This design comes from an exercise in tuning for small area, a short achievable clock period and few clock cycles per item on the open sky130 flow, not from production work. RTL that was checked went through simulation tests only; none was proved equivalent to the original. Some runs may be left out. An edit can pass the tests and still lose a function that they never use. The RTL of runs 2 to 9 was laid out without a check of its function.

==> design/flow/design.v <==
module packet_parser (
	input  logic         clk,
	input  logic         rst_n,       
	input  logic         s_tvalid,
	input  logic [7:0]   s_tdata,
	input  logic         s_tlast,
	output logic         s_tready,
	output logic         m_tvalid,
	input  logic         m_tready,
	output logic [367:0] m_tdata
	);
logic       fill;           
logic       pend;           
logic       pad;            
logic [5:0] pos;            
logic take, acc_b, adv, p48, stored, inwin, go_pend, go_pad;
assign take    = pend && m_tready;
assign acc_b   = s_tvalid && fill;
assign adv     = acc_b || pad;
assign p48     = (pos == 6'd48);
assign stored  = (pos <= 6'd14) || (pos == 6'd16) || (pos == 6'd17) ||
                 (pos == 6'd23) || (pos >= 6'd26 && pos <= 6'd47);
assign inwin   = (pos >= 6'd14) && (pos <= 6'd37);
assign go_pend = p48 && ((acc_b && s_tlast) || pad);
assign go_pad  = acc_b && s_tlast && !p48;
always_ff @(posedge clk or negedge rst_n) begin
	if (!rst_n) begin
		fill <= 1'b1;
		pend <= 1'b0;
		pad  <= 1'b0;
		pos  <= 6'd0;
	end
	else if (pend) begin
		if (m_tready) begin
			pend <= 1'b0;
			fill <= 1'b1;
			pos  <= 6'd0;
		end
	end
	else begin
		if (adv && !p48)
			pos <= pos + 6'd1;
		if (go_pend) begin
			pend <= 1'b1;
			fill <= 1'b0;
			pad  <= 1'b0;
		end
		else if (go_pad) begin
			pad  <= 1'b1;
			fill <= 1'b0;
		end
	end
end
logic [7:0]   in_byte;
logic [319:0] ch;           
logic [15:0]  cnt;          
logic [15:0]  cnt_inc;
logic [7:0]   din;          
logic         dstep, dfirst;
logic [15:0]  acc;          
logic         pc;           
assign in_byte = s_tdata & {8{fill}};
assign cnt_inc = (cnt == 16'hFFFF) ? cnt : cnt + 16'd1;
always_ff @(posedge clk) begin
	if (adv && stored)
		ch <= {ch[311:0], in_byte};
	if (acc_b)
		cnt <= (pos == 6'd0) ? 16'd1 : cnt_inc;
	din    <= in_byte & {8{pos <= 6'd33}};    
	dstep  <= adv && inwin;
	dfirst <= (pos == 6'd14);
	if (dstep)
		{pc, acc} <= (dfirst ? 17'd0 : {1'b0, acc[7:0], acc[15:8]}) +
		             {8'd0, pc && !dfirst, din};
end
function integer slot(input integer b);
	integer i;
	begin
		if (b <= 14)      i = b;
		else if (b == 16) i = 15;
		else if (b == 17) i = 16;
		else if (b == 23) i = 17;
		else              i = b - 8;
		slot = 8 * (39 - i);
	end
endfunction
logic [47:0]  dest_mac, src_mac;
logic [15:0]  eth_type, total_length;
logic [7:0]   b14, protocol;
logic [31:0]  src_ip, dest_ip;
logic [111:0] payload;
genvar g;
generate
	for (g = 0; g < 6; g++) begin : MAC
		assign dest_mac[47-8*g -: 8] = ch[slot(g)   +: 8];
		assign src_mac [47-8*g -: 8] = ch[slot(6+g) +: 8];
	end
	for (g = 0; g < 4; g++) begin : IP
		assign src_ip [31-8*g -: 8] = ch[slot(26+g) +: 8];
		assign dest_ip[31-8*g -: 8] = ch[slot(30+g) +: 8];
	end
	for (g = 0; g < 14; g++) begin : PAY
		assign payload[8*g +: 8] = ch[slot(34+g) +: 8];
	end
endgenerate
assign eth_type     = {ch[slot(12) +: 8], ch[slot(13) +: 8]};
assign b14          = ch[slot(14) +: 8];
assign total_length = {ch[slot(16) +: 8], ch[slot(17) +: 8]};
assign protocol     = ch[slot(23) +: 8];
logic        f_v4, f_v6, f_short, f_ck, f_len;
logic        is_ipv4;
logic [15:0] len_now;
assign is_ipv4 = (eth_type == 16'h0800);
assign len_now = fill ? cnt_inc : cnt;
always_ff @(posedge clk) begin
	if (go_pend) begin
		f_v4    <= is_ipv4;
		f_v6    <= (eth_type == 16'h86DD);
		f_short <= (len_now < 16'd48);
		f_ck    <= is_ipv4 && (b14 == 8'h45) && (acc == 16'hFFFF);
		f_len   <= is_ipv4 && ({1'b0, total_length} + 17'd14 == {1'b0, len_now});
	end
end
assign s_tready = fill;
assign m_tvalid = pend;
assign m_tdata  = {11'b0, f_len, f_ck, f_short, f_v6, f_v4, acc, cnt, payload,
                   dest_ip, src_ip, protocol, total_length, b14[7:4], b14[3:0],
                   eth_type, src_mac, dest_mac};
endmodule
==> design/flow/run.sh <==
#!/bin/bash
# synth_recipe.tcl (not shown) runs the flow's synth.tcl, then flattens the netlist and writes it again
# the make line also repeats each setting of config.mk as NAME=value (left out here)
make -C /OpenROAD-flow-scripts/flow DESIGN_CONFIG=/design/flow/config.mk WORK_HOME=/design/flow/orfs CLKGATE_MAP_FILE= SYNTH_SCRIPT=/design/flow/synth_recipe.tcl finish
==> design/flow/config.mk <==
export PLATFORM = sky130hd
export DESIGN_NAME = packet_parser
export DESIGN_NICKNAME = packet_parser
export VERILOG_FILES = /design/flow/design.v
export SDC_FILE = /design/flow/constraint.sdc
export NUM_CORES = 4
export LEC_CHECK = 0
export CAP_MARGIN = 20
export CORE_MARGIN = 2
export CORE_UTILIZATION = 40
export PLACE_DENSITY = 0.6
export SLEW_MARGIN = 20
==> design/flow/constraint.sdc <==
create_clock -name core_clock -period 13.5 [get_ports {clk}]
set_input_delay 2.7000 -clock core_clock [delete_from_list [all_inputs] [get_ports {clk}]]
set_output_delay 2.7000 -clock core_clock [all_outputs]
set_load 0.01 [all_outputs]
### Finished layout with every layer on, run 1

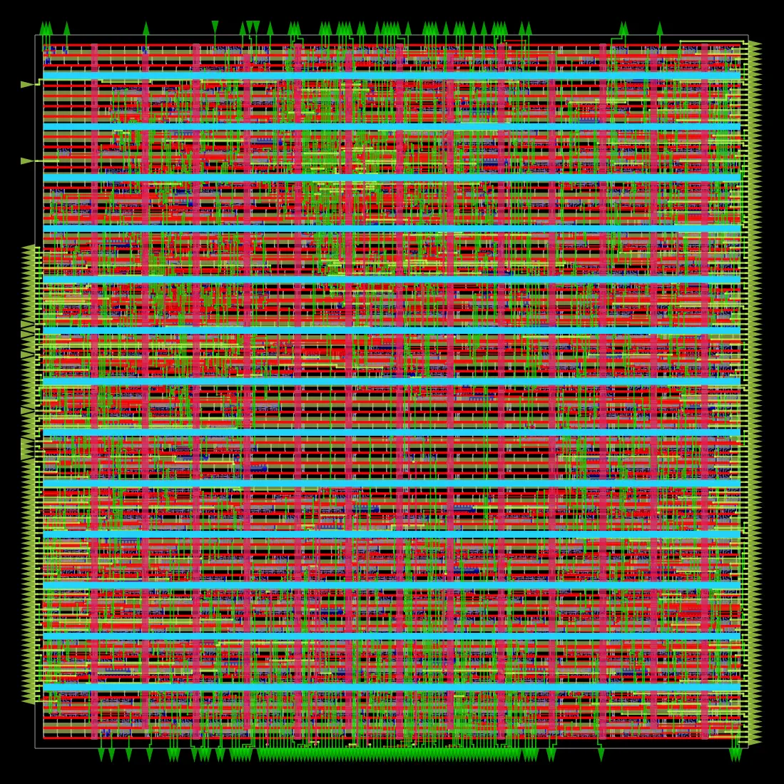
floorplan die width: 190.4 um
Die Y-Extent: 190.4 um

### Sequential cells coloured by netlist name, run 1

(3 px per um)
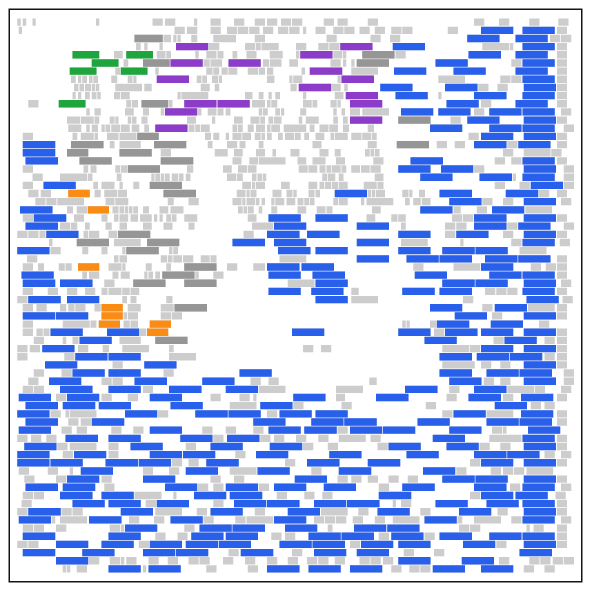
[`ch`] blue | sequential cells: 320 | where: all over the die
[`din`] orange | sequential cells: 8 | where: west
[`cnt`] purple | sequential cells: 16 | where: north
[`pos`] green | sequential cells: 6 | where: north-west
not coloured: 27

==> impl_metrics.json, run 1 <==
{
  "run_status": "finished clean",
  "drc": 0,
  "worst_setup_path_startpoint": "s_tvalid",
  "min_from": "ch[72]",
  "cts.repair_timing.setup_buffer_count": 0,
  "crit_path_max_fanout": 188,
  "critical_path.endpoint": "ch[271]",
  "design.portCount": 383,
  "cts_hold_buf": 0,
  "cts_tree": "done",
  "worst_path_max_delay_cell": "sky130_fd_sc_hd__buf_4",
  "finalCriticalPeriod_ns": 6.781,
  "worst-r2r-cell-count": 7,
  "hold-path-endpoint": "ch[80]",
  "grt_antenna_before_repair": 0,
  "worstSetupEndpointType": "flop",
  "placed_cells": 1587,
  "numPortBuffers": 371,
  "stdcell_area_mm2": 0.01926,
  "crit_chain": "clkdlybuf4s50_1, and2_1, nor2_1, a31o_2, a21oi_4, buf_12, buf_4, buf_4",
  "multiInputGateArea_mm2": 0.002482,
  "cp_top_family": "buffers and inverters",
  "first_iter_violations": 611,
  "tritoncts.num_buffers": 41,
  "synth_edf_count": 358,
  "synth.yosys.seq_area_share": 0.8044,
  "floorplan.die_area_mm2": 0.03624,
  "utilization": 0.5602,
  "post_route_cells_drive_above_1_share": 0.06224,
  "worstSetupStartpointType": "primary input",
  "max-clock-path-buffers": 3,
  "clock_sinks": 377,
  "timing_worst_slew_pin_value_ns": 1.310,
  "final.period_utilization": 0.5023,
  "grt_first_pass_wirelength_um": 50840,
  "core_region_area_mm2": 0.03437,
  "hold_depth": 0,
  "grt-ovfl-total": 0,
  "worst_ep_arrival_time_ns": 6.94,
  "maxCapViolCount": 0,
  "first_global_vias": 8136,
  "slew_violations": 0,
  "hpwlAfterDp_um": 25380,
  "ys_async_sr_fraction": 0.02387,
  "synth.lib_cells_used.distinct": 63,
  "htree_levels": 2,
  "clock_root_buffer_master": "sky130_fd_sc_hd__clkbuf_16",
  "achievable_freq_ghz": 0.1475,
  "synth.ff_latch_count": 377,
  "rsz0062_at_grt": "false",
  "rr_endpoint": "ch[271]",
  "initial_core_util": 0.4042,
  "synthDominantCellAreaShare": 0.7737,
  "synth_mux_area_frac": 0.005133,
  "insertedDiodeCount": 0,
  "yosys.area_share.simple": 0.08231,
  "layout.filler_cells": 2780,
  "yosys_most_used_dff": "sky130_fd_sc_hd__edfxtp_1",
  "post_layout_nonfiller_instances": 1660,
  "yosys.area_share.xor_xnor": 0.03467,
  "clock_insertion_delay_worst_skew_ns": 0.54,
  "synth_compound_area_frac": 0.03782,
  "fin_worst_hold_slack_ns": 0.4422,
  "critPathMostFrequentCell": "sky130_fd_sc_hd__buf_4",
  "detail_route.vias_per_cell": 4.970,
  "globalplace.congestion": 0.8723,
  "synth-adder-area-share": 0.01495,
  "reg_to_reg_critical_path_startpoint": "fill",
  "detail_route.first_pass.iterations": 5,
  "crit_type": "in2reg",
  "maximum_number_of_pins_on_one_net_before_global_route_repair": 189,
  "worst_slew_margin_rel": 0.1268,
  "fp-row-count": 68,
  "crit_path_max_incr_delay_ns": 0.87,
  "place_ws_ns": 6.126,
  "post_cts.resized_instances": 0,
  "ys_warn_count": 1,
  "netlist_area_mm2": 0.01389,
  "cts.clk_slew.worst_paths_ns": 0.05,
  "final_nets": 1204,
  "worst-r2r-setup-slack_ns": 8.45
}
Testbench counts for the RTL of run 1, summed over its fixed seeds: cycles 152,893, packets 320.
### Wiring heat map, run 1

(2 px per um) 38 x 38 tiles, from dark blue (low) to red (high), scaled to the fullest tile. Values are wire area over tile area, all layers added.
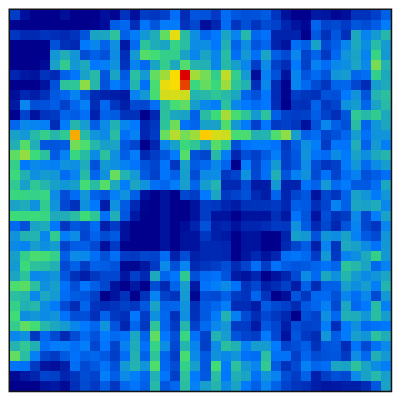
emptiest ninth of the die: centre
nearly empty tiles: 6.1%
fullest tile: 0.70
final routed wirelength across all metal layers: 35190 um
GRT Util Overall: 0.1888
via count: 8251
final routed wire length divided by cell count: 21.20 um

run 1: registers in the layout, indices dropped and copies added, names as in the netlist, 6 cells and up:
signal / cells
pos: 6
din: 8
cnt: 16
ch: 320
acc: 16
run 1: final cells by class:
cell class / count / area share
clock buffer: 49 / 0.05484
clock inverter: 24 / 0.009422
inverter: 9 / 0.001754
multi-input combinational: 371 / 0.1289
sequential: 377 / 0.5804
tap: 455 / 0.02956
timing repair buffer: 375 / 0.1951
run 1: cell usage after synthesis (all sizes together), types with 9 or more instances:
| library cell | count |
|---|---|
| nor2 | 28 |
| buf | 30 |
| and3 | 13 |
| nand4 | 21 |
| o21ai | 22 |
| nor4 | 13 |
| and2 | 12 |
| nor3 | 14 |
| nand2 | 37 |
| or3 | 9 |
| clkbuf | 11 |
| nor2b | 18 |
| edfxtp | 358 |
| nand3 | 19 |
| dfxtp | 10 |
| a21oi | 29 |
| xnor2 | 39 |
| ha | 15 |
| xor2 | 16 |
run 1: routing by layer:
layer / routed length [um] / vias to the layer above / GRT usage
met5: 0 / - / 0
met1: 13810 / 4026 / 0.2312
met3: 3887 / 56 / 0.07656
li1: - / 3779 / -
met2: 16610 / 390 / 0.3059
met4: 883 / 0 / 0.05993
### Cell area per tile, run 1

(2 px per um) 19 x 19 tiles, from dark blue (low) to red (high), 0 to 100% covered.
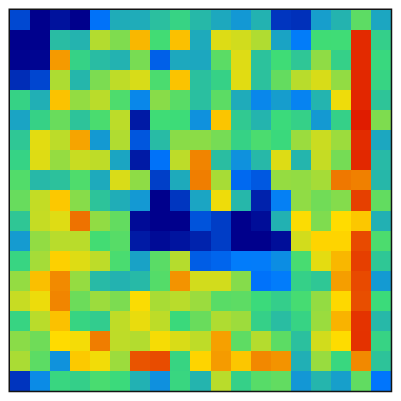

## Run 2: what changed since run 1
--- a/design/flow/design.v
+++ b/design/flow/design.v
@@ -64,8 +64,8 @@
 always_ff @(posedge clk) begin
 	if (adv && stored)
 		ch <= {ch[311:0], in_byte};
-	if (acc_b)
-		cnt <= (pos == 6'd0) ? 16'd1 : cnt_inc;
+	if ((acc_b && (!s_tlast || pos == 6'd0)) || go_pend)
+		cnt <= (acc_b && pos == 6'd0) ? {15'd0, !s_tlast} : cnt_inc;
 	din    <= in_byte & {8{pos <= 6'd33}};    
 	dstep  <= adv && inwin;
 	dfirst <= (pos == 6'd14);
@@ -111,7 +111,7 @@
 logic        is_ipv4;
 logic [15:0] len_now;
 assign is_ipv4 = (eth_type == 16'h0800);
-assign len_now = fill ? cnt_inc : cnt;
+assign len_now = cnt_inc;
 always_ff @(posedge clk) begin
 	if (go_pend) begin
 		f_v4    <= is_ipv4;
==> design/flow/flow/run.sh (new file) <==
#!/bin/bash
# Own layout flow: the standard synthesis and layout, with
#  - plain sky130 buffers on the ports instead of the delay buffer the
#    resizer picks by default;
#  - a clock tree of fewer, larger sink clusters and no dummy loads;
#  - timing repair asked to reach a setup slack margin, so that it works on
#    the paths that set the achieved period (the constraints are unchanged).
set -euo pipefail
bash standard.sh synth > synth.log 2>&1
bash standard.sh finish \
  BUFFER_PORTS_ARGS="-buffer_cell sky130_fd_sc_hd__buf_1" \
  CTS_ARGS="-sink_clustering_enable -repair_clock_nets -sink_clustering_size 30 -sink_clustering_max_diameter 100 -buf_list sky130_fd_sc_hd__clkbuf_16 -dont_use_dummy_load" \
  SETUP_SLACK_MARGIN=9.5 > layout.log 2>&1
==> design/flow/standard.sh (new file) <==
#!/bin/bash
# synth_recipe.tcl (not shown) runs the flow's synth.tcl, then flattens the netlist and writes it again
# the make line also repeats each setting of config.mk as NAME=value (left out here)
make -C /OpenROAD-flow-scripts/flow DESIGN_CONFIG=/design/flow/config.mk WORK_HOME=/design/flow/orfs CLKGATE_MAP_FILE= SYNTH_SCRIPT=/design/flow/synth_recipe.tcl "${@:-finish}"
--- a/design/flow/config.mk
+++ b/design/flow/config.mk
@@ -7,6 +7,6 @@
 export LEC_CHECK = 0
 export CAP_MARGIN = 20
 export CORE_MARGIN = 2
-export CORE_UTILIZATION = 40
-export PLACE_DENSITY = 0.6
+export CORE_UTILIZATION = 65
+export PLACE_DENSITY = 0.8
 export SLEW_MARGIN = 20
removed: design/flow/run.sh
### Cell area per tile, run 2

(2 px per um) 15 x 15 tiles, from dark blue (low) to red (high), 0 to 100% covered.
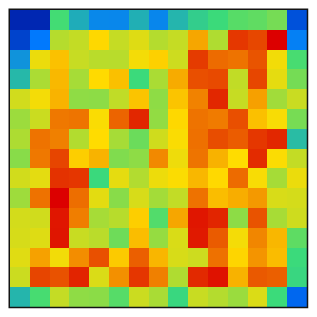
fullest tile: 100%
tiles over 75% full: 42%
emptiest ninth of the die: north-west
mean over tiles: 71%
core region area: 0.02036 mm2
post-route core utilization: 0.7847
Initial Utilization: 0.6653

### Sequential cells coloured by netlist name, run 2

(4 px per um)
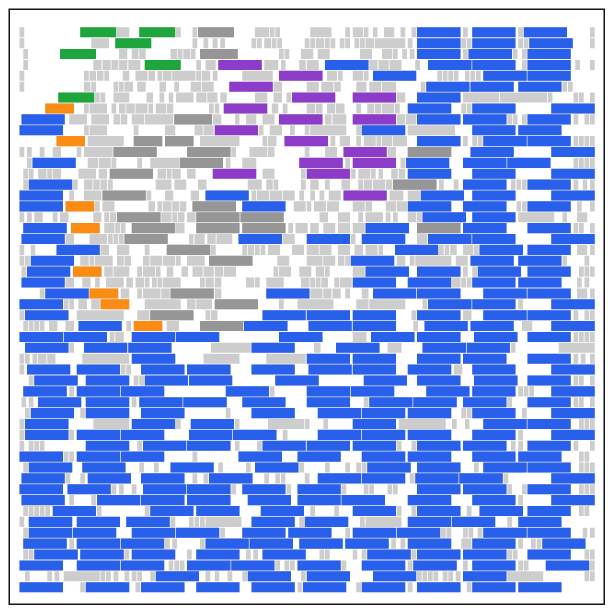
[`pos`] green | sequential cells: 6 | where: north-west
[`din`] orange | sequential cells: 8
[`ch`] blue | sequential cells: 320 | where: all over the die
[`cnt`] purple | sequential cells: 16 | where: north

==> impl_metrics.json, run 2 <==
{
  "grt_most_used_layer": "met2",
  "worstSetupEndpointType": "output port",
  "routed-wl-met2_um": 17270,
  "routed_metal_1_wire_length_um": 11510,
  "grt_first_pass_wirelength_um": 47580,
  "synth_mux_area_frac": 0.005448,
  "crit_type": "reg2out",
  "first_iter_violations": 832,
  "placed_cells": 1367,
  "stdcell_area_mm2": 0.01598,
  "hold_depth": 0,
  "dominant_cells": "registers",
  "reg_to_reg_critical_path_startpoint": "cnt[12]",
  "hpwlAfterDp_um": 22330,
  "worst-r2r-cell-count": 8,
  "slew_violations": 0,
  "timing_worst_slew_pin_value_ns": 0.8918,
  "layout.filler_cells": 1170,
  "crit_chain": "buf_1",
  "hold_path.class": "reg2reg",
  "final_nets": 1167,
  "first_global_vias": 7540,
  "route.top_layer_used": "met4",
  "report.final.setup_viol": 0,
  "synthesis.area_per_instance_um2": 18.33,
  "htree_levels": 1,
  "final.signal_buffer_count": 398,
  "post_route_cells_drive_above_1_share": 0.05722,
  "routed_wl_um": 32840,
  "clockBufferCount": 16,
  "yosys.area_share.xor_xnor": 0.02650,
  "worst-r2r-setup-slack_ns": 10.04,
  "layout.nonclk_buf_frac": 0.1122,
  "synth_compound_area_frac": 0.03232,
  "synth_edf_count": 358,
  "multiInputGateArea_mm2": 0.002215,
  "final.period_utilization": 0.2926,
  "worst_ep_arrival_time_ns": 1.25,
  "post_synth_most_frequent_cells": "sky130_fd_sc_hd__edfxtp_1 (358), sky130_fd_sc_hd__nor2_1 (38), sky130_fd_sc_hd__nand2_1 (35)",
  "cts_tree": "done",
  "synth.lib_cells_used.distinct": 64,
  "floorplan.die_area_mm2": 0.02202,
  "avgRoutedWirePerCell_um": 23.36,
  "grt-ovfl-total": 0,
  "detail_route.vias_per_cell": 5.820,
  "finalCriticalPeriod_ns": 3.950,
  "numPortBuffers": 371,
  "synth.yosys.seq_area_share": 0.8249,
  "gr_util_met2": 0.5222,
  "clk_share": 0.02505,
  "n_tap_cell": 270,
  "ys_async_sr_fraction": 0.02387,
  "max_flop_register": "ch",
  "ant_nets": 0,
  "maxCapViolCount": 0,
  "tritoncts.num_buffers": 16,
  "req_time_crit_path_ns": 10.80,
  "clock_insertion_delay_worst_skew_ns": 0.53,
  "grtUsageMet3": 0.05675,
  "yosys_most_used_dff": "sky130_fd_sc_hd__edfxtp_1",
  "clock_root_buffer_master": "sky130_fd_sc_hd__clkbuf_16",
  "worst_slew_margin_rel": 0.4010,
  "largest_reg_flops": 320,
  "synth-adder-area-share": 0.01533,
  "design.seq.count": 377,
  "ys_warn_count": 1,
  "worstSetupStartpointType": "flop",
  "drc": 0,
  "post_layout_nonfiller_instances": 1406,
  "grt_antenna_before_repair": 0,
  "synth.most_common_cell": "sky130_fd_sc_hd__edfxtp_1",
  "hold-path-endpoint": "ch[109]",
  "max-clock-path-buffers": 3,
  "design.portCount": 383,
  "met3WireLength_um": 2938,
  "clock_sinks": 377,
  "die_h_um": 148.4,
  "fin_worst_hold_slack_ns": 0.4337,
  "detail_route.first_pass.iterations": 6,
  "rr_endpoint": "f_len",
  "fp-row-count": 52,
  "synth.ff_latch_count": 377,
  "floorplan_die_width_um": 148.4,
  "vias": 8183,
  "synthDominantCellAreaShare": 0.7934,
  "insertedDiodeCount": 0,
  "cts_hold_buf": 0,
  "min_from": "ch[101]",
  "run_status": "finished clean",
  "maximum_number_of_pins_on_one_net_before_global_route_repair": 79,
  "place_ws_ns": 7.410,
  "crit_path_max_incr_delay_ns": 0.54,
  "cts.clk_slew.worst_paths_ns": 0.12,
  "num-multi-input-gates": 330,
  "cp_top_family": "flip-flops",
  "fraction_of_standard_cell_area_in_multi_input_logic": 0.1386,
  "inv_count": 15,
  "worst_path_max_delay_cell": "sky130_fd_sc_hd__edfxtp_1",
  "gr-usage-all-layers": 0.2937,
  "crit_path_max_fanout": 8,
  "globalplace.congestion": 0.8921,
  "share_of_cell_area_taken_by_flip_flops_and_latches": 0.6995,
  "netlist_area_mm2": 0.01355,
  "final_cell_mix": "sky130_fd_sc_hd__buf_1 (371), sky130_fd_sc_hd__edfxtp_1 (358), sky130_fd_sc_hd__nor2_1 (38)",
  "achievable_freq_ghz": 0.2532,
  "use_met1": 0.3693,
  "rsz0062_at_grt": "false",
  "worst-path-buf-inv": 1,
  "yosys.area_share.simple": 0.07859
}
-- run 2: cell types whose count changed in the layout (fill, tap and decap cells not counted), moves of 8 or more --
cell,delta
sky130_fd_sc_hd__clkbuf_1,-8
sky130_fd_sc_hd__buf_4,+15
sky130_fd_sc_hd__clkbuf_16,-25
sky130_fd_sc_hd__clkinv_1,-12
sky130_fd_sc_hd__nor2_1,+10
sky130_fd_sc_hd__and3_1,-8
sky130_fd_sc_hd__buf_1,+371
sky130_fd_sc_hd__clkdlybuf4s50_1,-371
sky130_fd_sc_hd__a21oi_1,-14
-- run 2: worst max path at each step --
stage	startpoint	endpoint	slack, ns	cells past startpoint
2_1_floorplan	s_tvalid	ch[0]	2.21	2
3_5_place_dp	s_tvalid	ch[272]	7.41	6
4_1_cts	ch[190]	m_tdata[126]	9.51	1
6_report	cnt[1]	m_tdata[321]	9.55	1
5_1_grt	cnt[1]	m_tdata[321]	9.51	1
3_3_place_gp	s_tvalid	ch[288]	7.48	6
-- run 2: repair_timing --
item | CTS | global route
resized for setup | 9 | 1
pin swaps | 1 | 0
buffers inserted | 3 | 14
gates cloned | 6 | 0
endpoints found under the setup margin | 250 | 9
### Pin placement, run 2

(2 px per um) Pins as bars across the die edge, other pins in grey.
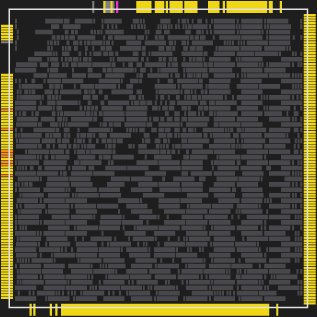

## Run 3: what changed since run 2
--- a/design/flow/design.v
+++ b/design/flow/design.v
@@ -55,23 +55,22 @@
 logic [319:0] ch;           
 logic [15:0]  cnt;          
 logic [15:0]  cnt_inc;
-logic [7:0]   din;          
-logic         dstep, dfirst;
+logic [7:0]   cs_byte;      
+logic         first;
 logic [15:0]  acc;          
 logic         pc;           
 assign in_byte = s_tdata & {8{fill}};
+assign cs_byte = in_byte & {8{pos <= 6'd33}};    
+assign first   = (pos == 6'd14);
 assign cnt_inc = (cnt == 16'hFFFF) ? cnt : cnt + 16'd1;
 always_ff @(posedge clk) begin
 	if (adv && stored)
 		ch <= {ch[311:0], in_byte};
 	if ((acc_b && (!s_tlast || pos == 6'd0)) || go_pend)
 		cnt <= (acc_b && pos == 6'd0) ? {15'd0, !s_tlast} : cnt_inc;
-	din    <= in_byte & {8{pos <= 6'd33}};    
-	dstep  <= adv && inwin;
-	dfirst <= (pos == 6'd14);
-	if (dstep)
-		{pc, acc} <= (dfirst ? 17'd0 : {1'b0, acc[7:0], acc[15:8]}) +
-		             {8'd0, pc && !dfirst, din};
+	if (adv && inwin)
+		{pc, acc} <= (first ? 17'd0 : {1'b0, acc[7:0], acc[15:8]}) +
+		             {8'd0, pc && !first, cs_byte};
 end
 function integer slot(input integer b);
 	integer i;
### Pin placement, run 3

(2 px per um) Pins as bars across the die edge, other pins in grey.
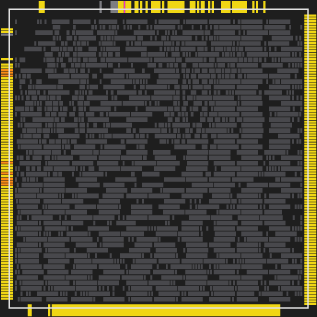
[`m_tdata`] yellow | pins: 368 | direction: output | edge: 127 south, 107 east, 82 west, 52 north
[`s_tlast`] magenta | pins: 1 | direction: input | edge: north
[`s_tdata`] orange | pins: 8 | direction: input | edge: west
Die Y-Extent: 148.7 um
floorplan die width: 148.7 um
count of buffers inserted at the top-level ports: 371

### Finished layout with every layer on, run 3

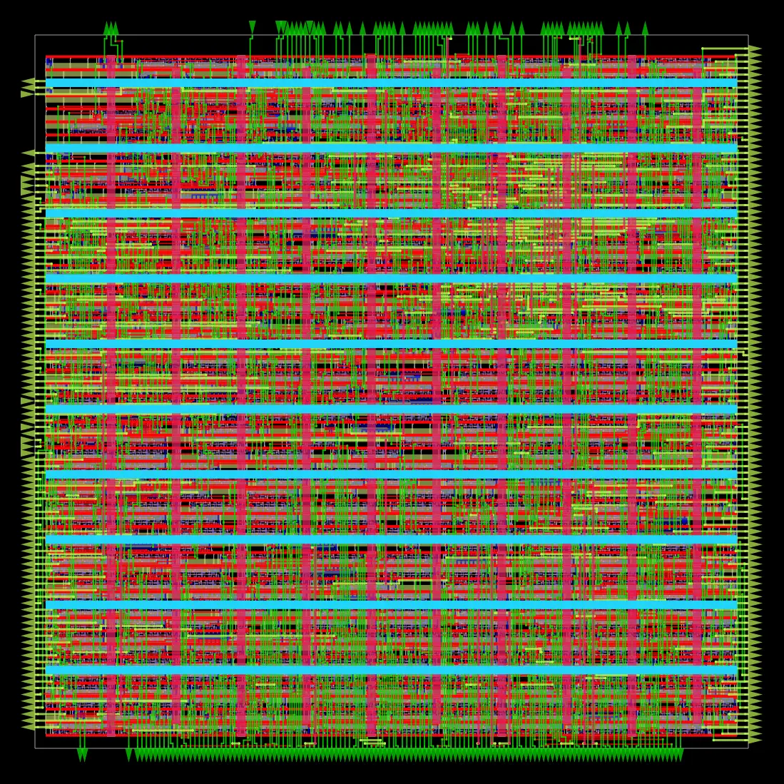
DIE AREA: 0.02211 mm2
post-route core utilization: 0.7929
final routed wirelength across all metal layers: 34410 um
Core Rows: 52
final std cell area, no fill: 0.01615 mm2

==> impl_metrics.json, run 3 <==
{
  "multiInputGateArea_mm2": 0.002541,
  "final_nets": 1197,
  "worst_ep_arrival_time_ns": 4.50,
  "use_met1": 0.3724,
  "drc": 0,
  "worst-r2r-cell-count": 7,
  "synth.ff_latch_count": 367,
  "grt-ovfl-total": 0,
  "avgRoutedWirePerCell_um": 23.98,
  "run_status": "finished clean",
  "first_global_vias": 7668,
  "ys_warn_count": 1,
  "crit_path_max_incr_delay_ns": 0.36,
  "report.final.setup_viol": 0,
  "synth.most_common_cell": "sky130_fd_sc_hd__edfxtp_1",
  "min_from": "ch[70]",
  "crit_chain": "buf_1, and2_4, nor2b_4, ha_4, inv_2, fa_2, nor2b_4, o21ai_2, a21boi_2, o211ai_1, a21oi_2, xnor2_1, nor2_1",
  "timing_worst_slew_pin_value_ns": 1.051,
  "globalplace.congestion": 0.9494,
  "insertedDiodeCount": 0,
  "achievable_freq_ghz": 0.2348,
  "path_depth": 13,
  "max_flop_register": "ch",
  "worst-path-buf-inv": 2,
  "hold_path.class": "reg2reg",
  "worst-r2r-setup-slack_ns": 9.65,
  "req_time_crit_path_ns": 13.74,
  "post_synth_most_frequent_cells": "sky130_fd_sc_hd__edfxtp_1 (358), sky130_fd_sc_hd__nor2_1 (50), sky130_fd_sc_hd__nand2_1 (33)",
  "route.top_layer_used": "met4",
  "fin_worst_hold_slack_ns": 0.4092,
  "clock_insertion_delay_worst_skew_ns": 0.52,
  "slew_violations": 0,
  "cts.clk_slew.worst_paths_ns": 0.11,
  "netlist_area_mm2": 0.01361,
  "gr-usage-all-layers": 0.2984,
  "ant_nets": 0,
  "grt_antenna_before_repair": 0,
  "grtUsageMet3": 0.07239,
  "grt_most_used_layer": "met2",
  "synth.yosys.seq_area_share": 0.8067,
  "tritoncts.num_buffers": 16,
  "post_layout_nonfiller_instances": 1435,
  "met3WireLength_um": 3694,
  "detail_route.first_pass.iterations": 5,
  "core_region_area_mm2": 0.02036,
  "maximum_number_of_pins_on_one_net_before_global_route_repair": 101,
  "layout.filler_cells": 1145,
  "design.portCount": 383,
  "finalCriticalPeriod_ns": 4.259,
  "ys_async_sr_fraction": 0.02452,
  "post_route_cells_drive_above_1_share": 0.08584,
  "maxCapViolCount": 0,
  "gr_util_met2": 0.5370,
  "cts_tree": "done",
  "reg_to_reg_critical_path_startpoint": "cnt[9]",
  "initial_core_util": 0.6682,
  "cts_hold_buf": 0,
  "synth_edf_count": 358,
  "rsz0062_at_grt": "true",
  "htree_levels": 1
}
-- run 3: cell types whose count changed after synthesis, sizes merged, moves of 4 or more --
cell,delta
a21oi,+4
and2,+11
buf,+7
dfxtp,-10
nand3,+8
nand4,-5
nor2,+13
nor2b,-13
o211ai,+4
o21a,+5
o31ai,+4
xor2,+5
-- run 3: cell type report --
type,instances,area share
multi-input cells,359,0.1574
flip-flops and latches,367,0.6798
inverters,16,0.003719
repair buffers,407,0.1134
well taps,270,0.02092
clock buffers,16,0.02479
-- run 3: logic make-up (layout without fill, tap and decap cells) --
group / after synthesis / count (layout) / share of synthesized area
AOI/OAI and AO/OA: 67 / 67 / 0.03393
xor gates and xnor gates: 46 / 46 / 0.03062
adders and majority gates: 17 / 17 / 0.01618
buffers and inverters: 48 / 439 / 0.02152
DFF: 367 / 367 / 0.8067
muxes: 6 / 6 / 0.004506
other: 1 / 11 / 0.0002756
and+or+nand+nor: 212 / 212 / 0.08625
-- run 3: what timing repair did --
action,4_1_cts,5_1_grt
hold endpoints to repair,0,0
buffers inserted,6,19
pin swaps,11,6
gates resized for setup,17,8
setup endpoints to repair,296,159
gates cloned,4,1
### Sequential cells coloured by netlist name, run 3

(4 px per um)
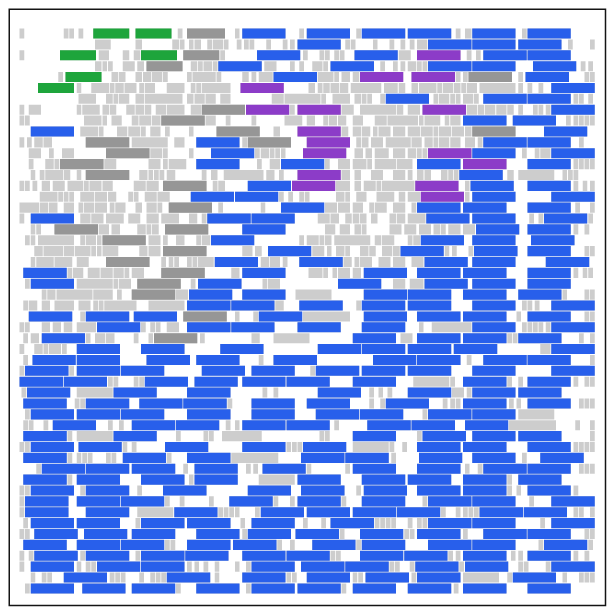

## Run 4: what changed since run 3
--- a/design/flow/design.v
+++ b/design/flow/design.v
@@ -9,65 +9,70 @@
 	input  logic         m_tready,
 	output logic [367:0] m_tdata
 	);
-logic       fill;           
+logic       rdy;            
 logic       pend;           
 logic       pad;            
 logic [5:0] pos;            
-logic take, acc_b, adv, p48, stored, inwin, go_pend, go_pad;
-assign take    = pend && m_tready;
-assign acc_b   = s_tvalid && fill;
-assign adv     = acc_b || pad;
+logic       dv;             
+logic [7:0] din;
+logic       dl;
+logic fill, proc, adv, p48, stored, inwin, go_pend, go_pad;
+logic next_pend, next_pad, dfull_next;
+assign fill    = !pend && !pad;
+assign proc    = dv && fill;
+assign adv     = proc || pad;
 assign p48     = (pos == 6'd48);
 assign stored  = (pos <= 6'd14) || (pos == 6'd16) || (pos == 6'd17) ||
                  (pos == 6'd23) || (pos >= 6'd26 && pos <= 6'd47);
 assign inwin   = (pos >= 6'd14) && (pos <= 6'd37);
-assign go_pend = p48 && ((acc_b && s_tlast) || pad);
-assign go_pad  = acc_b && s_tlast && !p48;
+assign go_pend = p48 && ((proc && dl) || pad);
+assign go_pad  = proc && dl && !p48;
+assign next_pend  = pend ? !m_tready : go_pend;
+assign next_pad   = !pend && (pad ? !go_pend : go_pad);
+assign dfull_next = (rdy && s_tvalid) || (dv && !proc);
 always_ff @(posedge clk or negedge rst_n) begin
 	if (!rst_n) begin
-		fill <= 1'b1;
+		rdy  <= 1'b1;
 		pend <= 1'b0;
 		pad  <= 1'b0;
 		pos  <= 6'd0;
-	end
-	else if (pend) begin
-		if (m_tready) begin
-			pend <= 1'b0;
-			fill <= 1'b1;
-			pos  <= 6'd0;
-		end
+		dv   <= 1'b0;
 	end
 	else begin
-		if (adv && !p48)
+		rdy  <= !(next_pend || next_pad) || !dfull_next;
+		pend <= next_pend;
+		pad  <= next_pad;
+		dv   <= dfull_next;
+		if (pend) begin
+			if (m_tready)
+				pos <= 6'd0;
+		end
+		else if (adv && !p48)
 			pos <= pos + 6'd1;
-		if (go_pend) begin
-			pend <= 1'b1;
-			fill <= 1'b0;
-			pad  <= 1'b0;
-		end
-		else if (go_pad) begin
-			pad  <= 1'b1;
-			fill <= 1'b0;
-		end
 	end
 end
-logic [7:0]   in_byte;
+always_ff @(posedge clk) begin
+	if (rdy) begin
+		din <= s_tdata;
+		dl  <= s_tlast;
+	end
+end
+logic [7:0]   in_byte, cs_byte;
 logic [319:0] ch;           
 logic [15:0]  cnt;          
 logic [15:0]  cnt_inc;
-logic [7:0]   cs_byte;      
-logic         first;
 logic [15:0]  acc;          
 logic         pc;           
-assign in_byte = s_tdata & {8{fill}};
+logic         first;
+assign in_byte = din & {8{!pad}};
 assign cs_byte = in_byte & {8{pos <= 6'd33}};    
+assign cnt_inc = (cnt == 16'hFFFF) ? cnt : cnt + 16'd1;
 assign first   = (pos == 6'd14);
-assign cnt_inc = (cnt == 16'hFFFF) ? cnt : cnt + 16'd1;
 always_ff @(posedge clk) begin
 	if (adv && stored)
 		ch <= {ch[311:0], in_byte};
-	if ((acc_b && (!s_tlast || pos == 6'd0)) || go_pend)
-		cnt <= (acc_b && pos == 6'd0) ? {15'd0, !s_tlast} : cnt_inc;
+	if (proc)
+		cnt <= (pos == 6'd0) ? 16'd1 : cnt_inc;
 	if (adv && inwin)
 		{pc, acc} <= (first ? 17'd0 : {1'b0, acc[7:0], acc[15:8]}) +
 		             {8'd0, pc && !first, cs_byte};
@@ -110,7 +115,7 @@
 logic        is_ipv4;
 logic [15:0] len_now;
 assign is_ipv4 = (eth_type == 16'h0800);
-assign len_now = cnt_inc;
+assign len_now = pad ? cnt : cnt_inc;
 always_ff @(posedge clk) begin
 	if (go_pend) begin
 		f_v4    <= is_ipv4;
@@ -120,7 +125,7 @@
 		f_len   <= is_ipv4 && ({1'b0, total_length} + 17'd14 == {1'b0, len_now});
 	end
 end
-assign s_tready = fill;
+assign s_tready = rdy;
 assign m_tvalid = pend;
 assign m_tdata  = {11'b0, f_len, f_ck, f_short, f_v6, f_v4, acc, cnt, payload,
                    dest_ip, src_ip, protocol, total_length, b14[7:4], b14[3:0],
==> design/flow/run.sh (new file) <==
#!/bin/bash
# synth_recipe.tcl (not shown) runs the flow's synth.tcl, then flattens the netlist and writes it again
# the make line also repeats each setting of config.mk as NAME=value (left out here)
make -C /OpenROAD-flow-scripts/flow DESIGN_CONFIG=/design/flow/config.mk WORK_HOME=/design/flow/orfs CLKGATE_MAP_FILE= SYNTH_SCRIPT=/design/flow/synth_recipe.tcl finish
--- a/design/flow/config.mk
+++ b/design/flow/config.mk
@@ -7,6 +7,6 @@
 export LEC_CHECK = 0
 export CAP_MARGIN = 20
 export CORE_MARGIN = 2
-export CORE_UTILIZATION = 65
-export PLACE_DENSITY = 0.8
+export CORE_UTILIZATION = 40
+export PLACE_DENSITY = 0.6
 export SLEW_MARGIN = 20
removed: design/flow/flow/run.sh
removed: design/flow/standard.sh
### Sequential cells coloured by netlist name, run 4

(3 px per um)
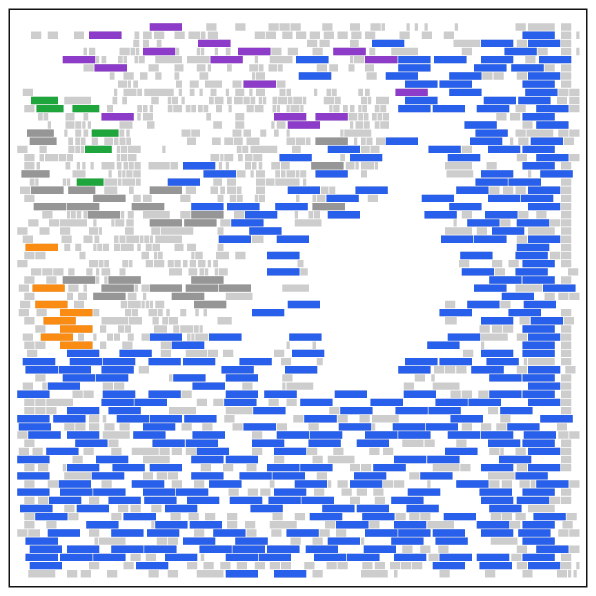
[`din`] orange | sequential cells: 8 | where: west
[`cnt`] purple | sequential cells: 16
[`ch`] blue | sequential cells: 320 | where: all over the die
[`pos`] green | sequential cells: 6 | where: north-west
not coloured: 27

### Cell area per tile, run 4

(2 px per um) 19 x 19 tiles, from dark blue (low) to red (high), 0 to 100% covered.
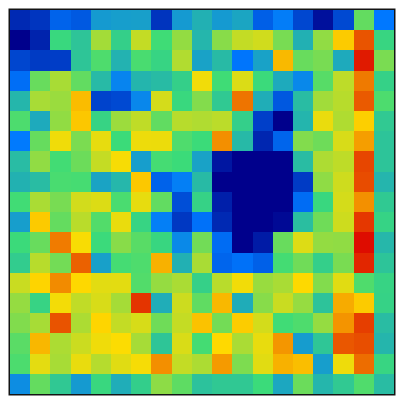
nearly empty tiles: 4.4%
tiles over 75% full: 13%
mean over tiles: 52%
fullest tile: 99%
emptiest ninth of the die: centre

==> impl_metrics.json, run 4 <==
{
  "run_status": "finished clean",
  "worst_path_max_delay_cell": "sky130_fd_sc_hd__dfstp_2",
  "synth_top_family_by_area": "simple AND/OR/NAND/NOR gates",
  "synth.ff_latch_count": 377,
  "ant_nets": 0,
  "tritoncts.num_buffers": 42,
  "share_of_cell_area_taken_by_flip_flops_and_latches": 0.5767,
  "routed_wl_um": 36790,
  "initial_core_util": 0.4073,
  "design.portCount": 383,
  "floorplan_die_width_um": 192,
  "yosys_most_used_dff": "sky130_fd_sc_hd__edfxtp_1",
  "grtUsageMet3": 0.07437,
  "gr-usage-all-layers": 0.1949,
  "drc": 0,
  "synthDominantCellAreaShare": 0.7795,
  "synth_compound_area_frac": 0.03460,
  "num-multi-input-gates": 401,
  "final.signal_buffer_count": 377,
  "synth.most_common_cell": "sky130_fd_sc_hd__edfxtp_1",
  "yosys.area_share.xor_xnor": 0.03753,
  "min_from": "ch[27]",
  "maxCapViolCount": 0,
  "cp_top_family": "flip-flops",
  "slew_violations": 0,
  "max-clock-path-buffers": 3,
  "n_tap_cell": 455,
  "hold-path-endpoint": "ch[35]",
  "cts.repair_timing.setup_buffer_count": 0,
  "detail_route.first_pass.iterations": 5,
  "critical_path.endpoint": "s_tready",
  "req_time_crit_path_ns": 10.80,
  "vias": 8447,
  "rr_endpoint": "ch[4]",
  "ys_async_sr_fraction": 0.02653,
  "cts_hold_buf": 0,
  "hpwlAfterDp_um": 26460,
  "use_met1": 0.2548,
  "route.top_layer_used": "met4",
  "gr_util_met2": 0.3003,
  "netlist_area_mm2": 0.01414,
  "fp-row-count": 68,
  "achievable_freq_ghz": 0.2218,
  "htree_levels": 2,
  "hold_path.class": "reg2reg",
  "floorplan.die_area_mm2": 0.03686,
  "numPortBuffers": 371,
  "insertedDiodeCount": 0,
  "timing_worst_slew_pin_value_ns": 1.003,
  "clock_sinks": 377,
  "routed_metal_1_wire_length_um": 15170,
  "worst_slew_margin_rel": 0.3313,
  "crit_path_max_incr_delay_ns": 0.67,
  "worst_ep_arrival_time_ns": 1.81,
  "crit_chain": "clkdlybuf4s50_1",
  "crit_path_max_fanout": 11,
  "die_h_um": 192,
  "max_flop_register": "ch",
  "hold_depth": 0,
  "fraction_of_standard_cell_area_in_multi_input_logic": 0.1349,
  "final_nets": 1241,
  "grt_first_pass_wirelength_um": 52470,
  "final_cell_mix": "sky130_fd_sc_hd__clkdlybuf4s50_1 (371), sky130_fd_sc_hd__edfxtp_1 (367), sky130_fd_sc_hd__nor2_1 (46)",
  "design.seq.count": 377,
  "detail_route.vias_per_cell": 4.981,
  "worstSetupEndpointType": "output port",
  "grt_most_used_layer": "met2",
  "final.period_utilization": 0.3340,
  "post_synth_most_frequent_cells": "sky130_fd_sc_hd__edfxtp_1 (367), sky130_fd_sc_hd__nor2_1 (46), sky130_fd_sc_hd__nand2_1 (44)",
  "grt_antenna_before_repair": 0,
  "synth_edf_count": 367,
  "worstSetupStartpointType": "flop",
  "post_route_cells_drive_above_1_share": 0.05560,
  "worst_setup_path_startpoint": "rdy",
  "post_cts.resized_instances": 0,
  "worst-r2r-setup-slack_ns": 9.76,
  "maximum_number_of_pins_on_one_net_before_global_route_repair": 171,
  "crit_type": "reg2out",
  "synth.yosys.seq_area_share": 0.7973
}
run 4: cell types whose count changed after synthesis, moves of 5 or more:
| cell | delta |
|---|---|
| sky130_fd_sc_hd__and2_1 | -7 |
| sky130_fd_sc_hd__buf_2 | +14 |
| sky130_fd_sc_hd__buf_6 | -6 |
| sky130_fd_sc_hd__edfxtp_1 | +9 |
| sky130_fd_sc_hd__nand2_1 | +11 |
| sky130_fd_sc_hd__nand3_1 | +5 |
| sky130_fd_sc_hd__nand4_1 | +5 |
| sky130_fd_sc_hd__nor2b_1 | +9 |
| sky130_fd_sc_hd__o21ai_0 | +11 |
| sky130_fd_sc_hd__xnor2_1 | +7 |
| sky130_fd_sc_hd__xor2_1 | +6 |
run 4: per-stage QoR:
step	util	instance area [um2]
6_report	0.5630	19550
4_1_cts	0.5629	19540
3_3_place_gp	0.5270	18300
5_1_grt	0.5630	19550
3_5_place_dp	0.5270	18300
2_1_floorplan	-	14190
### Finished layout with every layer on, run 4

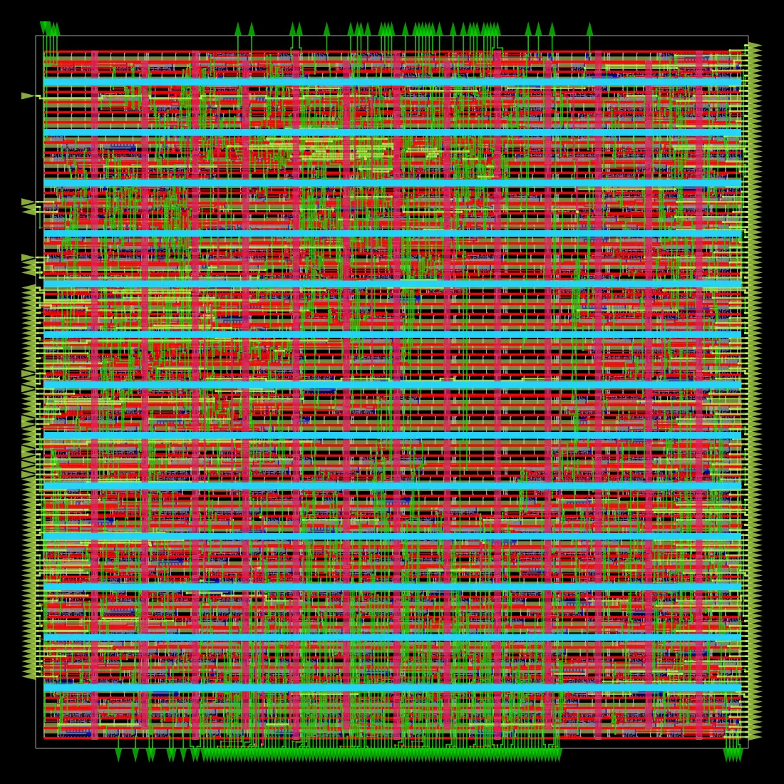

## Run 5: what changed since run 4
==> design/flow/flow/run.sh (new file) <==
#!/bin/bash
# Own layout flow: the standard flow, with the port buffers made plain
# sky130 buffers instead of the delay buffer the resizer picks by default.
set -euo pipefail
bash standard.sh synth > synth.log 2>&1
bash standard.sh finish BUFFER_PORTS_ARGS="-buffer_cell sky130_fd_sc_hd__buf_1" > layout.log 2>&1
==> design/flow/standard.sh (new file) <==
#!/bin/bash
# synth_recipe.tcl (not shown) runs the flow's synth.tcl, then flattens the netlist and writes it again
# the make line also repeats each setting of config.mk as NAME=value (left out here)
make -C /OpenROAD-flow-scripts/flow DESIGN_CONFIG=/design/flow/config.mk WORK_HOME=/design/flow/orfs CLKGATE_MAP_FILE= SYNTH_SCRIPT=/design/flow/synth_recipe.tcl "${@:-finish}"
removed: design/flow/run.sh
### Finished layout with every layer on, run 5

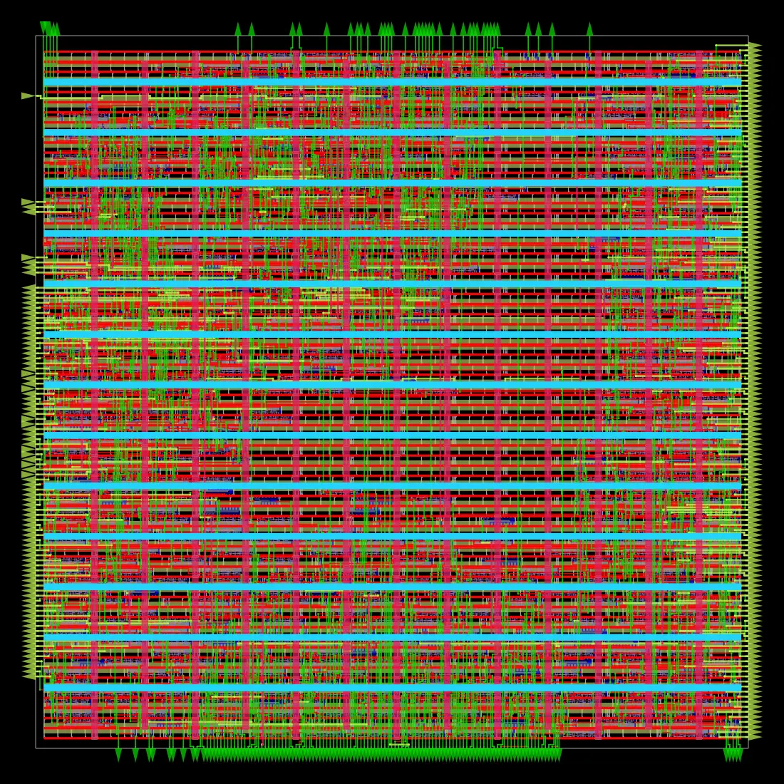
post-route core utilization: 0.4991
final std cell area, no fill: 0.01733 mm2
floorplan die width: 192 um
final routed wirelength across all metal layers: 35200 um
count of placed standard cells in the final layout, fillers left out: 1693

### Sequential cells coloured by netlist name, run 5

(3 px per um)
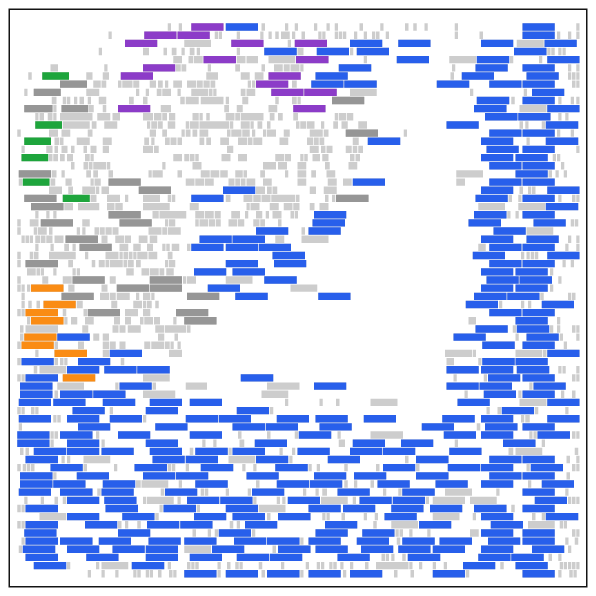
[`pos`] green | sequential cells: 6 | where: north-west
[`ch`] blue | sequential cells: 320 | where: all over the die
[`din`] orange | sequential cells: 8 | where: west
[`cnt`] purple | sequential cells: 16
not coloured: 27

==> impl_metrics.json, run 5 <==
{
  "placedInstanceArea_mm2": 0.01598,
  "worst_path_max_delay_cell": "sky130_fd_sc_hd__buf_4",
  "hpwlAfterDp_um": 25190,
  "run_status": "finished clean",
  "yosys.area_share.xor_xnor": 0.03753,
  "maximum_number_of_pins_on_one_net_before_global_route_repair": 166,
  "htree_levels": 2,
  "final_cell_mix": "sky130_fd_sc_hd__buf_1 (371), sky130_fd_sc_hd__edfxtp_1 (367), sky130_fd_sc_hd__nor2_1 (46)",
  "crit_type": "reg2reg",
  "reg_to_reg_critical_path_startpoint": "pos[0]",
  "detail_route.first_pass.iterations": 5,
  "synth-adder-area-share": 0.01558,
  "globalplace.congestion": 0.8886,
  "crit_path_max_incr_delay_ns": 0.84,
  "grt-ovfl-total": 0,
  "numPortBuffers": 371,
  "cp_top_family": "buffers and inverters",
  "yosys.area_share.simple": 0.08957,
  "final.period_utilization": 0.3282,
  "synthesis.area_per_instance_um2": 17.16,
  "grt_antenna_before_repair": 0,
  "clock_sinks": 377,
  "post_synth_most_frequent_cells": "sky130_fd_sc_hd__edfxtp_1 (367), sky130_fd_sc_hd__nor2_1 (46), sky130_fd_sc_hd__nand2_1 (44)",
  "rr_endpoint": "ch[283]",
  "worst-r2r-setup-slack_ns": 9.07,
  "largest_reg_flops": 320,
  "floorplan.die_area_mm2": 0.03686,
  "cts_hold_buf": 0,
  "ys_warn_count": 1,
  "use_met1": 0.2302,
  "critPathMostFrequentCell": "sky130_fd_sc_hd__buf_4",
  "max_flop_register": "ch",
  "cts.clk_slew.worst_paths_ns": 0.06,
  "worst_setup_path_startpoint": "pos[0]",
  "post_route_cells_drive_above_1_share": 0.06381,
  "worstSetupStartpointType": "flop",
  "critical_path.endpoint": "ch[283]",
  "worst_ep_arrival_time_ns": 4.59,
  "synth_top_family_by_area": "simple AND/OR/NAND/NOR gates",
  "max-clock-path-buffers": 3,
  "cts.repair_timing.setup_buffer_count": 0,
  "synth_mux_area_frac": 0.004337,
  "core_region_area_mm2": 0.03471,
  "layout.filler_cells": 3037,
  "synth_edf_count": 367,
  "insertedDiodeCount": 0,
  "grt_first_pass_wirelength_um": 50110,
  "met3WireLength_um": 3606,
  "tritoncts.num_buffers": 40,
  "grtUsageMet3": 0.05957,
  "netlist_area_mm2": 0.01414,
  "initial_core_util": 0.4073,
  "gr_util_met2": 0.3041,
  "ys_async_sr_fraction": 0.02653,
  "maxCapViolCount": 0,
  "achievable_freq_ghz": 0.2257,
  "path_depth": 9,
  "hold_path.class": "reg2reg",
  "vias": 8505,
  "synth.most_common_cell": "sky130_fd_sc_hd__edfxtp_1",
  "req_time_crit_path_ns": 13.66,
  "grt_most_used_layer": "met2",
  "drc": 0,
  "routed_metal_1_wire_length_um": 13930,
  "ant_nets": 0,
  "slew_violations": 0,
  "yosys_most_used_dff": "sky130_fd_sc_hd__edfxtp_1",
  "avgRoutedWirePerCell_um": 20.79,
  "cts_tree": "done",
  "synth.yosys.seq_area_share": 0.7973,
  "synth.ff_latch_count": 377,
  "clock_root_buffer_master": "sky130_fd_sc_hd__clkbuf_16",
  "gr-usage-all-layers": 0.1857,
  "placed_cells": 1623,
  "finalCriticalPeriod_ns": 4.431,
  "routed-wl-met2_um": 16720
}
## run 5: cell counts after synthesis
Identical to the previous run, type by type.
## run 5: through the flow
step	utilization	hold slack [ns]	worst slack, ns
CTS	0.4991	0.4449	9.096
global route	0.4991	0.4488	8.746
floorplan	-	0.4721	2.735
finish	0.4991	0.4434	9.069
detailed placement	0.4604	0.4309	9.086
global placement	0.4604	0.4278	9.243
## run 5: worst min path at each step
stage	startpoint	end	slack, ns	depth (start not counted)
2_1_floorplan	dv	dv	0.47	2
3_3_place_gp	ch[86]	ch[94]	0.43	0
3_5_place_dp	ch[39]	ch[47]	0.43	0
4_1_cts	ch[92]	ch[100]	0.44	0
5_1_grt	ch[57]	ch[65]	0.45	0
6_report	ch[54]	ch[62]	0.44	0
## run 5: layout make-up
cell class                      instances  area, um2  share of cell area
Clock buffer                           43       1012             0.05842
Clock inverter                         27      331.6             0.01914
Inverter                               12      45.04            0.002600
Multi-Input combinational cell        401       2638              0.1522
Sequential cell                       377      11270              0.6506
Tap cell                              455      569.3             0.03286
Timing Repair Buffer                  378       1458             0.08413
### Cell area per tile, run 5

(2 px per um) 19 x 19 tiles, from dark blue (low) to red (high), 0 to 100% covered.
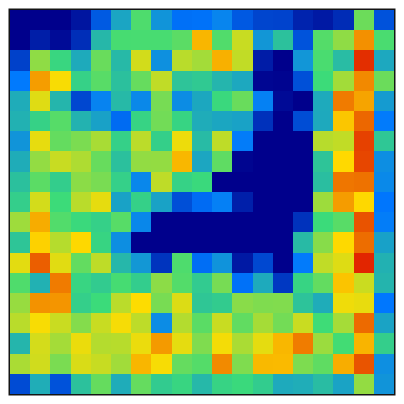

## Run 6: what changed since run 5
--- a/design/flow/design.v
+++ b/design/flow/design.v
@@ -16,20 +16,25 @@
 logic       dv;             
 logic [7:0] din;
 logic       dl;
-logic fill, proc, adv, p48, stored, inwin, go_pend, go_pad;
+logic fill, proc, adv, p48, inwin, go_pend, go_pad;
 logic next_pend, next_pad, dfull_next;
+logic [5:0] pos_next;
+logic shift_q;              
 assign fill    = !pend && !pad;
 assign proc    = dv && fill;
 assign adv     = proc || pad;
 assign p48     = (pos == 6'd48);
-assign stored  = (pos <= 6'd14) || (pos == 6'd16) || (pos == 6'd17) ||
-                 (pos == 6'd23) || (pos >= 6'd26 && pos <= 6'd47);
 assign inwin   = (pos >= 6'd14) && (pos <= 6'd37);
 assign go_pend = p48 && ((proc && dl) || pad);
 assign go_pad  = proc && dl && !p48;
 assign next_pend  = pend ? !m_tready : go_pend;
 assign next_pad   = !pend && (pad ? !go_pend : go_pad);
 assign dfull_next = (rdy && s_tvalid) || (dv && !proc);
+assign pos_next   = pend ? (m_tready ? 6'd0 : pos) : ((adv && !p48) ? pos + 6'd1 : pos);
+function logic stored_at(input logic [5:0] p);
+	stored_at = (p <= 6'd14) || (p == 6'd16) || (p == 6'd17) ||
+	            (p == 6'd23) || (p >= 6'd26 && p <= 6'd47);
+endfunction
 always_ff @(posedge clk or negedge rst_n) begin
 	if (!rst_n) begin
 		rdy  <= 1'b1;
@@ -37,18 +42,15 @@
 		pad  <= 1'b0;
 		pos  <= 6'd0;
 		dv   <= 1'b0;
+		shift_q <= 1'b0;
 	end
 	else begin
 		rdy  <= !(next_pend || next_pad) || !dfull_next;
 		pend <= next_pend;
 		pad  <= next_pad;
 		dv   <= dfull_next;
-		if (pend) begin
-			if (m_tready)
-				pos <= 6'd0;
-		end
-		else if (adv && !p48)
-			pos <= pos + 6'd1;
+		pos  <= pos_next;
+		shift_q <= ((dfull_next && !next_pend && !next_pad) || next_pad) && stored_at(pos_next);
 	end
 end
 always_ff @(posedge clk) begin
@@ -69,7 +71,7 @@
 assign cnt_inc = (cnt == 16'hFFFF) ? cnt : cnt + 16'd1;
 assign first   = (pos == 6'd14);
 always_ff @(posedge clk) begin
-	if (adv && stored)
+	if (shift_q)
 		ch <= {ch[311:0], in_byte};
 	if (proc)
 		cnt <= (pos == 6'd0) ? 16'd1 : cnt_inc;
==> design/flow/flow/run.sh (replaced) <==
#!/bin/bash
# Own layout flow: the standard synthesis and layout, with
#  - plain sky130 buffers on the ports instead of the delay buffer the
#    resizer picks by default;
#  - timing repair asked to reach a setup slack margin, so that it works on
#    the paths that set the achieved period (the constraints are unchanged).
set -euo pipefail
bash standard.sh synth > synth.log 2>&1
bash standard.sh finish \
  BUFFER_PORTS_ARGS="-buffer_cell sky130_fd_sc_hd__buf_1" \
  SETUP_SLACK_MARGIN=9.5 > layout.log 2>&1
### Cell area per tile, run 6

(2 px per um) 19 x 19 tiles, from dark blue (low) to red (high), 0 to 100% covered.
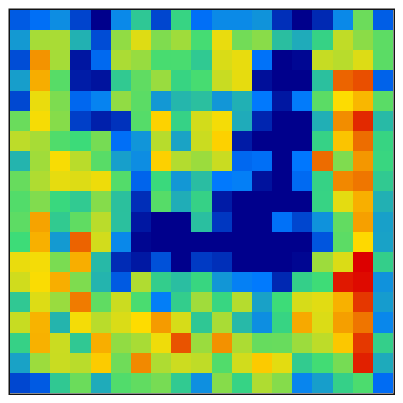
mean over tiles: 46%
nearly empty tiles: 9.7%
emptiest ninth of the die: centre
fullest tile: 100%
tiles over 75% full: 13%

### Sequential cells coloured by netlist name, run 6

(3 px per um)
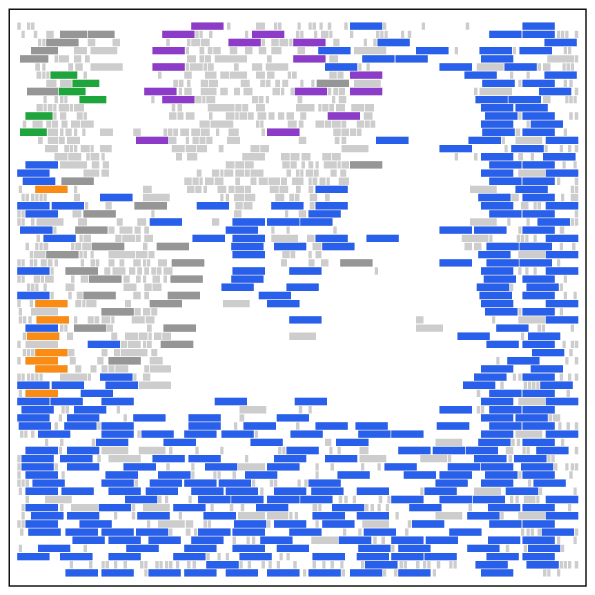
[`ch`] blue | sequential cells: 320 | where: all over the die
[`pos`] green | sequential cells: 6 | where: north-west
[`cnt`] purple | sequential cells: 16
[`din`] orange | sequential cells: 8 | where: west

==> impl_metrics.json, run 6 <==
{
  "run_status": "finished clean",
  "detail_route.first_pass.iterations": 5,
  "drc": 0,
  "numPortBuffers": 371,
  "routed_metal_1_wire_length_um": 14040,
  "synth.ff_latch_count": 378,
  "clk_share": 0.08057,
  "clockBufferCount": 52,
  "place_ws_ns": 9.352,
  "route.top_layer_used": "met4",
  "max_flop_register": "ch",
  "layout.nonclk_buf_frac": 0.09460,
  "worstSetupStartpointType": "flop",
  "synthDominantCellAreaShare": 0.7819,
  "avgRoutedWirePerCell_um": 20.54,
  "htree_levels": 2,
  "synth.most_common_cell": "sky130_fd_sc_hd__edfxtp_1",
  "floorplan.die_area_mm2": 0.03675,
  "timing_worst_slew_pin_value_ns": 0.9895,
  "gr-usage-all-layers": 0.1834,
  "rsz0062_at_grt": "false",
  "grtUsageMet3": 0.04641,
  "seqCellArea_mm2": 0.01130,
  "hold_depth": 0,
  "stdcell_area_mm2": 0.01758,
  "die_h_um": 191.7,
  "inv_count": 12,
  "achievable_freq_ghz": 0.2519,
  "routed-wl-met2_um": 16780,
  "cts.repair_timing.setup_buffer_count": 22,
  "dominant_cells": "registers",
  "crit_type": "reg2out",
  "crit_path_max_incr_delay_ns": 0.53,
  "n_tap_cell": 455,
  "worstSetupEndpointType": "output port",
  "post_cts.resized_instances": 4,
  "final.period_utilization": 0.2940,
  "ant_nets": 0,
  "req_time_crit_path_ns": 10.80,
  "grt_first_pass_wirelength_um": 49680,
  "min_from": "ch[250]",
  "fraction_of_standard_cell_area_in_multi_input_logic": 0.1468,
  "placedInstanceArea_mm2": 0.01595,
  "slew_violations": 0,
  "yosys_most_used_dff": "sky130_fd_sc_hd__edfxtp_1",
  "cts_hold_buf": 0,
  "routed_wl_um": 34910,
  "post_route_cells_drive_above_1_share": 0.09895,
  "synthesis.area_per_instance_um2": 17.86,
  "hold_path.class": "reg2reg",
  "worst_setup_path_startpoint": "ch[196]",
  "layout.filler_cells": 2974,
  "clock_insertion_delay_worst_skew_ns": 0.55,
  "globalplace.congestion": 0.8714,
  "tritoncts.num_buffers": 41,
  "synth.largest_area_cell": "sky130_fd_sc_hd__edfxtp_1",
  "vias": 8423,
  "first_iter_violations": 469,
  "gr_util_met2": 0.3009,
  "synth.lib_cells_used.distinct": 68,
  "maxCapViolCount": 0,
  "grt_antenna_before_repair": 0,
  "num-multi-input-gates": 373,
  "design.portCount": 383,
  "worst-r2r-cell-count": 12,
  "grt-ovfl-total": 0,
  "hpwlAfterDp_um": 24830,
  "crit_path_max_fanout": 5,
  "final_nets": 1239,
  "max-clock-path-buffers": 3,
  "floorplan_die_width_um": 191.7,
  "worst_path_max_delay_cell": "sky130_fd_sc_hd__edfxtp_1",
  "maximum_number_of_pins_on_one_net_before_global_route_repair": 88,
  "worst-path-buf-inv": 1,
  "multiInputGateArea_mm2": 0.002581,
  "met3WireLength_um": 3065,
  "initial_core_util": 0.4070,
  "clock_sinks": 378,
  "clock_root_buffer_master": "sky130_fd_sc_hd__clkbuf_16",
  "rr_endpoint": "acc[15]",
  "final.signal_buffer_count": 404,
  "insertedDiodeCount": 1,
  "synth_edf_count": 367,
  "path_depth": 1,
  "worst-r2r-setup-slack_ns": 10.01,
  "worst_ep_arrival_time_ns": 1.27,
  "design.seq.count": 378,
  "worst_slew_margin_rel": 0.3404,
  "cts.clk_slew.worst_paths_ns": 0.06,
  "fin_worst_hold_slack_ns": 0.4385,
  "cts_tree": "done",
  "critical_path.endpoint": "m_tdata[132]",
  "finalCriticalPeriod_ns": 3.970,
  "report.final.setup_viol": 0,
  "ys_warn_count": 1,
  "detail_route.vias_per_cell": 4.958,
  "use_met1": 0.2327,
  "core_region_area_mm2": 0.03463,
  "cp_top_family": "flip-flops",
  "reg_to_reg_critical_path_startpoint": "pos[0]",
  "hold-path-endpoint": "ch[258]",
  "first_global_vias": 8114,
  "final_cell_mix": "sky130_fd_sc_hd__buf_1 (368), sky130_fd_sc_hd__edfxtp_1 (367), sky130_fd_sc_hd__clkbuf_16 (43)",
  "fp-row-count": 68,
  "largest_reg_flops": 320,
  "grt_most_used_layer": "met2",
  "netlist_area_mm2": 0.01409,
  "synth.yosys.seq_area_share": 0.8015,
  "post_synth_most_frequent_cells": "sky130_fd_sc_hd__edfxtp_1 (367), sky130_fd_sc_hd__nand2_1 (38), sky130_fd_sc_hd__nor2_1 (34)"
}
[run 6: changes by cell type after synthesis, sizes merged, moves of 4 or more]
| cell | change |
|---|---|
| o21ai | -8 |
| nor4 | +8 |
| buf | -4 |
| xnor2 | -8 |
| nor3b | +4 |
| nand3 | -9 |
| nand4 | -4 |
| nor2 | -12 |
| nand2 | -6 |
| mux2i | +6 |
| clkbuf | -4 |
| a31oi | +4 |
[run 6: kinds of logic (layout without fill, tap and decap cells)]
kind of cell | after synthesis | count (layout) | synth area share
AOI/OAI and AO/OA | 73 | 73 | 0.03524
xor gates and xnor gates | 49 | 49 | 0.03045
other | 1 | 12 | 0.0002661
buffers and inverters | 48 | 492 | 0.01926
DFF | 378 | 378 | 0.8015
adders and majority gates | 16 | 16 | 0.01474
and+or+nand+nor | 210 | 210 | 0.08833
muxes | 14 | 14 | 0.01021
[run 6: metrics by stage]
stage	utilization	cells
6_report	0.5076	1699
5_1_grt	0.5076	1698
4_1_cts	0.5065	1695
3_5_place_dp	0.4606	1597
3_3_place_gp	0.4606	1597
2_1_floorplan	-	799
### Pin placement, run 6

(2 px per um) Pins as bars across the die edge, other pins in grey.
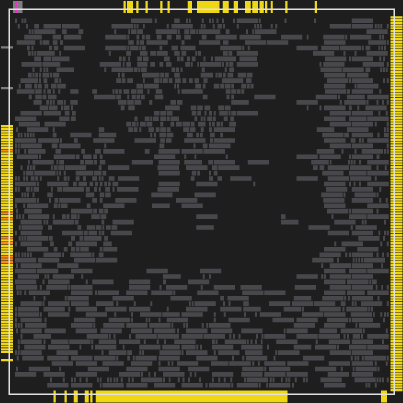

## Run 7: what changed since run 6
--- a/design/flow/config.mk
+++ b/design/flow/config.mk
@@ -7,6 +7,6 @@
 export LEC_CHECK = 0
 export CAP_MARGIN = 20
 export CORE_MARGIN = 2
-export CORE_UTILIZATION = 40
-export PLACE_DENSITY = 0.6
+export CORE_UTILIZATION = 65
+export PLACE_DENSITY = 0.8
 export SLEW_MARGIN = 20
### Pin placement, run 7

(2 px per um) Pins as bars across the die edge, other pins in grey.
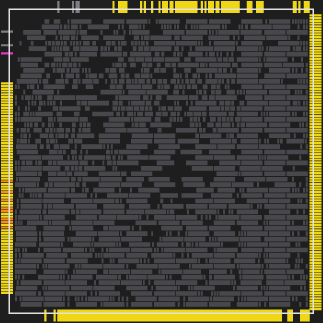
[`m_tdata`] yellow | pins: 368 | direction: output | edge: 132 south, 109 east, 70 west, 57 north
[`s_tdata`] orange | pins: 8 | direction: input | edge: west
[`s_tlast`] magenta | pins: 1 | direction: input | edge: west
floorplan die width: 151.3 um
Die Y-Extent: 151.3 um

### Finished layout with every layer on, run 7

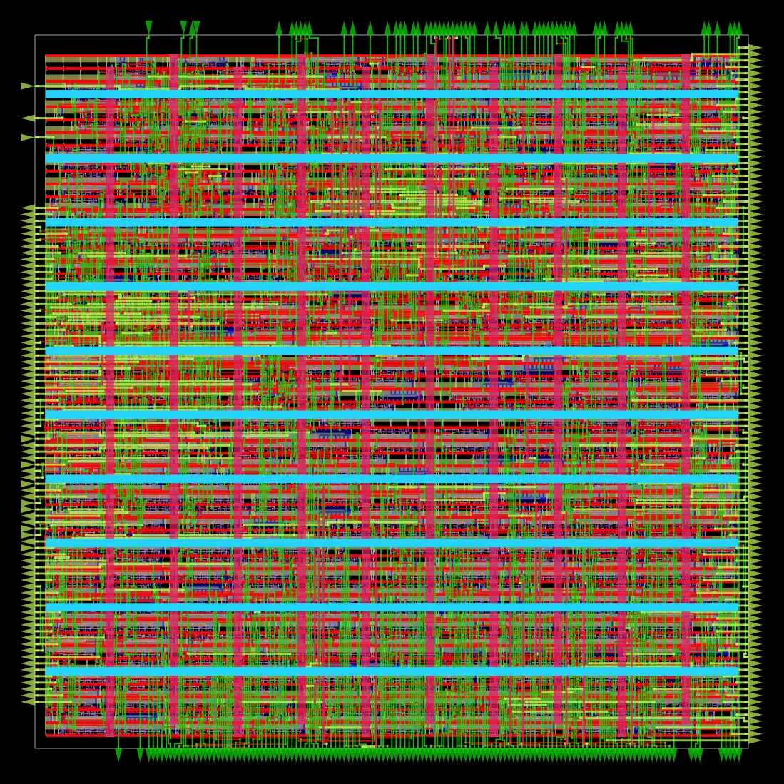
Core Rows: 53
final std cell area, no fill: 0.01704 mm2
DIE AREA: 0.02288 mm2

==> impl_metrics.json, run 7 <==
{
  "synth.most_common_cell": "sky130_fd_sc_hd__edfxtp_1",
  "numPortBuffers": 371,
  "reg_to_reg_critical_path_startpoint": "pos[0]",
  "utilization": 0.8054,
  "fin_worst_hold_slack_ns": 0.4432,
  "synth.largest_area_cell": "sky130_fd_sc_hd__edfxtp_1",
  "synth_compound_area_frac": 0.03524,
  "maxCapViolCount": 0,
  "worst_slew_margin_rel": 0.2966,
  "post_synth_most_frequent_cells": "sky130_fd_sc_hd__edfxtp_1 (367), sky130_fd_sc_hd__nand2_1 (38), sky130_fd_sc_hd__nor2_1 (34)",
  "layout-area-overhead-vs-synth_pct": 20.88,
  "avgRoutedWirePerCell_um": 22.46,
  "worst-path-buf-inv": 1,
  "final.period_utilization": 0.2937,
  "synth.yosys.seq_area_share": 0.8015,
  "crit_path_max_fanout": 7,
  "placedInstanceArea_mm2": 0.01572,
  "worst_ep_arrival_time_ns": 1.26,
  "final_cell_mix": "sky130_fd_sc_hd__buf_1 (371), sky130_fd_sc_hd__edfxtp_1 (367), sky130_fd_sc_hd__nand2_1 (38), sky130_fd_sc_hd__clkbuf_16 (38), sky130_fd_sc_hd__nor2_1 (34)",
  "ant_nets": 0,
  "core_region_area_mm2": 0.02115,
  "post_route_cells_drive_above_1_share": 0.08443,
  "max_flop_register": "ch",
  "yosys.area_share.xor_xnor": 0.03045,
  "finalWorstSetupSlack_ns": 9.535,
  "synth_top_family_by_area": "simple AND/OR/NAND/NOR gates",
  "ys_async_sr_fraction": 0.02910,
  "achievable_freq_ghz": 0.2522,
  "rsz0062_at_grt": "false",
  "slew_violations": 0,
  "initial_core_util": 0.6663,
  "vias": 8571,
  "synth.ff_latch_count": 378,
  "hold_path.class": "reg2reg",
  "worst-r2r-setup-slack_ns": 9.86,
  "place_ws_ns": 9.423,
  "post_layout_nonfiller_instances": 1495,
  "detail_route.vias_per_cell": 5.733,
  "layout.filler_cells": 1145,
  "routed_wl_um": 33570,
  "cts.clk_slew.worst_paths_ns": 0.06,
  "rr_endpoint": "acc[12]",
  "first_global_vias": 7834,
  "first_iter_violations": 777,
  "synthesis.instances": 789,
  "placed_cells": 1416,
  "synthDominantCellAreaShare": 0.7819,
  "tritoncts.num_buffers": 37,
  "clock_insertion_delay_worst_skew_ns": 0.53,
  "hold_depth": 0,
  "clock_sinks": 378,
  "timing_worst_slew_pin_value_ns": 1.054,
  "clock_root_buffer_master": "sky130_fd_sc_hd__clkbuf_16",
  "timing.clock.skew_ns": 0.009920,
  "globalplace.congestion": 0.9457,
  "cts_hold_buf": 0,
  "synth_edf_count": 367,
  "req_time_crit_path_ns": 10.80,
  "tns_ns": 0,
  "synth.lib_cells_used.distinct": 68,
  "grt_first_pass_wirelength_um": 47710,
  "yosys.area_share.simple": 0.08833,
  "grt_antenna_before_repair": 0,
  "design.portCount": 383,
  "synthesis.area_per_instance_um2": 17.86,
  "hold-path-endpoint": "ch[49]",
  "worst_setup_path_startpoint": "ch[197]",
  "worstSetupEndpointType": "output port",
  "cts_tree": "done",
  "htree_levels": 2,
  "worst-r2r-cell-count": 13,
  "ys_warn_count": 1,
  "min_from": "ch[41]",
  "final_common_cell": "sky130_fd_sc_hd__buf_1",
  "crit_type": "reg2out",
  "gr-usage-all-layers": 0.2860,
  "cp_top_family": "flip-flops",
  "insertedDiodeCount": 0,
  "drc": 0,
  "synth-adder-area-share": 0.01474,
  "netlist_area_mm2": 0.01409,
  "max-clock-path-buffers": 3,
  "worst_path_max_delay_cell": "sky130_fd_sc_hd__edfxtp_1",
  "grt-ovfl-total": 0,
  "detail_route.first_pass.iterations": 5,
  "maximum_number_of_pins_on_one_net_before_global_route_repair": 88,
  "hpwlAfterDp_um": 23370,
  "run_status": "finished clean",
  "finalCriticalPeriod_ns": 3.965,
  "worstSetupStartpointType": "flop",
  "synth_mux_area_frac": 0.01021,
  "finalHoldViolCount": 0,
  "yosys_most_used_dff": "sky130_fd_sc_hd__edfxtp_1",
  "report.final.setup_viol": 0,
  "final_nets": 1223,
  "crit_path_max_incr_delay_ns": 0.51,
  "synth_top_cells_by_area": "sky130_fd_sc_hd__edfxtp_1 (78%), sky130_fd_sc_hd__xnor2_1 (1.9%), sky130_fd_sc_hd__dfrtp_1 (1.8%), sky130_fd_sc_hd__ha_1 (1.3%), sky130_fd_sc_hd__xor2_1 (1.2%)",
  "crit_chain": "buf_1",
  "largest_reg_flops": 320
}
[run 7: area by class of cell]
cell class / instances / area (um2) / area share
Tap cell: 275 / 344.1 / 0.02020
Timing Repair Buffer: 392 / 1550 / 0.09099
Inverter: 12 / 45.04 / 0.002644
Multi-Input combinational cell: 373 / 2587 / 0.1519
Clock inverter: 19 / 198.9 / 0.01168
Sequential cell: 378 / 11300 / 0.6633
Clock buffer: 46 / 1011 / 0.05934
[run 7: per-layer routing]
metal,vias to the layer above,GRT usage,share of wire
met5,-,0,0
met4,0,0.08879,0.030
met3,62,0.08554,0.11
met1,4227,0.3742,0.37
met2,461,0.4681,0.49
li1,3821,-,-
[run 7: worst max path at each step]
stage	endpoint	slack (ns)	cells past startpoint
global placement	shift_q	9.52	8
floorplan	shift_q	9.70	7
global route	m_tdata[125]	9.50	1
finish	m_tdata[133]	9.54	1
detailed placement	shift_q	9.42	8
CTS	m_tdata[124]	9.50	1
[run 7: what timing repair did]
item	CTS	global route
gates resized for setup	0	0
buffers inserted	8	6
endpoints found under the setup margin	8	4
### Sequential cells coloured by netlist name, run 7

(4 px per um)
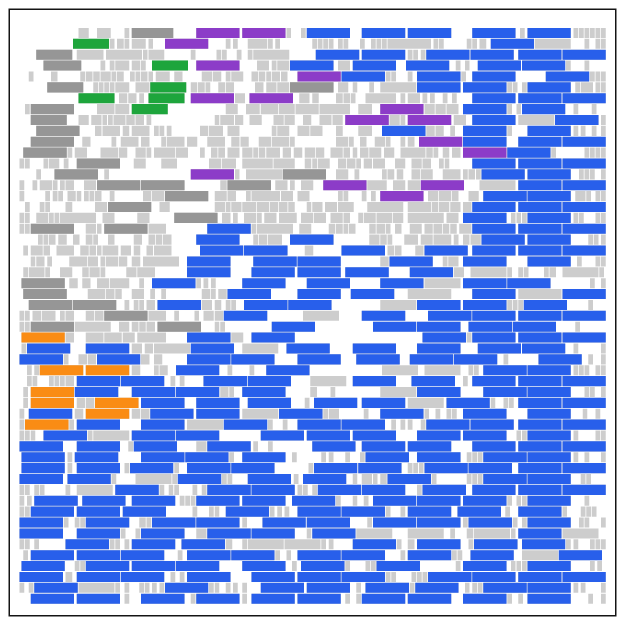

## Run 8: what changed since run 7
--- a/design/flow/config.mk
+++ b/design/flow/config.mk
@@ -8,5 +8,7 @@
 export CAP_MARGIN = 20
 export CORE_MARGIN = 2
 export CORE_UTILIZATION = 65
+export CTS_BUF_LIST = sky130_fd_sc_hd__clkbuf_8
+export CTS_CLUSTER_SIZE = 40
 export PLACE_DENSITY = 0.8
 export SLEW_MARGIN = 20
### Sequential cells coloured by netlist name, run 8

(4 px per um)
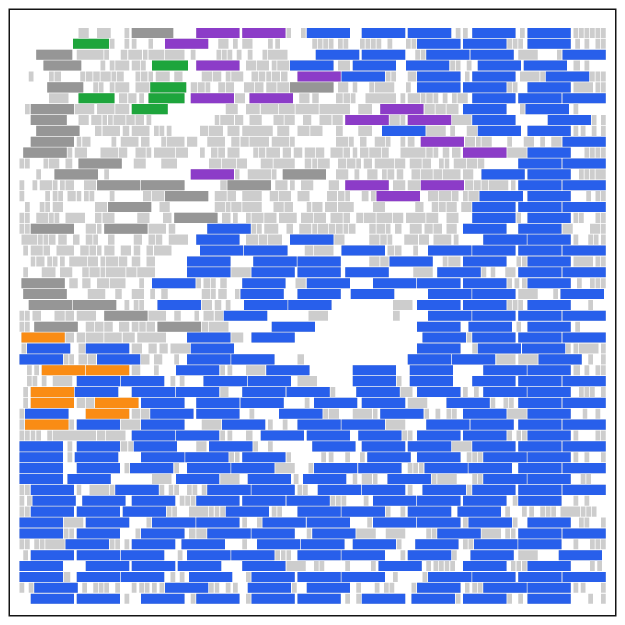
[`cnt`] purple | sequential cells: 16
[`ch`] blue | sequential cells: 320 | where: all over the die
[`din`] orange | sequential cells: 8
[`pos`] green | sequential cells: 6 | where: north-west
not coloured: 28

### Cell area per tile, run 8

(2 px per um) 15 x 15 tiles, from dark blue (low) to red (high), 0 to 100% covered.
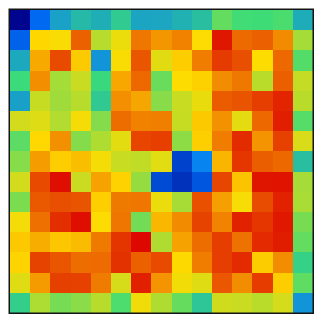
fullest tile: 99%
mean over tiles: 73%
emptiest ninth of the die: north-west
tiles over 75% full: 53%
nearly empty tiles: 0.40%
Initial Utilization: 0.6663
core region area: 0.02115 mm2

==> impl_metrics.json, run 8 <==
{
  "hpwlAfterDp_um": 23370,
  "inv_count": 12,
  "finalCriticalPeriod_ns": 3.954,
  "placedInstanceArea_mm2": 0.01572,
  "routed_wl_um": 33650,
  "post_route_cells_drive_above_1_share": 0.1186,
  "share_of_cell_area_taken_by_flip_flops_and_latches": 0.6628,
  "synth.yosys.seq_area_share": 0.8015,
  "hold_depth": 0,
  "path_depth": 1,
  "timing_worst_slew_pin_value_ns": 1.061,
  "req_time_crit_path_ns": 10.80,
  "netlist_area_mm2": 0.01409,
  "maximum_number_of_pins_on_one_net_before_global_route_repair": 88,
  "fp-row-count": 53,
  "crit_path_max_fanout": 3,
  "grtUsageMet3": 0.08705,
  "final_nets": 1266,
  "yosys_most_used_dff": "sky130_fd_sc_hd__edfxtp_1",
  "worst_ep_arrival_time_ns": 1.25,
  "timing.clock.skew_ns": 0.04905,
  "n_tap_cell": 275,
  "clock_root_buffer_master": "sky130_fd_sc_hd__clkbuf_8",
  "slew_violations": 0,
  "grt_first_pass_wirelength_um": 47440,
  "max-clock-path-buffers": 3,
  "final.period_utilization": 0.2929,
  "hold-path-endpoint": "ch[171]",
  "rsz0062_at_grt": "false",
  "multiInputGateArea_mm2": 0.002587,
  "first_global_vias": 7992,
  "gr-usage-all-layers": 0.2840,
  "final_common_cell": "sky130_fd_sc_hd__edfxtp_1",
  "layout.nonclk_buf_frac": 0.1020,
  "num-multi-input-gates": 373,
  "grt-ovfl-total": 0,
  "first_iter_violations": 781,
  "globalplace.congestion": 0.9457,
  "hold_path.class": "reg2reg",
  "synth_edf_count": 367,
  "cts.clk_slew.worst_paths_ns": 0.06,
  "worst-r2r-setup-slack_ns": 9.89,
  "synthesis.area_per_instance_um2": 17.86,
  "finalWorstSetupSlack_ns": 9.546,
  "critical_path.endpoint": "m_tdata[120]",
  "maxCapViolCount": 0,
  "htree_levels": 2,
  "achievable_freq_ghz": 0.2529,
  "yosys.area_share.xor_xnor": 0.03045,
  "tns_ns": 0,
  "grt_most_used_layer": "met2",
  "design.portCount": 383,
  "dominant_cells": "registers",
  "final_cell_mix": "sky130_fd_sc_hd__edfxtp_1 (367), sky130_fd_sc_hd__buf_1 (364), sky130_fd_sc_hd__clkbuf_8 (58)",
  "synth_compound_area_frac": 0.03524,
  "report.final.setup_viol": 0,
  "gr_util_met2": 0.4697,
  "met3WireLength_um": 3549,
  "worstSetupStartpointType": "flop",
  "cts_hold_buf": 0,
  "placed_cells": 1416,
  "stdcell_area_mm2": 0.01705,
  "detail_route.vias_per_cell": 5.616,
  "worst_setup_path_startpoint": "ch[184]",
  "final.signal_buffer_count": 416,
  "layout.filler_cells": 1137,
  "tritoncts.num_buffers": 56,
  "synth.ff_latch_count": 378,
  "synth_mux_area_frac": 0.01021,
  "worst_path_max_delay_cell": "sky130_fd_sc_hd__edfxtp_1",
  "route.top_layer_used": "met4",
  "run_status": "finished clean",
  "synth.most_common_cell": "sky130_fd_sc_hd__edfxtp_1",
  "floorplan_die_width_um": 151.3,
  "fraction_of_standard_cell_area_in_multi_input_logic": 0.1518,
  "design.seq.count": 378,
  "ys_warn_count": 1,
  "die_h_um": 151.3,
  "post_synth_most_frequent_cells": "sky130_fd_sc_hd__edfxtp_1 (367), sky130_fd_sc_hd__nand2_1 (38), sky130_fd_sc_hd__nor2_1 (34)",
  "routed-wl-met2_um": 16760,
  "clock_insertion_delay_worst_skew_ns": 0.61,
  "insertedDiodeCount": 0,
  "rr_endpoint": "acc[12]",
  "routed_metal_1_wire_length_um": 12480,
  "reg_to_reg_critical_path_startpoint": "pos[0]",
  "worst-path-buf-inv": 1,
  "synth-adder-area-share": 0.01474,
  "clock_sinks": 378,
  "synthDominantCellAreaShare": 0.7819,
  "layout-area-overhead-vs-synth_pct": 20.96,
  "worst_slew_margin_rel": 0.2918,
  "floorplan.die_area_mm2": 0.02288,
  "vias": 8744,
  "drc": 0,
  "worst-r2r-cell-count": 13,
  "use_met1": 0.3657,
  "detail_route.first_pass.iterations": 5,
  "cts_tree": "done",
  "synth_top_family_by_area": "simple AND/OR/NAND/NOR gates",
  "worstSetupEndpointType": "output port",
  "crit_path_max_incr_delay_ns": 0.49,
  "synth_top_cells_by_area": "sky130_fd_sc_hd__edfxtp_1 (78%), sky130_fd_sc_hd__xnor2_1 (1.9%), sky130_fd_sc_hd__dfrtp_1 (1.8%), sky130_fd_sc_hd__ha_1 (1.3%), sky130_fd_sc_hd__xor2_1 (1.2%)",
  "ant_nets": 0,
  "crit_type": "reg2out",
  "yosys.area_share.simple": 0.08833,
  "post_layout_nonfiller_instances": 1557,
  "ys_async_sr_fraction": 0.02910,
  "crit_chain": "buf_1",
  "cp_top_family": "flip-flops",
  "seqCellArea_mm2": 0.01130,
  "place_ws_ns": 9.423,
  "synthesis.instances": 789,
  "max_flop_register": "ch",
  "clockBufferCount": 58,
  "clk_share": 0.06055,
  "min_from": "ch[163]",
  "grt_antenna_before_repair": 0,
  "largest_reg_flops": 320,
  "finalHoldViolCount": 0,
  "numPortBuffers": 371,
  "synth.lib_cells_used.distinct": 68,
  "avgRoutedWirePerCell_um": 21.61,
  "synth.largest_area_cell": "sky130_fd_sc_hd__edfxtp_1"
}
## run 8: cell types whose count changed in the layout (fill, tap and decap cells not counted), moves of 7 or more
cell,before,now
sky130_fd_sc_hd__inv_1,12,26
sky130_fd_sc_hd__buf_1,371,364
sky130_fd_sc_hd__buf_4,21,45
sky130_fd_sc_hd__clkbuf_16,38,0
sky130_fd_sc_hd__clkbuf_8,3,58
sky130_fd_sc_hd__clkinv_1,3,14
## run 8: what timing repair did
| item | in CTS | in global routing |
|---|---|---|
| endpoints found under the setup margin | 24 | 13 |
| resized for setup | 2 | 5 |
| setup buffers | 23 | 15 |
## run 8: per-stage QoR
stage / hold slack (ns) / utilization
after floorplan: 0.4908 / -
after global placement: 0.4272 / 0.7432
after detailed placement: 0.4301 / 0.7432
after CTS: 0.4391 / 0.8003
after global routing: 0.4453 / 0.8059
final: 0.4295 / 0.8059
## run 8: cell families (layout without fill, tap and decap cells)
family                     Yosys count  count (layout)
other                                1              11
muxes                               14              14
DFF                                378             378
adders and majority gates           16              16
AOI/OAI and AO/OA                   73              73
and+or+nand+nor                    210             210
buffers and inverters               48             531
xor gates and xnor gates            49              49
## Run 9: what changed since run 8
==> design/flow/config.mk (replaced) <==
export PLATFORM = sky130hd
export DESIGN_NAME = packet_parser
export DESIGN_NICKNAME = packet_parser
export VERILOG_FILES = /design/flow/design.v
export SDC_FILE = /design/flow/constraint.sdc
export NUM_CORES = 4
export LEC_CHECK = 0
export CAP_MARGIN = 20
export CORE_MARGIN = 2
export CORE_UTILIZATION = 75
export CTS_BUF_LIST = sky130_fd_sc_hd__clkbuf_4
export CTS_CLUSTER_SIZE = 30
export PLACE_DENSITY = 0.85
export SLEW_MARGIN = 20
==> impl_metrics.json, run 9 <==
{
  "yosys_most_used_dff": "sky130_fd_sc_hd__edfxtp_1",
  "floorplan_die_width_um": 141.1,
  "failing_step": "4_1_cts",
  "die_h_um": 141.1,
  "ys_async_sr_fraction": 0.02910,
  "tritoncts.num_buffers": 87,
  "numPortBuffers": 371,
  "clock_root_buffer_master": "sky130_fd_sc_hd__clkbuf_4",
  "synthesis.area_per_instance_um2": 17.86,
  "initial_core_util": 0.7586,
  "post_synth_most_frequent_cells": "sky130_fd_sc_hd__edfxtp_1 (367), sky130_fd_sc_hd__nand2_1 (38), sky130_fd_sc_hd__nor2_1 (34)",
  "synth_top_cells_by_area": "sky130_fd_sc_hd__edfxtp_1 (78%), sky130_fd_sc_hd__xnor2_1 (1.9%), sky130_fd_sc_hd__dfrtp_1 (1.8%), sky130_fd_sc_hd__ha_1 (1.3%), sky130_fd_sc_hd__xor2_1 (1.2%)",
  "placedInstanceArea_mm2": 0.01567,
  "fp-row-count": 50,
  "synth.largest_area_cell": "sky130_fd_sc_hd__edfxtp_1",
  "synthDominantCellAreaShare": 0.7819,
  "post_cts.resized_instances": 157,
  "synth_edf_count": 367,
  "netlist_area_mm2": 0.01409,
  "synth.ff_latch_count": 378,
  "synth.lib_cells_used.distinct": 68,
  "ys_warn_count": 1,
  "run_status": "aborted with a tool error",
  "cts.repair_timing.setup_buffer_count": 125,
  "error": "[ERROR DPL-0033] detailed placement checks failed during check placement.",
  "synthesis.instances": 789,
  "htree_levels": 3,
  "clock_sinks": 378,
  "design.portCount": 383,
  "synth.most_common_cell": "sky130_fd_sc_hd__edfxtp_1",
  "max-clock-path-buffers": 3,
  "synth.yosys.seq_area_share": 0.8015,
  "globalplace.congestion": 0.9208,
  "cts_hold_buf": 0,
  "hpwlAfterDp_um": 24120
}
==> run 9: cell counts after synthesis <==
Identical to the previous run, type by type.
==> run 9: through the flow <==
step           setup slack (ns)  instances
3_3_place_gp              9.492       1374
2_1_floorplan             9.702        799
3_5_place_dp              9.422       1374
==> run 9: worst min-delay path by stage <==
stage,from,endpoint
after detailed placement,ch[128],ch[136]
after global placement,ch[247],ch[255]
after floorplan,dl,pad
==> run 9: logic make-up after synthesis <==
group                    after synthesis  share of synthesized area
AND/OR/NAND/NOR                      210                    0.08833
multiplexers                          14                    0.01021
XOR/XNOR                              49                    0.03045
flip-flops                           378                     0.8015
AO/OA/AOI/OAI                         73                    0.03524
buffers and inverters                 48                    0.01926
adder cells (fa/ha/maj)               16                    0.01474
other                                  1                  0.0002661
## Run 10: what changed since run 9
--- a/design/flow/design.v
+++ b/design/flow/design.v
@@ -73,8 +73,8 @@
 always_ff @(posedge clk) begin
 	if (shift_q)
 		ch <= {ch[311:0], in_byte};
-	if (proc)
-		cnt <= (pos == 6'd0) ? 16'd1 : cnt_inc;
+	if ((proc && (!dl || pos == 6'd0)) || go_pend)
+		cnt <= (proc && pos == 6'd0) ? {15'd0, !dl} : cnt_inc;
 	if (adv && inwin)
 		{pc, acc} <= (first ? 17'd0 : {1'b0, acc[7:0], acc[15:8]}) +
 		             {8'd0, pc && !first, cs_byte};
@@ -117,7 +117,7 @@
 logic        is_ipv4;
 logic [15:0] len_now;
 assign is_ipv4 = (eth_type == 16'h0800);
-assign len_now = pad ? cnt : cnt_inc;
+assign len_now = cnt_inc;
 always_ff @(posedge clk) begin
 	if (go_pend) begin
 		f_v4    <= is_ipv4;
==> design/flow/flow/run.sh (replaced) <==
#!/bin/bash
# Own layout flow: the standard synthesis and layout, with
#  - plain sky130 buffers on the ports instead of the delay buffer the
#    resizer picks by default;
#  - a clock tree of fewer, larger sink clusters and no dummy loads;
#  - timing repair asked to reach a setup slack margin, so that it works on
#    the paths that set the achieved period (the constraints are unchanged).
set -euo pipefail
bash standard.sh synth > synth.log 2>&1
bash standard.sh finish \
  BUFFER_PORTS_ARGS="-buffer_cell sky130_fd_sc_hd__buf_1" \
  CTS_ARGS="-sink_clustering_enable -repair_clock_nets -sink_clustering_size 20 -sink_clustering_max_diameter 60 -buf_list sky130_fd_sc_hd__clkbuf_8 -dont_use_dummy_load" \
  SETUP_SLACK_MARGIN=9.5 > layout.log 2>&1
==> design/flow/config.mk (replaced) <==
export PLATFORM = sky130hd
export DESIGN_NAME = packet_parser
export DESIGN_NICKNAME = packet_parser
export VERILOG_FILES = /design/flow/design.v
export SDC_FILE = /design/flow/constraint.sdc
export NUM_CORES = 4
export LEC_CHECK = 0
export CAP_MARGIN = 20
export CORE_MARGIN = 2
export CORE_UTILIZATION = 65
export PLACE_DENSITY = 0.8
export SLEW_MARGIN = 20
### Cell area per tile, run 10

(2 px per um) 15 x 15 tiles, from dark blue (low) to red (high), 0 to 100% covered.
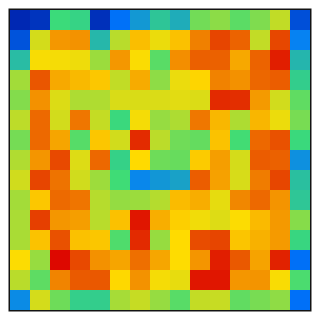
mean over tiles: 70%
fullest tile: 99%
tiles over 75% full: 46%

==> impl_metrics.json, run 10 <==
{
  "design.seq.count": 378,
  "finalHoldViolCount": 0,
  "first_iter_violations": 775,
  "achievable_freq_ghz": 0.2529,
  "gr-usage-all-layers": 0.2700,
  "cts_tree": "done",
  "layout-area-overhead-vs-synth_pct": 16.16,
  "crit_path_max_fanout": 4,
  "seqCellArea_mm2": 0.01130,
  "detail_route.vias_per_cell": 5.697,
  "design.portCount": 383,
  "cts.clk_slew.worst_paths_ns": 0.11,
  "slew_violations": 0,
  "grt-ovfl-total": 0,
  "num-multi-input-gates": 342,
  "place_ws_ns": 9.569,
  "dominant_cells": "registers",
  "report.final.setup_viol": 0,
  "worstSetupEndpointType": "output port",
  "multiInputGateArea_mm2": 0.002387,
  "synth_edf_count": 367,
  "synth.most_common_cell": "sky130_fd_sc_hd__edfxtp_1",
  "layout.filler_cells": 1279,
  "synth.lib_cells_used.distinct": 69,
  "synth.ff_latch_count": 378,
  "timing_worst_slew_pin_value_ns": 1.053,
  "numPortBuffers": 371,
  "worst_ep_arrival_time_ns": 1.25,
  "floorplan.die_area_mm2": 0.02249,
  "maxCapViolCount": 0,
  "clk_share": 0.02139,
  "avgRoutedWirePerCell_um": 22.32,
  "synthDominantCellAreaShare": 0.7957,
  "clockBufferCount": 25,
  "synthesis.instances": 748,
  "vias": 8181,
  "core_region_area_mm2": 0.02096,
  "synth.largest_area_cell": "sky130_fd_sc_hd__edfxtp_1",
  "inv_count": 11,
  "crit_type": "reg2out",
  "largest_reg_flops": 320,
  "ys_async_sr_fraction": 0.02910,
  "synth_top_cells_by_area": "sky130_fd_sc_hd__edfxtp_1 (80%), sky130_fd_sc_hd__dfrtp_1 (1.8%), sky130_fd_sc_hd__xnor2_1 (1.5%), sky130_fd_sc_hd__ha_1 (1.4%), sky130_fd_sc_hd__nor2_1 (1.2%)",
  "netlist_area_mm2": 0.01385,
  "tns_ns": 0,
  "post_synth_most_frequent_cells": "sky130_fd_sc_hd__edfxtp_1 (367), sky130_fd_sc_hd__nor2_1 (44), sky130_fd_sc_hd__nand2_1 (41)",
  "cp_top_family": "flip-flops",
  "detail_route.first_pass.iterations": 5,
  "placedInstanceArea_mm2": 0.01550,
  "max-clock-path-buffers": 3,
  "clock_sinks": 378,
  "fp-row-count": 53,
  "tritoncts.num_buffers": 25,
  "maximum_number_of_pins_on_one_net_before_global_route_repair": 92,
  "final_nets": 1192,
  "stdcell_area_mm2": 0.01609,
  "post_layout_nonfiller_instances": 1436,
  "yosys_most_used_dff": "sky130_fd_sc_hd__edfxtp_1",
  "worstSetupStartpointType": "flop",
  "worst_path_max_delay_cell": "sky130_fd_sc_hd__edfxtp_1",
  "final.signal_buffer_count": 405,
  "n_tap_cell": 275,
  "finalWorstSetupSlack_ns": 9.546,
  "cts_hold_buf": 0,
  "timing.clock.skew_ns": 0.05141,
  "ys_warn_count": 1,
  "initial_core_util": 0.6610,
  "utilization": 0.7678,
  "drc": 0,
  "final_common_cell": "sky130_fd_sc_hd__buf_1",
  "run_status": "finished clean",
  "fin_worst_hold_slack_ns": 0.4243,
  "ant_nets": 0,
  "fraction_of_standard_cell_area_in_multi_input_logic": 0.1484,
  "worst_slew_margin_rel": 0.2977,
  "max_flop_register": "ch",
  "insertedDiodeCount": 0,
  "crit_chain": "buf_2",
  "rsz0062_at_grt": "false",
  "crit_path_max_incr_delay_ns": 0.49,
  "final_cell_mix": "sky130_fd_sc_hd__buf_1 (369), sky130_fd_sc_hd__edfxtp_1 (367), sky130_fd_sc_hd__nor2_1 (44)",
  "first_global_vias": 7493,
  "globalplace.congestion": 0.9170,
  "grt_first_pass_wirelength_um": 44520,
  "final.period_utilization": 0.2929,
  "htree_levels": 1,
  "post_route_cells_drive_above_1_share": 0.06977,
  "routed_wl_um": 32060,
  "clock_root_buffer_master": "sky130_fd_sc_hd__clkbuf_8",
  "share_of_cell_area_taken_by_flip_flops_and_latches": 0.7025,
  "worst-r2r-setup-slack_ns": 9.80,
  "placed_cells": 1382,
  "finalCriticalPeriod_ns": 3.954,
  "clock_insertion_delay_worst_skew_ns": 0.57,
  "synth.yosys.seq_area_share": 0.8156,
  "hold_path.class": "reg2reg",
  "req_time_crit_path_ns": 10.80,
  "layout.nonclk_buf_frac": 0.1038,
  "hpwlAfterDp_um": 23460,
  "synthesis.area_per_instance_um2": 18.52
}
Testbench counts for the RTL of run 10, summed over its fixed seeds: cycles 152,901, packets 320.
### Pin placement, run 10

(2 px per um) Pins as bars across the die edge, other pins in grey.
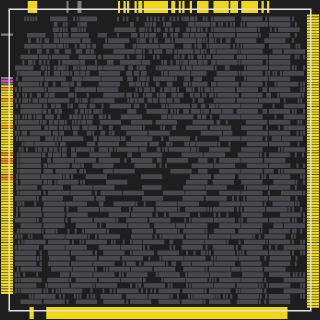
[`m_tdata`] yellow | pins: 368 | direction: output | edge: 133 south, 108 east, 69 west, 58 north
[`s_tlast`] magenta | pins: 1 | direction: input | edge: west
[`s_tdata`] orange | pins: 8 | direction: input | edge: west
Die Y-Extent: 150.0 um
floorplan die width: 150.0 um

-- run 10: cell count changes after synthesis, sizes merged, moves of 5 or more --
cell,change
nor2,+10
and3,-5
nand3,-6
nor4,-12
xnor2,-7
and2,+6
mux2i,+5
a31oi,-5
buf,-7
o21ai,-12
-- run 10: logic make-up after synthesis --
family          Yosys count  synth area share
xor+xnor                 43           0.03071
flops                   378            0.8156
mux                      16           0.01156
fa+ha+maj                16           0.01500
simple gates            199           0.08148
compound gates           57           0.03017
buf+inv                  38           0.01518
other cells               1         0.0002707
-- run 10: what timing repair did --
action                     in CTS  in global routing
gates resized for setup         2                  1
setup endpoints to repair      16                  7
buffers inserted               14                 14
-- run 10: worst paths after layout --
kind	startpoint	endpoint	depth (start not counted)
max	ch[212]	m_tdata[100]	1
min	ch[92]	ch[100]	0
max in group asynchronous	rst_n	shift_q	1
min reg2reg	ch[92]	ch[100]	0
max reg2reg	pos[0]	acc[12]	13
min in group asynchronous	rst_n	pos[1]	1
-- run 10: routing by layer --
layer,global-route usage,up-vias,share of wire
li1,-,3629,-
met1,0.3466,3995,0.36
met2,0.4603,485,0.50
met3,0.06768,72,0.10
met4,0.08302,0,0.033
met5,0,-,0
### Wiring heat map, run 10

(2 px per um) 30 x 30 tiles, from dark blue (low) to red (high), scaled to the fullest tile. Values are wire area over tile area, all layers added.
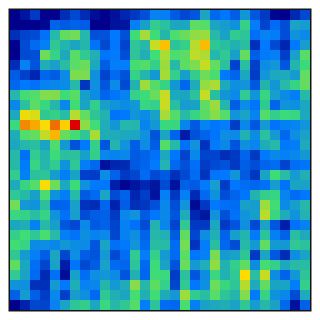

## Run 11: what changed since run 10
--- a/design/flow/flow/run.sh
+++ b/design/flow/flow/run.sh
@@ -9,5 +9,5 @@
 bash standard.sh synth > synth.log 2>&1
 bash standard.sh finish \
   BUFFER_PORTS_ARGS="-buffer_cell sky130_fd_sc_hd__buf_1" \
-  CTS_ARGS="-sink_clustering_enable -repair_clock_nets -sink_clustering_size 20 -sink_clustering_max_diameter 60 -buf_list sky130_fd_sc_hd__clkbuf_8 -dont_use_dummy_load" \
-  SETUP_SLACK_MARGIN=9.5 > layout.log 2>&1
+  CTS_ARGS="-sink_clustering_enable -repair_clock_nets -sink_clustering_size 30 -sink_clustering_max_diameter 100 -buf_list sky130_fd_sc_hd__clkbuf_16 -dont_use_dummy_load" \
+  SETUP_SLACK_MARGIN=9.8 > layout.log 2>&1
### Wiring heat map, run 11

(2 px per um) 30 x 30 tiles, from dark blue (low) to red (high), scaled to the fullest tile. Values are wire area over tile area, all layers added.
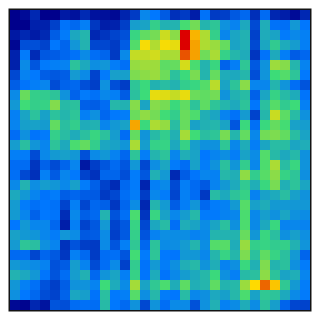
tiles over half the peak: 13%
fullest tile: 1.1
mean over tiles: 0.37
emptiest ninth of the die: north-west
densest ninth of the die: north
nearly empty tiles: 1.0%

==> impl_metrics.json, run 11 <==
{
  "seqCellArea_mm2": 0.01130,
  "synthesis.area_per_instance_um2": 18.52,
  "synth.largest_area_cell": "sky130_fd_sc_hd__edfxtp_1",
  "avgRoutedWirePerCell_um": 27.47,
  "finalWorstSetupSlack_ns": 9.408,
  "timing.clock.skew_ns": 0.05177,
  "design.portCount": 383,
  "insertedDiodeCount": 0,
  "post_route_cells_drive_above_1_share": 0.4823,
  "grt_antenna_before_repair": 1,
  "critical_path.endpoint": "m_tdata[141]",
  "worst_setup_path_startpoint": "ch[181]",
  "final_nets": 1470,
  "synth.most_common_cell": "sky130_fd_sc_hd__edfxtp_1",
  "crit_path_max_fanout": 2,
  "final.signal_buffer_count": 692,
  "cts_tree": "done",
  "fraction_of_standard_cell_area_in_multi_input_logic": 0.1257,
  "grt-ovfl-total": 0,
  "achievable_freq_ghz": 0.2444,
  "final.period_utilization": 0.3031,
  "worst-path-buf-inv": 1,
  "design.seq.count": 378,
  "run_status": "finished clean",
  "detail_route.first_pass.iterations": 5,
  "worst-r2r-setup-slack_ns": 9.87,
  "slew_violations": 0,
  "maxCapViolCount": 0,
  "synth_top_cells_by_area": "sky130_fd_sc_hd__edfxtp_1 (80%), sky130_fd_sc_hd__dfrtp_1 (1.8%), sky130_fd_sc_hd__xnor2_1 (1.5%), sky130_fd_sc_hd__ha_1 (1.4%), sky130_fd_sc_hd__nor2_1 (1.2%)",
  "met3WireLength_um": 5867,
  "first_iter_violations": 1334,
  "synthesis.instances": 748,
  "use_met1": 0.4058,
  "worst_slew_margin_rel": 0.2543,
  "hold_path.class": "reg2reg",
  "rr_endpoint": "acc[12]",
  "crit_chain": "clkbuf_2",
  "largest_reg_flops": 320,
  "cts_hold_buf": 0,
  "numPortBuffers": 371,
  "layout-area-overhead-vs-synth_pct": 37.81,
  "timing_worst_slew_pin_value_ns": 1.119,
  "clk_share": 0.02098,
  "placed_cells": 1382,
  "num-multi-input-gates": 342,
  "req_time_crit_path_ns": 10.80,
  "netlist_area_mm2": 0.01385,
  "worstSetupStartpointType": "flop",
  "multiInputGateArea_mm2": 0.002399,
  "yosys.area_share.xor_xnor": 0.03071,
  "die_h_um": 150.0,
  "worst-r2r-cell-count": 14,
  "core_region_area_mm2": 0.02096,
  "synth_top_family_by_area": "simple AND/OR/NAND/NOR gates",
  "worst_path_max_delay_cell": "sky130_fd_sc_hd__edfxtp_1",
  "initial_core_util": 0.6610,
  "ys_warn_count": 1,
  "route.top_layer_used": "met5",
  "worstSetupEndpointType": "output port",
  "finalCriticalPeriod_ns": 4.092,
  "first_global_vias": 8625,
  "globalplace.congestion": 0.9154,
  "worst_ep_arrival_time_ns": 1.39,
  "gr_util_met2": 0.5489,
  "htree_levels": 1,
  "layout.nonclk_buf_frac": 0.2411,
  "place_ws_ns": 9.560,
  "routed_metal_1_wire_length_um": 14850,
  "crit_path_max_incr_delay_ns": 0.64,
  "max-clock-path-buffers": 3,
  "max_flop_register": "ch",
  "fin_worst_hold_slack_ns": 0.4421,
  "layout.filler_cells": 712,
  "min_from": "ch[30]",
  "tritoncts.num_buffers": 16,
  "hold-path-endpoint": "ch[38]",
  "synth.lib_cells_used.distinct": 69,
  "clock_root_buffer_master": "sky130_fd_sc_hd__clkbuf_16",
  "detail_route.vias_per_cell": 6.097,
  "ant_nets": 0,
  "synth_edf_count": 367,
  "post_synth_most_frequent_cells": "sky130_fd_sc_hd__edfxtp_1 (367), sky130_fd_sc_hd__nor2_1 (44), sky130_fd_sc_hd__nand2_1 (41)",
  "floorplan_die_width_um": 150.0,
  "vias": 10450,
  "cts.clk_slew.worst_paths_ns": 0.12,
  "synth_mux_area_frac": 0.01156,
  "yosys_most_used_dff": "sky130_fd_sc_hd__edfxtp_1"
}
### Finished layout with every layer on, run 11

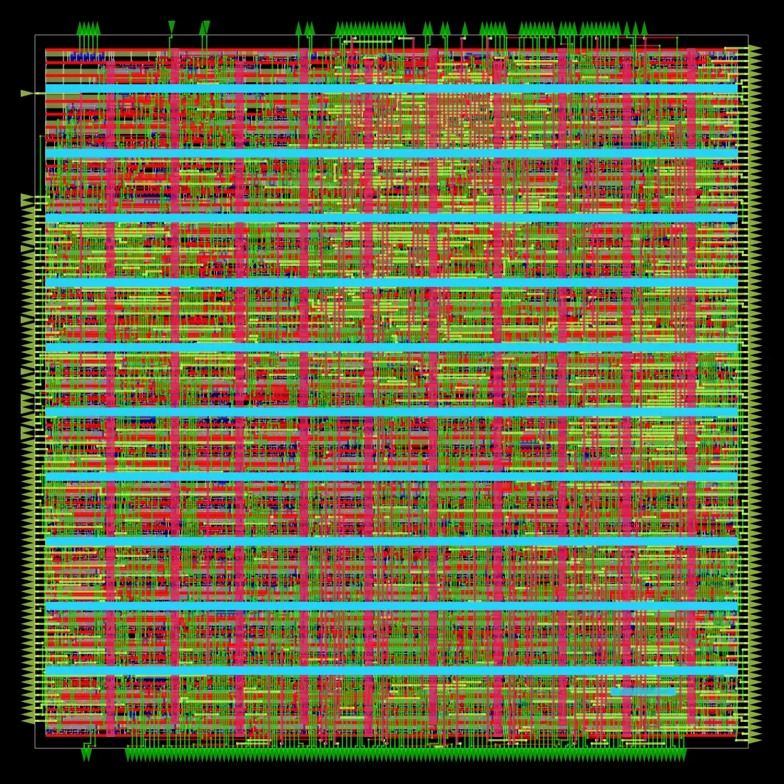
post-route core utilization: 0.9109
count of placed standard cells in the final layout, fillers left out: 1714
final routed wirelength across all metal layers: 47090 um
DIE AREA: 0.02249 mm2

==> run 11: timing repair <==
action | CTS | global route
endpoints found under the setup margin | 359 | 365
resized for setup | 143 | 298
setup buffers | 201 | 115
==> run 11: worst reg2reg max path: stages (launching register included) <==
cell                       delay, ns
sky130_fd_sc_hd__dfrtp_1        0.53
sky130_fd_sc_hd__inv_1          0.11
sky130_fd_sc_hd__ha_1           0.24
sky130_fd_sc_hd__nor2_1         0.17
sky130_fd_sc_hd__o21a_1         0.37
sky130_fd_sc_hd__nor2b_1        0.12
sky130_fd_sc_hd__ha_1           0.26
sky130_fd_sc_hd__fa_1           0.41
sky130_fd_sc_hd__a21o_1         0.19
sky130_fd_sc_hd__a21oi_1        0.22
sky130_fd_sc_hd__nand2b_1       0.20
sky130_fd_sc_hd__a2111o_1       0.17
sky130_fd_sc_hd__nand2_1        0.15
sky130_fd_sc_hd__nand3_1        0.15
sky130_fd_sc_hd__xor2_1         0.18
### Pin placement, run 11

(2 px per um) Pins as bars across the die edge, other pins in grey.
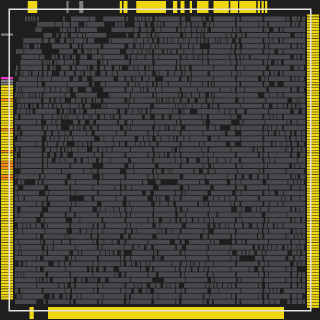

## Run 12: what changed since run 11
--- a/design/flow/flow/run.sh
+++ b/design/flow/flow/run.sh
@@ -10,4 +10,4 @@
 bash standard.sh finish \
   BUFFER_PORTS_ARGS="-buffer_cell sky130_fd_sc_hd__buf_1" \
   CTS_ARGS="-sink_clustering_enable -repair_clock_nets -sink_clustering_size 30 -sink_clustering_max_diameter 100 -buf_list sky130_fd_sc_hd__clkbuf_16 -dont_use_dummy_load" \
-  SETUP_SLACK_MARGIN=9.8 > layout.log 2>&1
+  SETUP_SLACK_MARGIN=9.65 > layout.log 2>&1
### Pin placement, run 12

(2 px per um) Pins as bars across the die edge, other pins in grey.
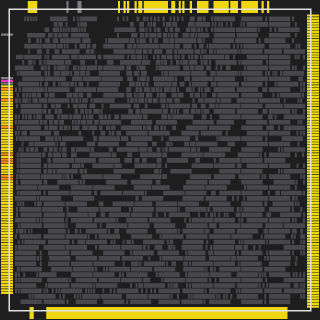
[`s_tdata`] orange | pins: 8 | direction: input | edge: west
[`s_tlast`] magenta | pins: 1 | direction: input | edge: west
[`m_tdata`] yellow | pins: 368 | direction: output | edge: 133 south, 108 east, 69 west, 58 north
all pins by edge: 133 south, 108 east, 81 west, 61 north

==> impl_metrics.json, run 12 <==
{
  "drc": 0,
  "netlist_area_mm2": 0.01385,
  "max_flop_register": "ch",
  "grt_antenna_before_repair": 0,
  "ys_warn_count": 1,
  "detail_route.first_pass.iterations": 6,
  "rsz0062_at_grt": "true",
  "synth.ff_latch_count": 378,
  "design.portCount": 383,
  "worst_slew_margin_rel": 0.2874,
  "final_cell_mix": "sky130_fd_sc_hd__edfxtp_1 (367), sky130_fd_sc_hd__buf_1 (326), sky130_fd_sc_hd__buf_4 (92)",
  "floorplan_die_width_um": 150.0,
  "layout-area-overhead-vs-synth_pct": 20.66,
  "htree_levels": 1,
  "layout.filler_cells": 1174,
  "synth.largest_area_cell": "sky130_fd_sc_hd__edfxtp_1",
  "run_status": "finished clean",
  "utilization": 0.7975,
  "worst_ep_arrival_time_ns": 1.18,
  "cp_top_family": "flip-flops",
  "insertedDiodeCount": 0,
  "yosys_most_used_dff": "sky130_fd_sc_hd__edfxtp_1",
  "post_layout_nonfiller_instances": 1486,
  "report.final.setup_viol": 0,
  "routed-wl-met2_um": 16480,
  "worstSetupStartpointType": "flop",
  "floorplan.die_area_mm2": 0.02249,
  "first_global_vias": 7605,
  "fp-row-count": 53,
  "clock_insertion_delay_worst_skew_ns": 0.52,
  "numPortBuffers": 371,
  "use_met1": 0.3571,
  "gr_util_met2": 0.4765,
  "finalHoldViolCount": 0,
  "post_route_cells_drive_above_1_share": 0.1445,
  "ant_nets": 0,
  "gr-usage-all-layers": 0.2779,
  "grt_first_pass_wirelength_um": 45730,
  "maxCapViolCount": 0,
  "grt-ovfl-total": 0,
  "cts.clk_slew.worst_paths_ns": 0.11,
  "initial_core_util": 0.6610,
  "tritoncts.num_buffers": 16,
  "route.top_layer_used": "met4",
  "placed_cells": 1382,
  "synth.yosys.seq_area_share": 0.8156,
  "crit_path_max_incr_delay_ns": 0.49,
  "slew_violations": 0,
  "post_synth_most_frequent_cells": "sky130_fd_sc_hd__edfxtp_1 (367), sky130_fd_sc_hd__nor2_1 (44), sky130_fd_sc_hd__nand2_1 (41)",
  "crit_type": "reg2out",
  "worst-path-buf-inv": 1,
  "clock_sinks": 378,
  "hold_path.class": "reg2reg",
  "finalCriticalPeriod_ns": 3.884,
  "finalWorstSetupSlack_ns": 9.616,
  "hpwlAfterDp_um": 23460,
  "achievable_freq_ghz": 0.2575,
  "grtUsageMet3": 0.06372,
  "synth.most_common_cell": "sky130_fd_sc_hd__edfxtp_1",
  "final.period_utilization": 0.2877,
  "synthesis.area_per_instance_um2": 18.52,
  "detail_route.vias_per_cell": 5.699,
  "synth.lib_cells_used.distinct": 69,
  "req_time_crit_path_ns": 10.80,
  "maximum_number_of_pins_on_one_net_before_global_route_repair": 92,
  "stdcell_area_mm2": 0.01671,
  "worst_path_max_delay_cell": "sky130_fd_sc_hd__edfxtp_1",
  "ys_async_sr_fraction": 0.02910,
  "cts_tree": "done",
  "grt_most_used_layer": "met2",
  "core_region_area_mm2": 0.02096,
  "synthDominantCellAreaShare": 0.7957,
  "globalplace.congestion": 0.9170,
  "tns_ns": 0,
  "synth_edf_count": 367,
  "timing_worst_slew_pin_value_ns": 1.069,
  "die_h_um": 150.0,
  "clock_root_buffer_master": "sky130_fd_sc_hd__clkbuf_16",
  "avgRoutedWirePerCell_um": 22.02,
  "final_common_cell": "sky130_fd_sc_hd__edfxtp_1",
  "crit_path_max_fanout": 4,
  "place_ws_ns": 9.569,
  "worstSetupEndpointType": "output port",
  "routed_metal_1_wire_length_um": 11930,
  "timing.clock.skew_ns": 0.04516,
  "crit_chain": "buf_1",
  "cts_hold_buf": 0,
  "synthesis.instances": 748,
  "fin_worst_hold_slack_ns": 0.4245,
  "routed_wl_um": 32730,
  "vias": 8468,
  "max-clock-path-buffers": 3,
  "met3WireLength_um": 3139,
  "final_nets": 1242,
  "largest_reg_flops": 320,
  "placedInstanceArea_mm2": 0.01550,
  "synth_top_cells_by_area": "sky130_fd_sc_hd__edfxtp_1 (80%), sky130_fd_sc_hd__dfrtp_1 (1.8%), sky130_fd_sc_hd__xnor2_1 (1.5%), sky130_fd_sc_hd__ha_1 (1.4%), sky130_fd_sc_hd__nor2_1 (1.2%)",
  "first_iter_violations": 713
}
### Sequential cells coloured by netlist name, run 12

(4 px per um)
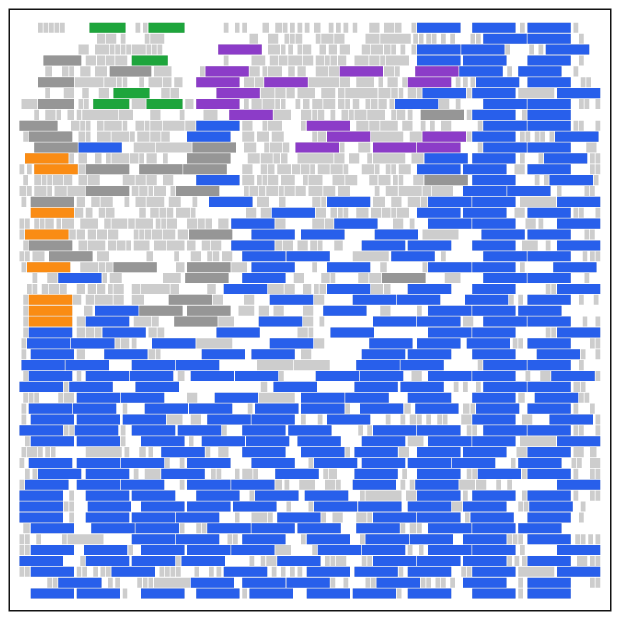
[`din`] orange | sequential cells: 8 | where: west
[`cnt`] purple | sequential cells: 16 | where: north
[`ch`] blue | sequential cells: 320 | where: all over the die
[`pos`] green | sequential cells: 6 | where: north-west
not coloured: 28
share of cell area taken by flip-flops and latches: 0.6763
sequential cell area: 0.01130 mm2

## run 12: kinds of logic after synthesis
kind of cell / count (synthesis) / share of synthesized area
other cells: 1 / 0.0002707
mux: 16 / 0.01156
simple gates: 199 / 0.08148
compound gates: 57 / 0.03017
fa+ha+maj: 16 / 0.01500
flops: 378 / 0.8156
xor+xnor: 43 / 0.03071
buf+inv: 38 / 0.01518
## run 12: final timing paths
kind                            startpoint           end  slack (ns)  depth (start not counted)
worst max-delay path                acc[3]  m_tdata[339]        9.62                          1
worst min-delay path                ch[27]        ch[35]        0.42                          0
worst max register to register      pos[0]       acc[12]        9.80                         13
worst min register to register      ch[27]        ch[35]        0.42                          0
max in group asynchronous            rst_n       shift_q       10.89                          1
min in group asynchronous            rst_n            dv        2.18                          1
## run 12: cell type report
class                      count  area, um2  share of cell area
inverter                      11      41.29            0.002471
tap                          275      344.1             0.02059
clock buffer                  16      400.4             0.02396
sequential                   378      11300              0.6763
timing repair buffer         464       2232              0.1336
multi-input combinational    342       2392              0.1431
## run 12: repair_timing
action | 4_1_cts | 5_1_grt
gates resized for setup | 25 | 44
endpoints found under the setup margin | 64 | 70
buffers inserted | 45 | 43
hold endpoints to repair | 0 | 0

## Gallery

Cell area per tile.
(2 px per um) 15 x 15 tiles, from dark blue (low) to red (high), 0 to 100% covered.
picture 1
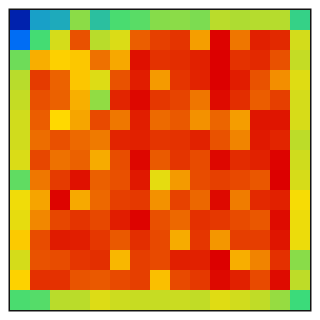
picture 2
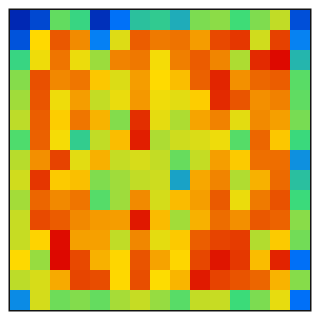
picture 3
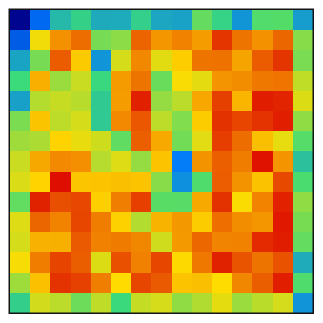
picture 4
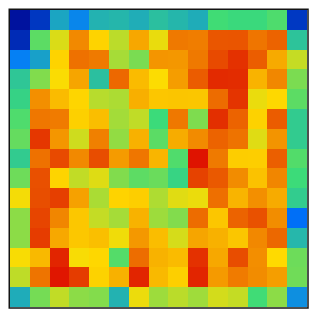
Picture 1 is run 11.
Picture 2 is run 12.
Picture 3 is run 7.
Picture 4 is run 3.

Key to picture 2:
fullest tile: 99%
mean over tiles: 73%
tiles over 75% full: 54%


## Gallery

Finished layout with every layer on.
panel A
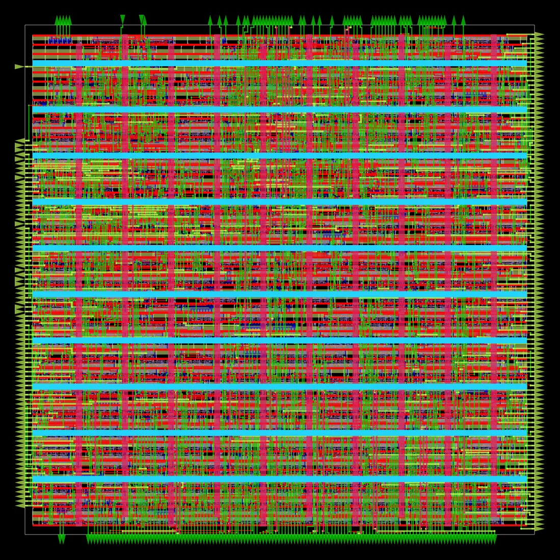
panel B
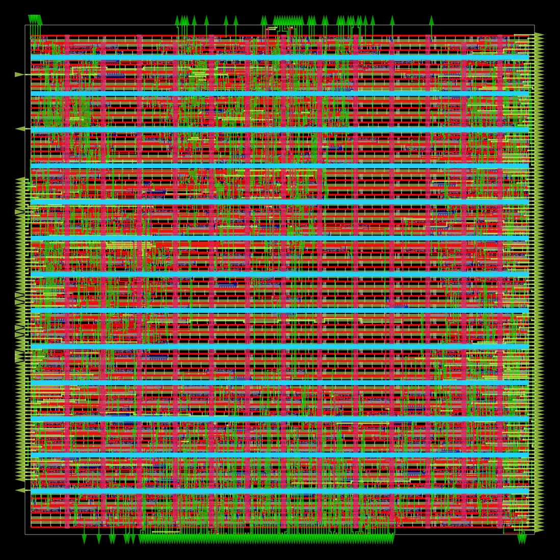
Of these, largest die: panel B
Of these, highest utilization: panel A
Run 12 is panel A.
Run 6 is panel B.

[what the ideal ports hide]
The flow's constraints put no driver on any port. The routed layouts listed below were extracted and timed again, unchanged, in two steps.
Step 1: set_driving_cell puts a clkbuf_16 on clk and a buf_2 on each other input, an assumption about the parent block.
Step 2 adds t to the input delays and takes it off the output delays; t is the mean of the earliest and latest rising clock arrival at the registers after step 1. Input paths then give back, and output paths get back, about the clock's delay inside the block.
a / b / c = ideal / step 1 / step 2; a / b = the first two.
| run | shift t [ns] | slack for setup (ns) | worst hold slack (ns) | latest minus earliest clock arrival (ns) |
|---|---|---|---|---|
| run 1 | 0.580 | 6.719 / 6.746 / 6.166 | 0.442 / 0.442 / 0.442 | 0.016 / 0.016 |
| run 2 | 0.555 | 9.550 / 9.503 / 9.090 | 0.434 / 0.434 / 0.434 | 0.042 / 0.042 |
| run 3 | 0.541 | 9.241 / 9.267 / 8.725 | 0.409 / 0.409 / 0.409 | 0.049 / 0.049 |
| run 4 | 0.596 | 8.991 / 8.939 / 9.535 | 0.438 / 0.438 / 0.438 | 0.018 / 0.018 |
| run 5 | 0.593 | 9.069 / 9.069 / 9.069 | 0.443 / 0.443 / 0.443 | 0.027 / 0.028 |
| run 6 | 0.595 | 9.530 / 9.477 / 9.330 | 0.439 / 0.439 / 0.439 | 0.022 / 0.021 |
| run 7 | 0.567 | 9.535 / 9.488 / 9.322 | 0.443 / 0.443 / 0.443 | 0.014 / 0.014 |
| run 8 | 0.629 | 9.546 / 9.502 / 9.372 | 0.430 / 0.430 / 0.430 | 0.049 / 0.049 |
| run 10 | 0.585 | 9.546 / 9.507 / 9.568 | 0.424 / 0.424 / 0.424 | 0.054 / 0.053 |
| run 11 | 0.553 | 9.408 / 9.361 / 9.462 | 0.442 / 0.442 / 0.442 | 0.065 / 0.066 |
| run 12 | 0.547 | 9.616 / 9.564 / 9.532 | 0.425 / 0.425 / 0.425 | 0.052 / 0.052 |
After both steps every run listed still meets setup and hold. The setup slack of run 1, which loses most, moves by +0.027 ns with the drivers and by -0.553 ns with both steps.
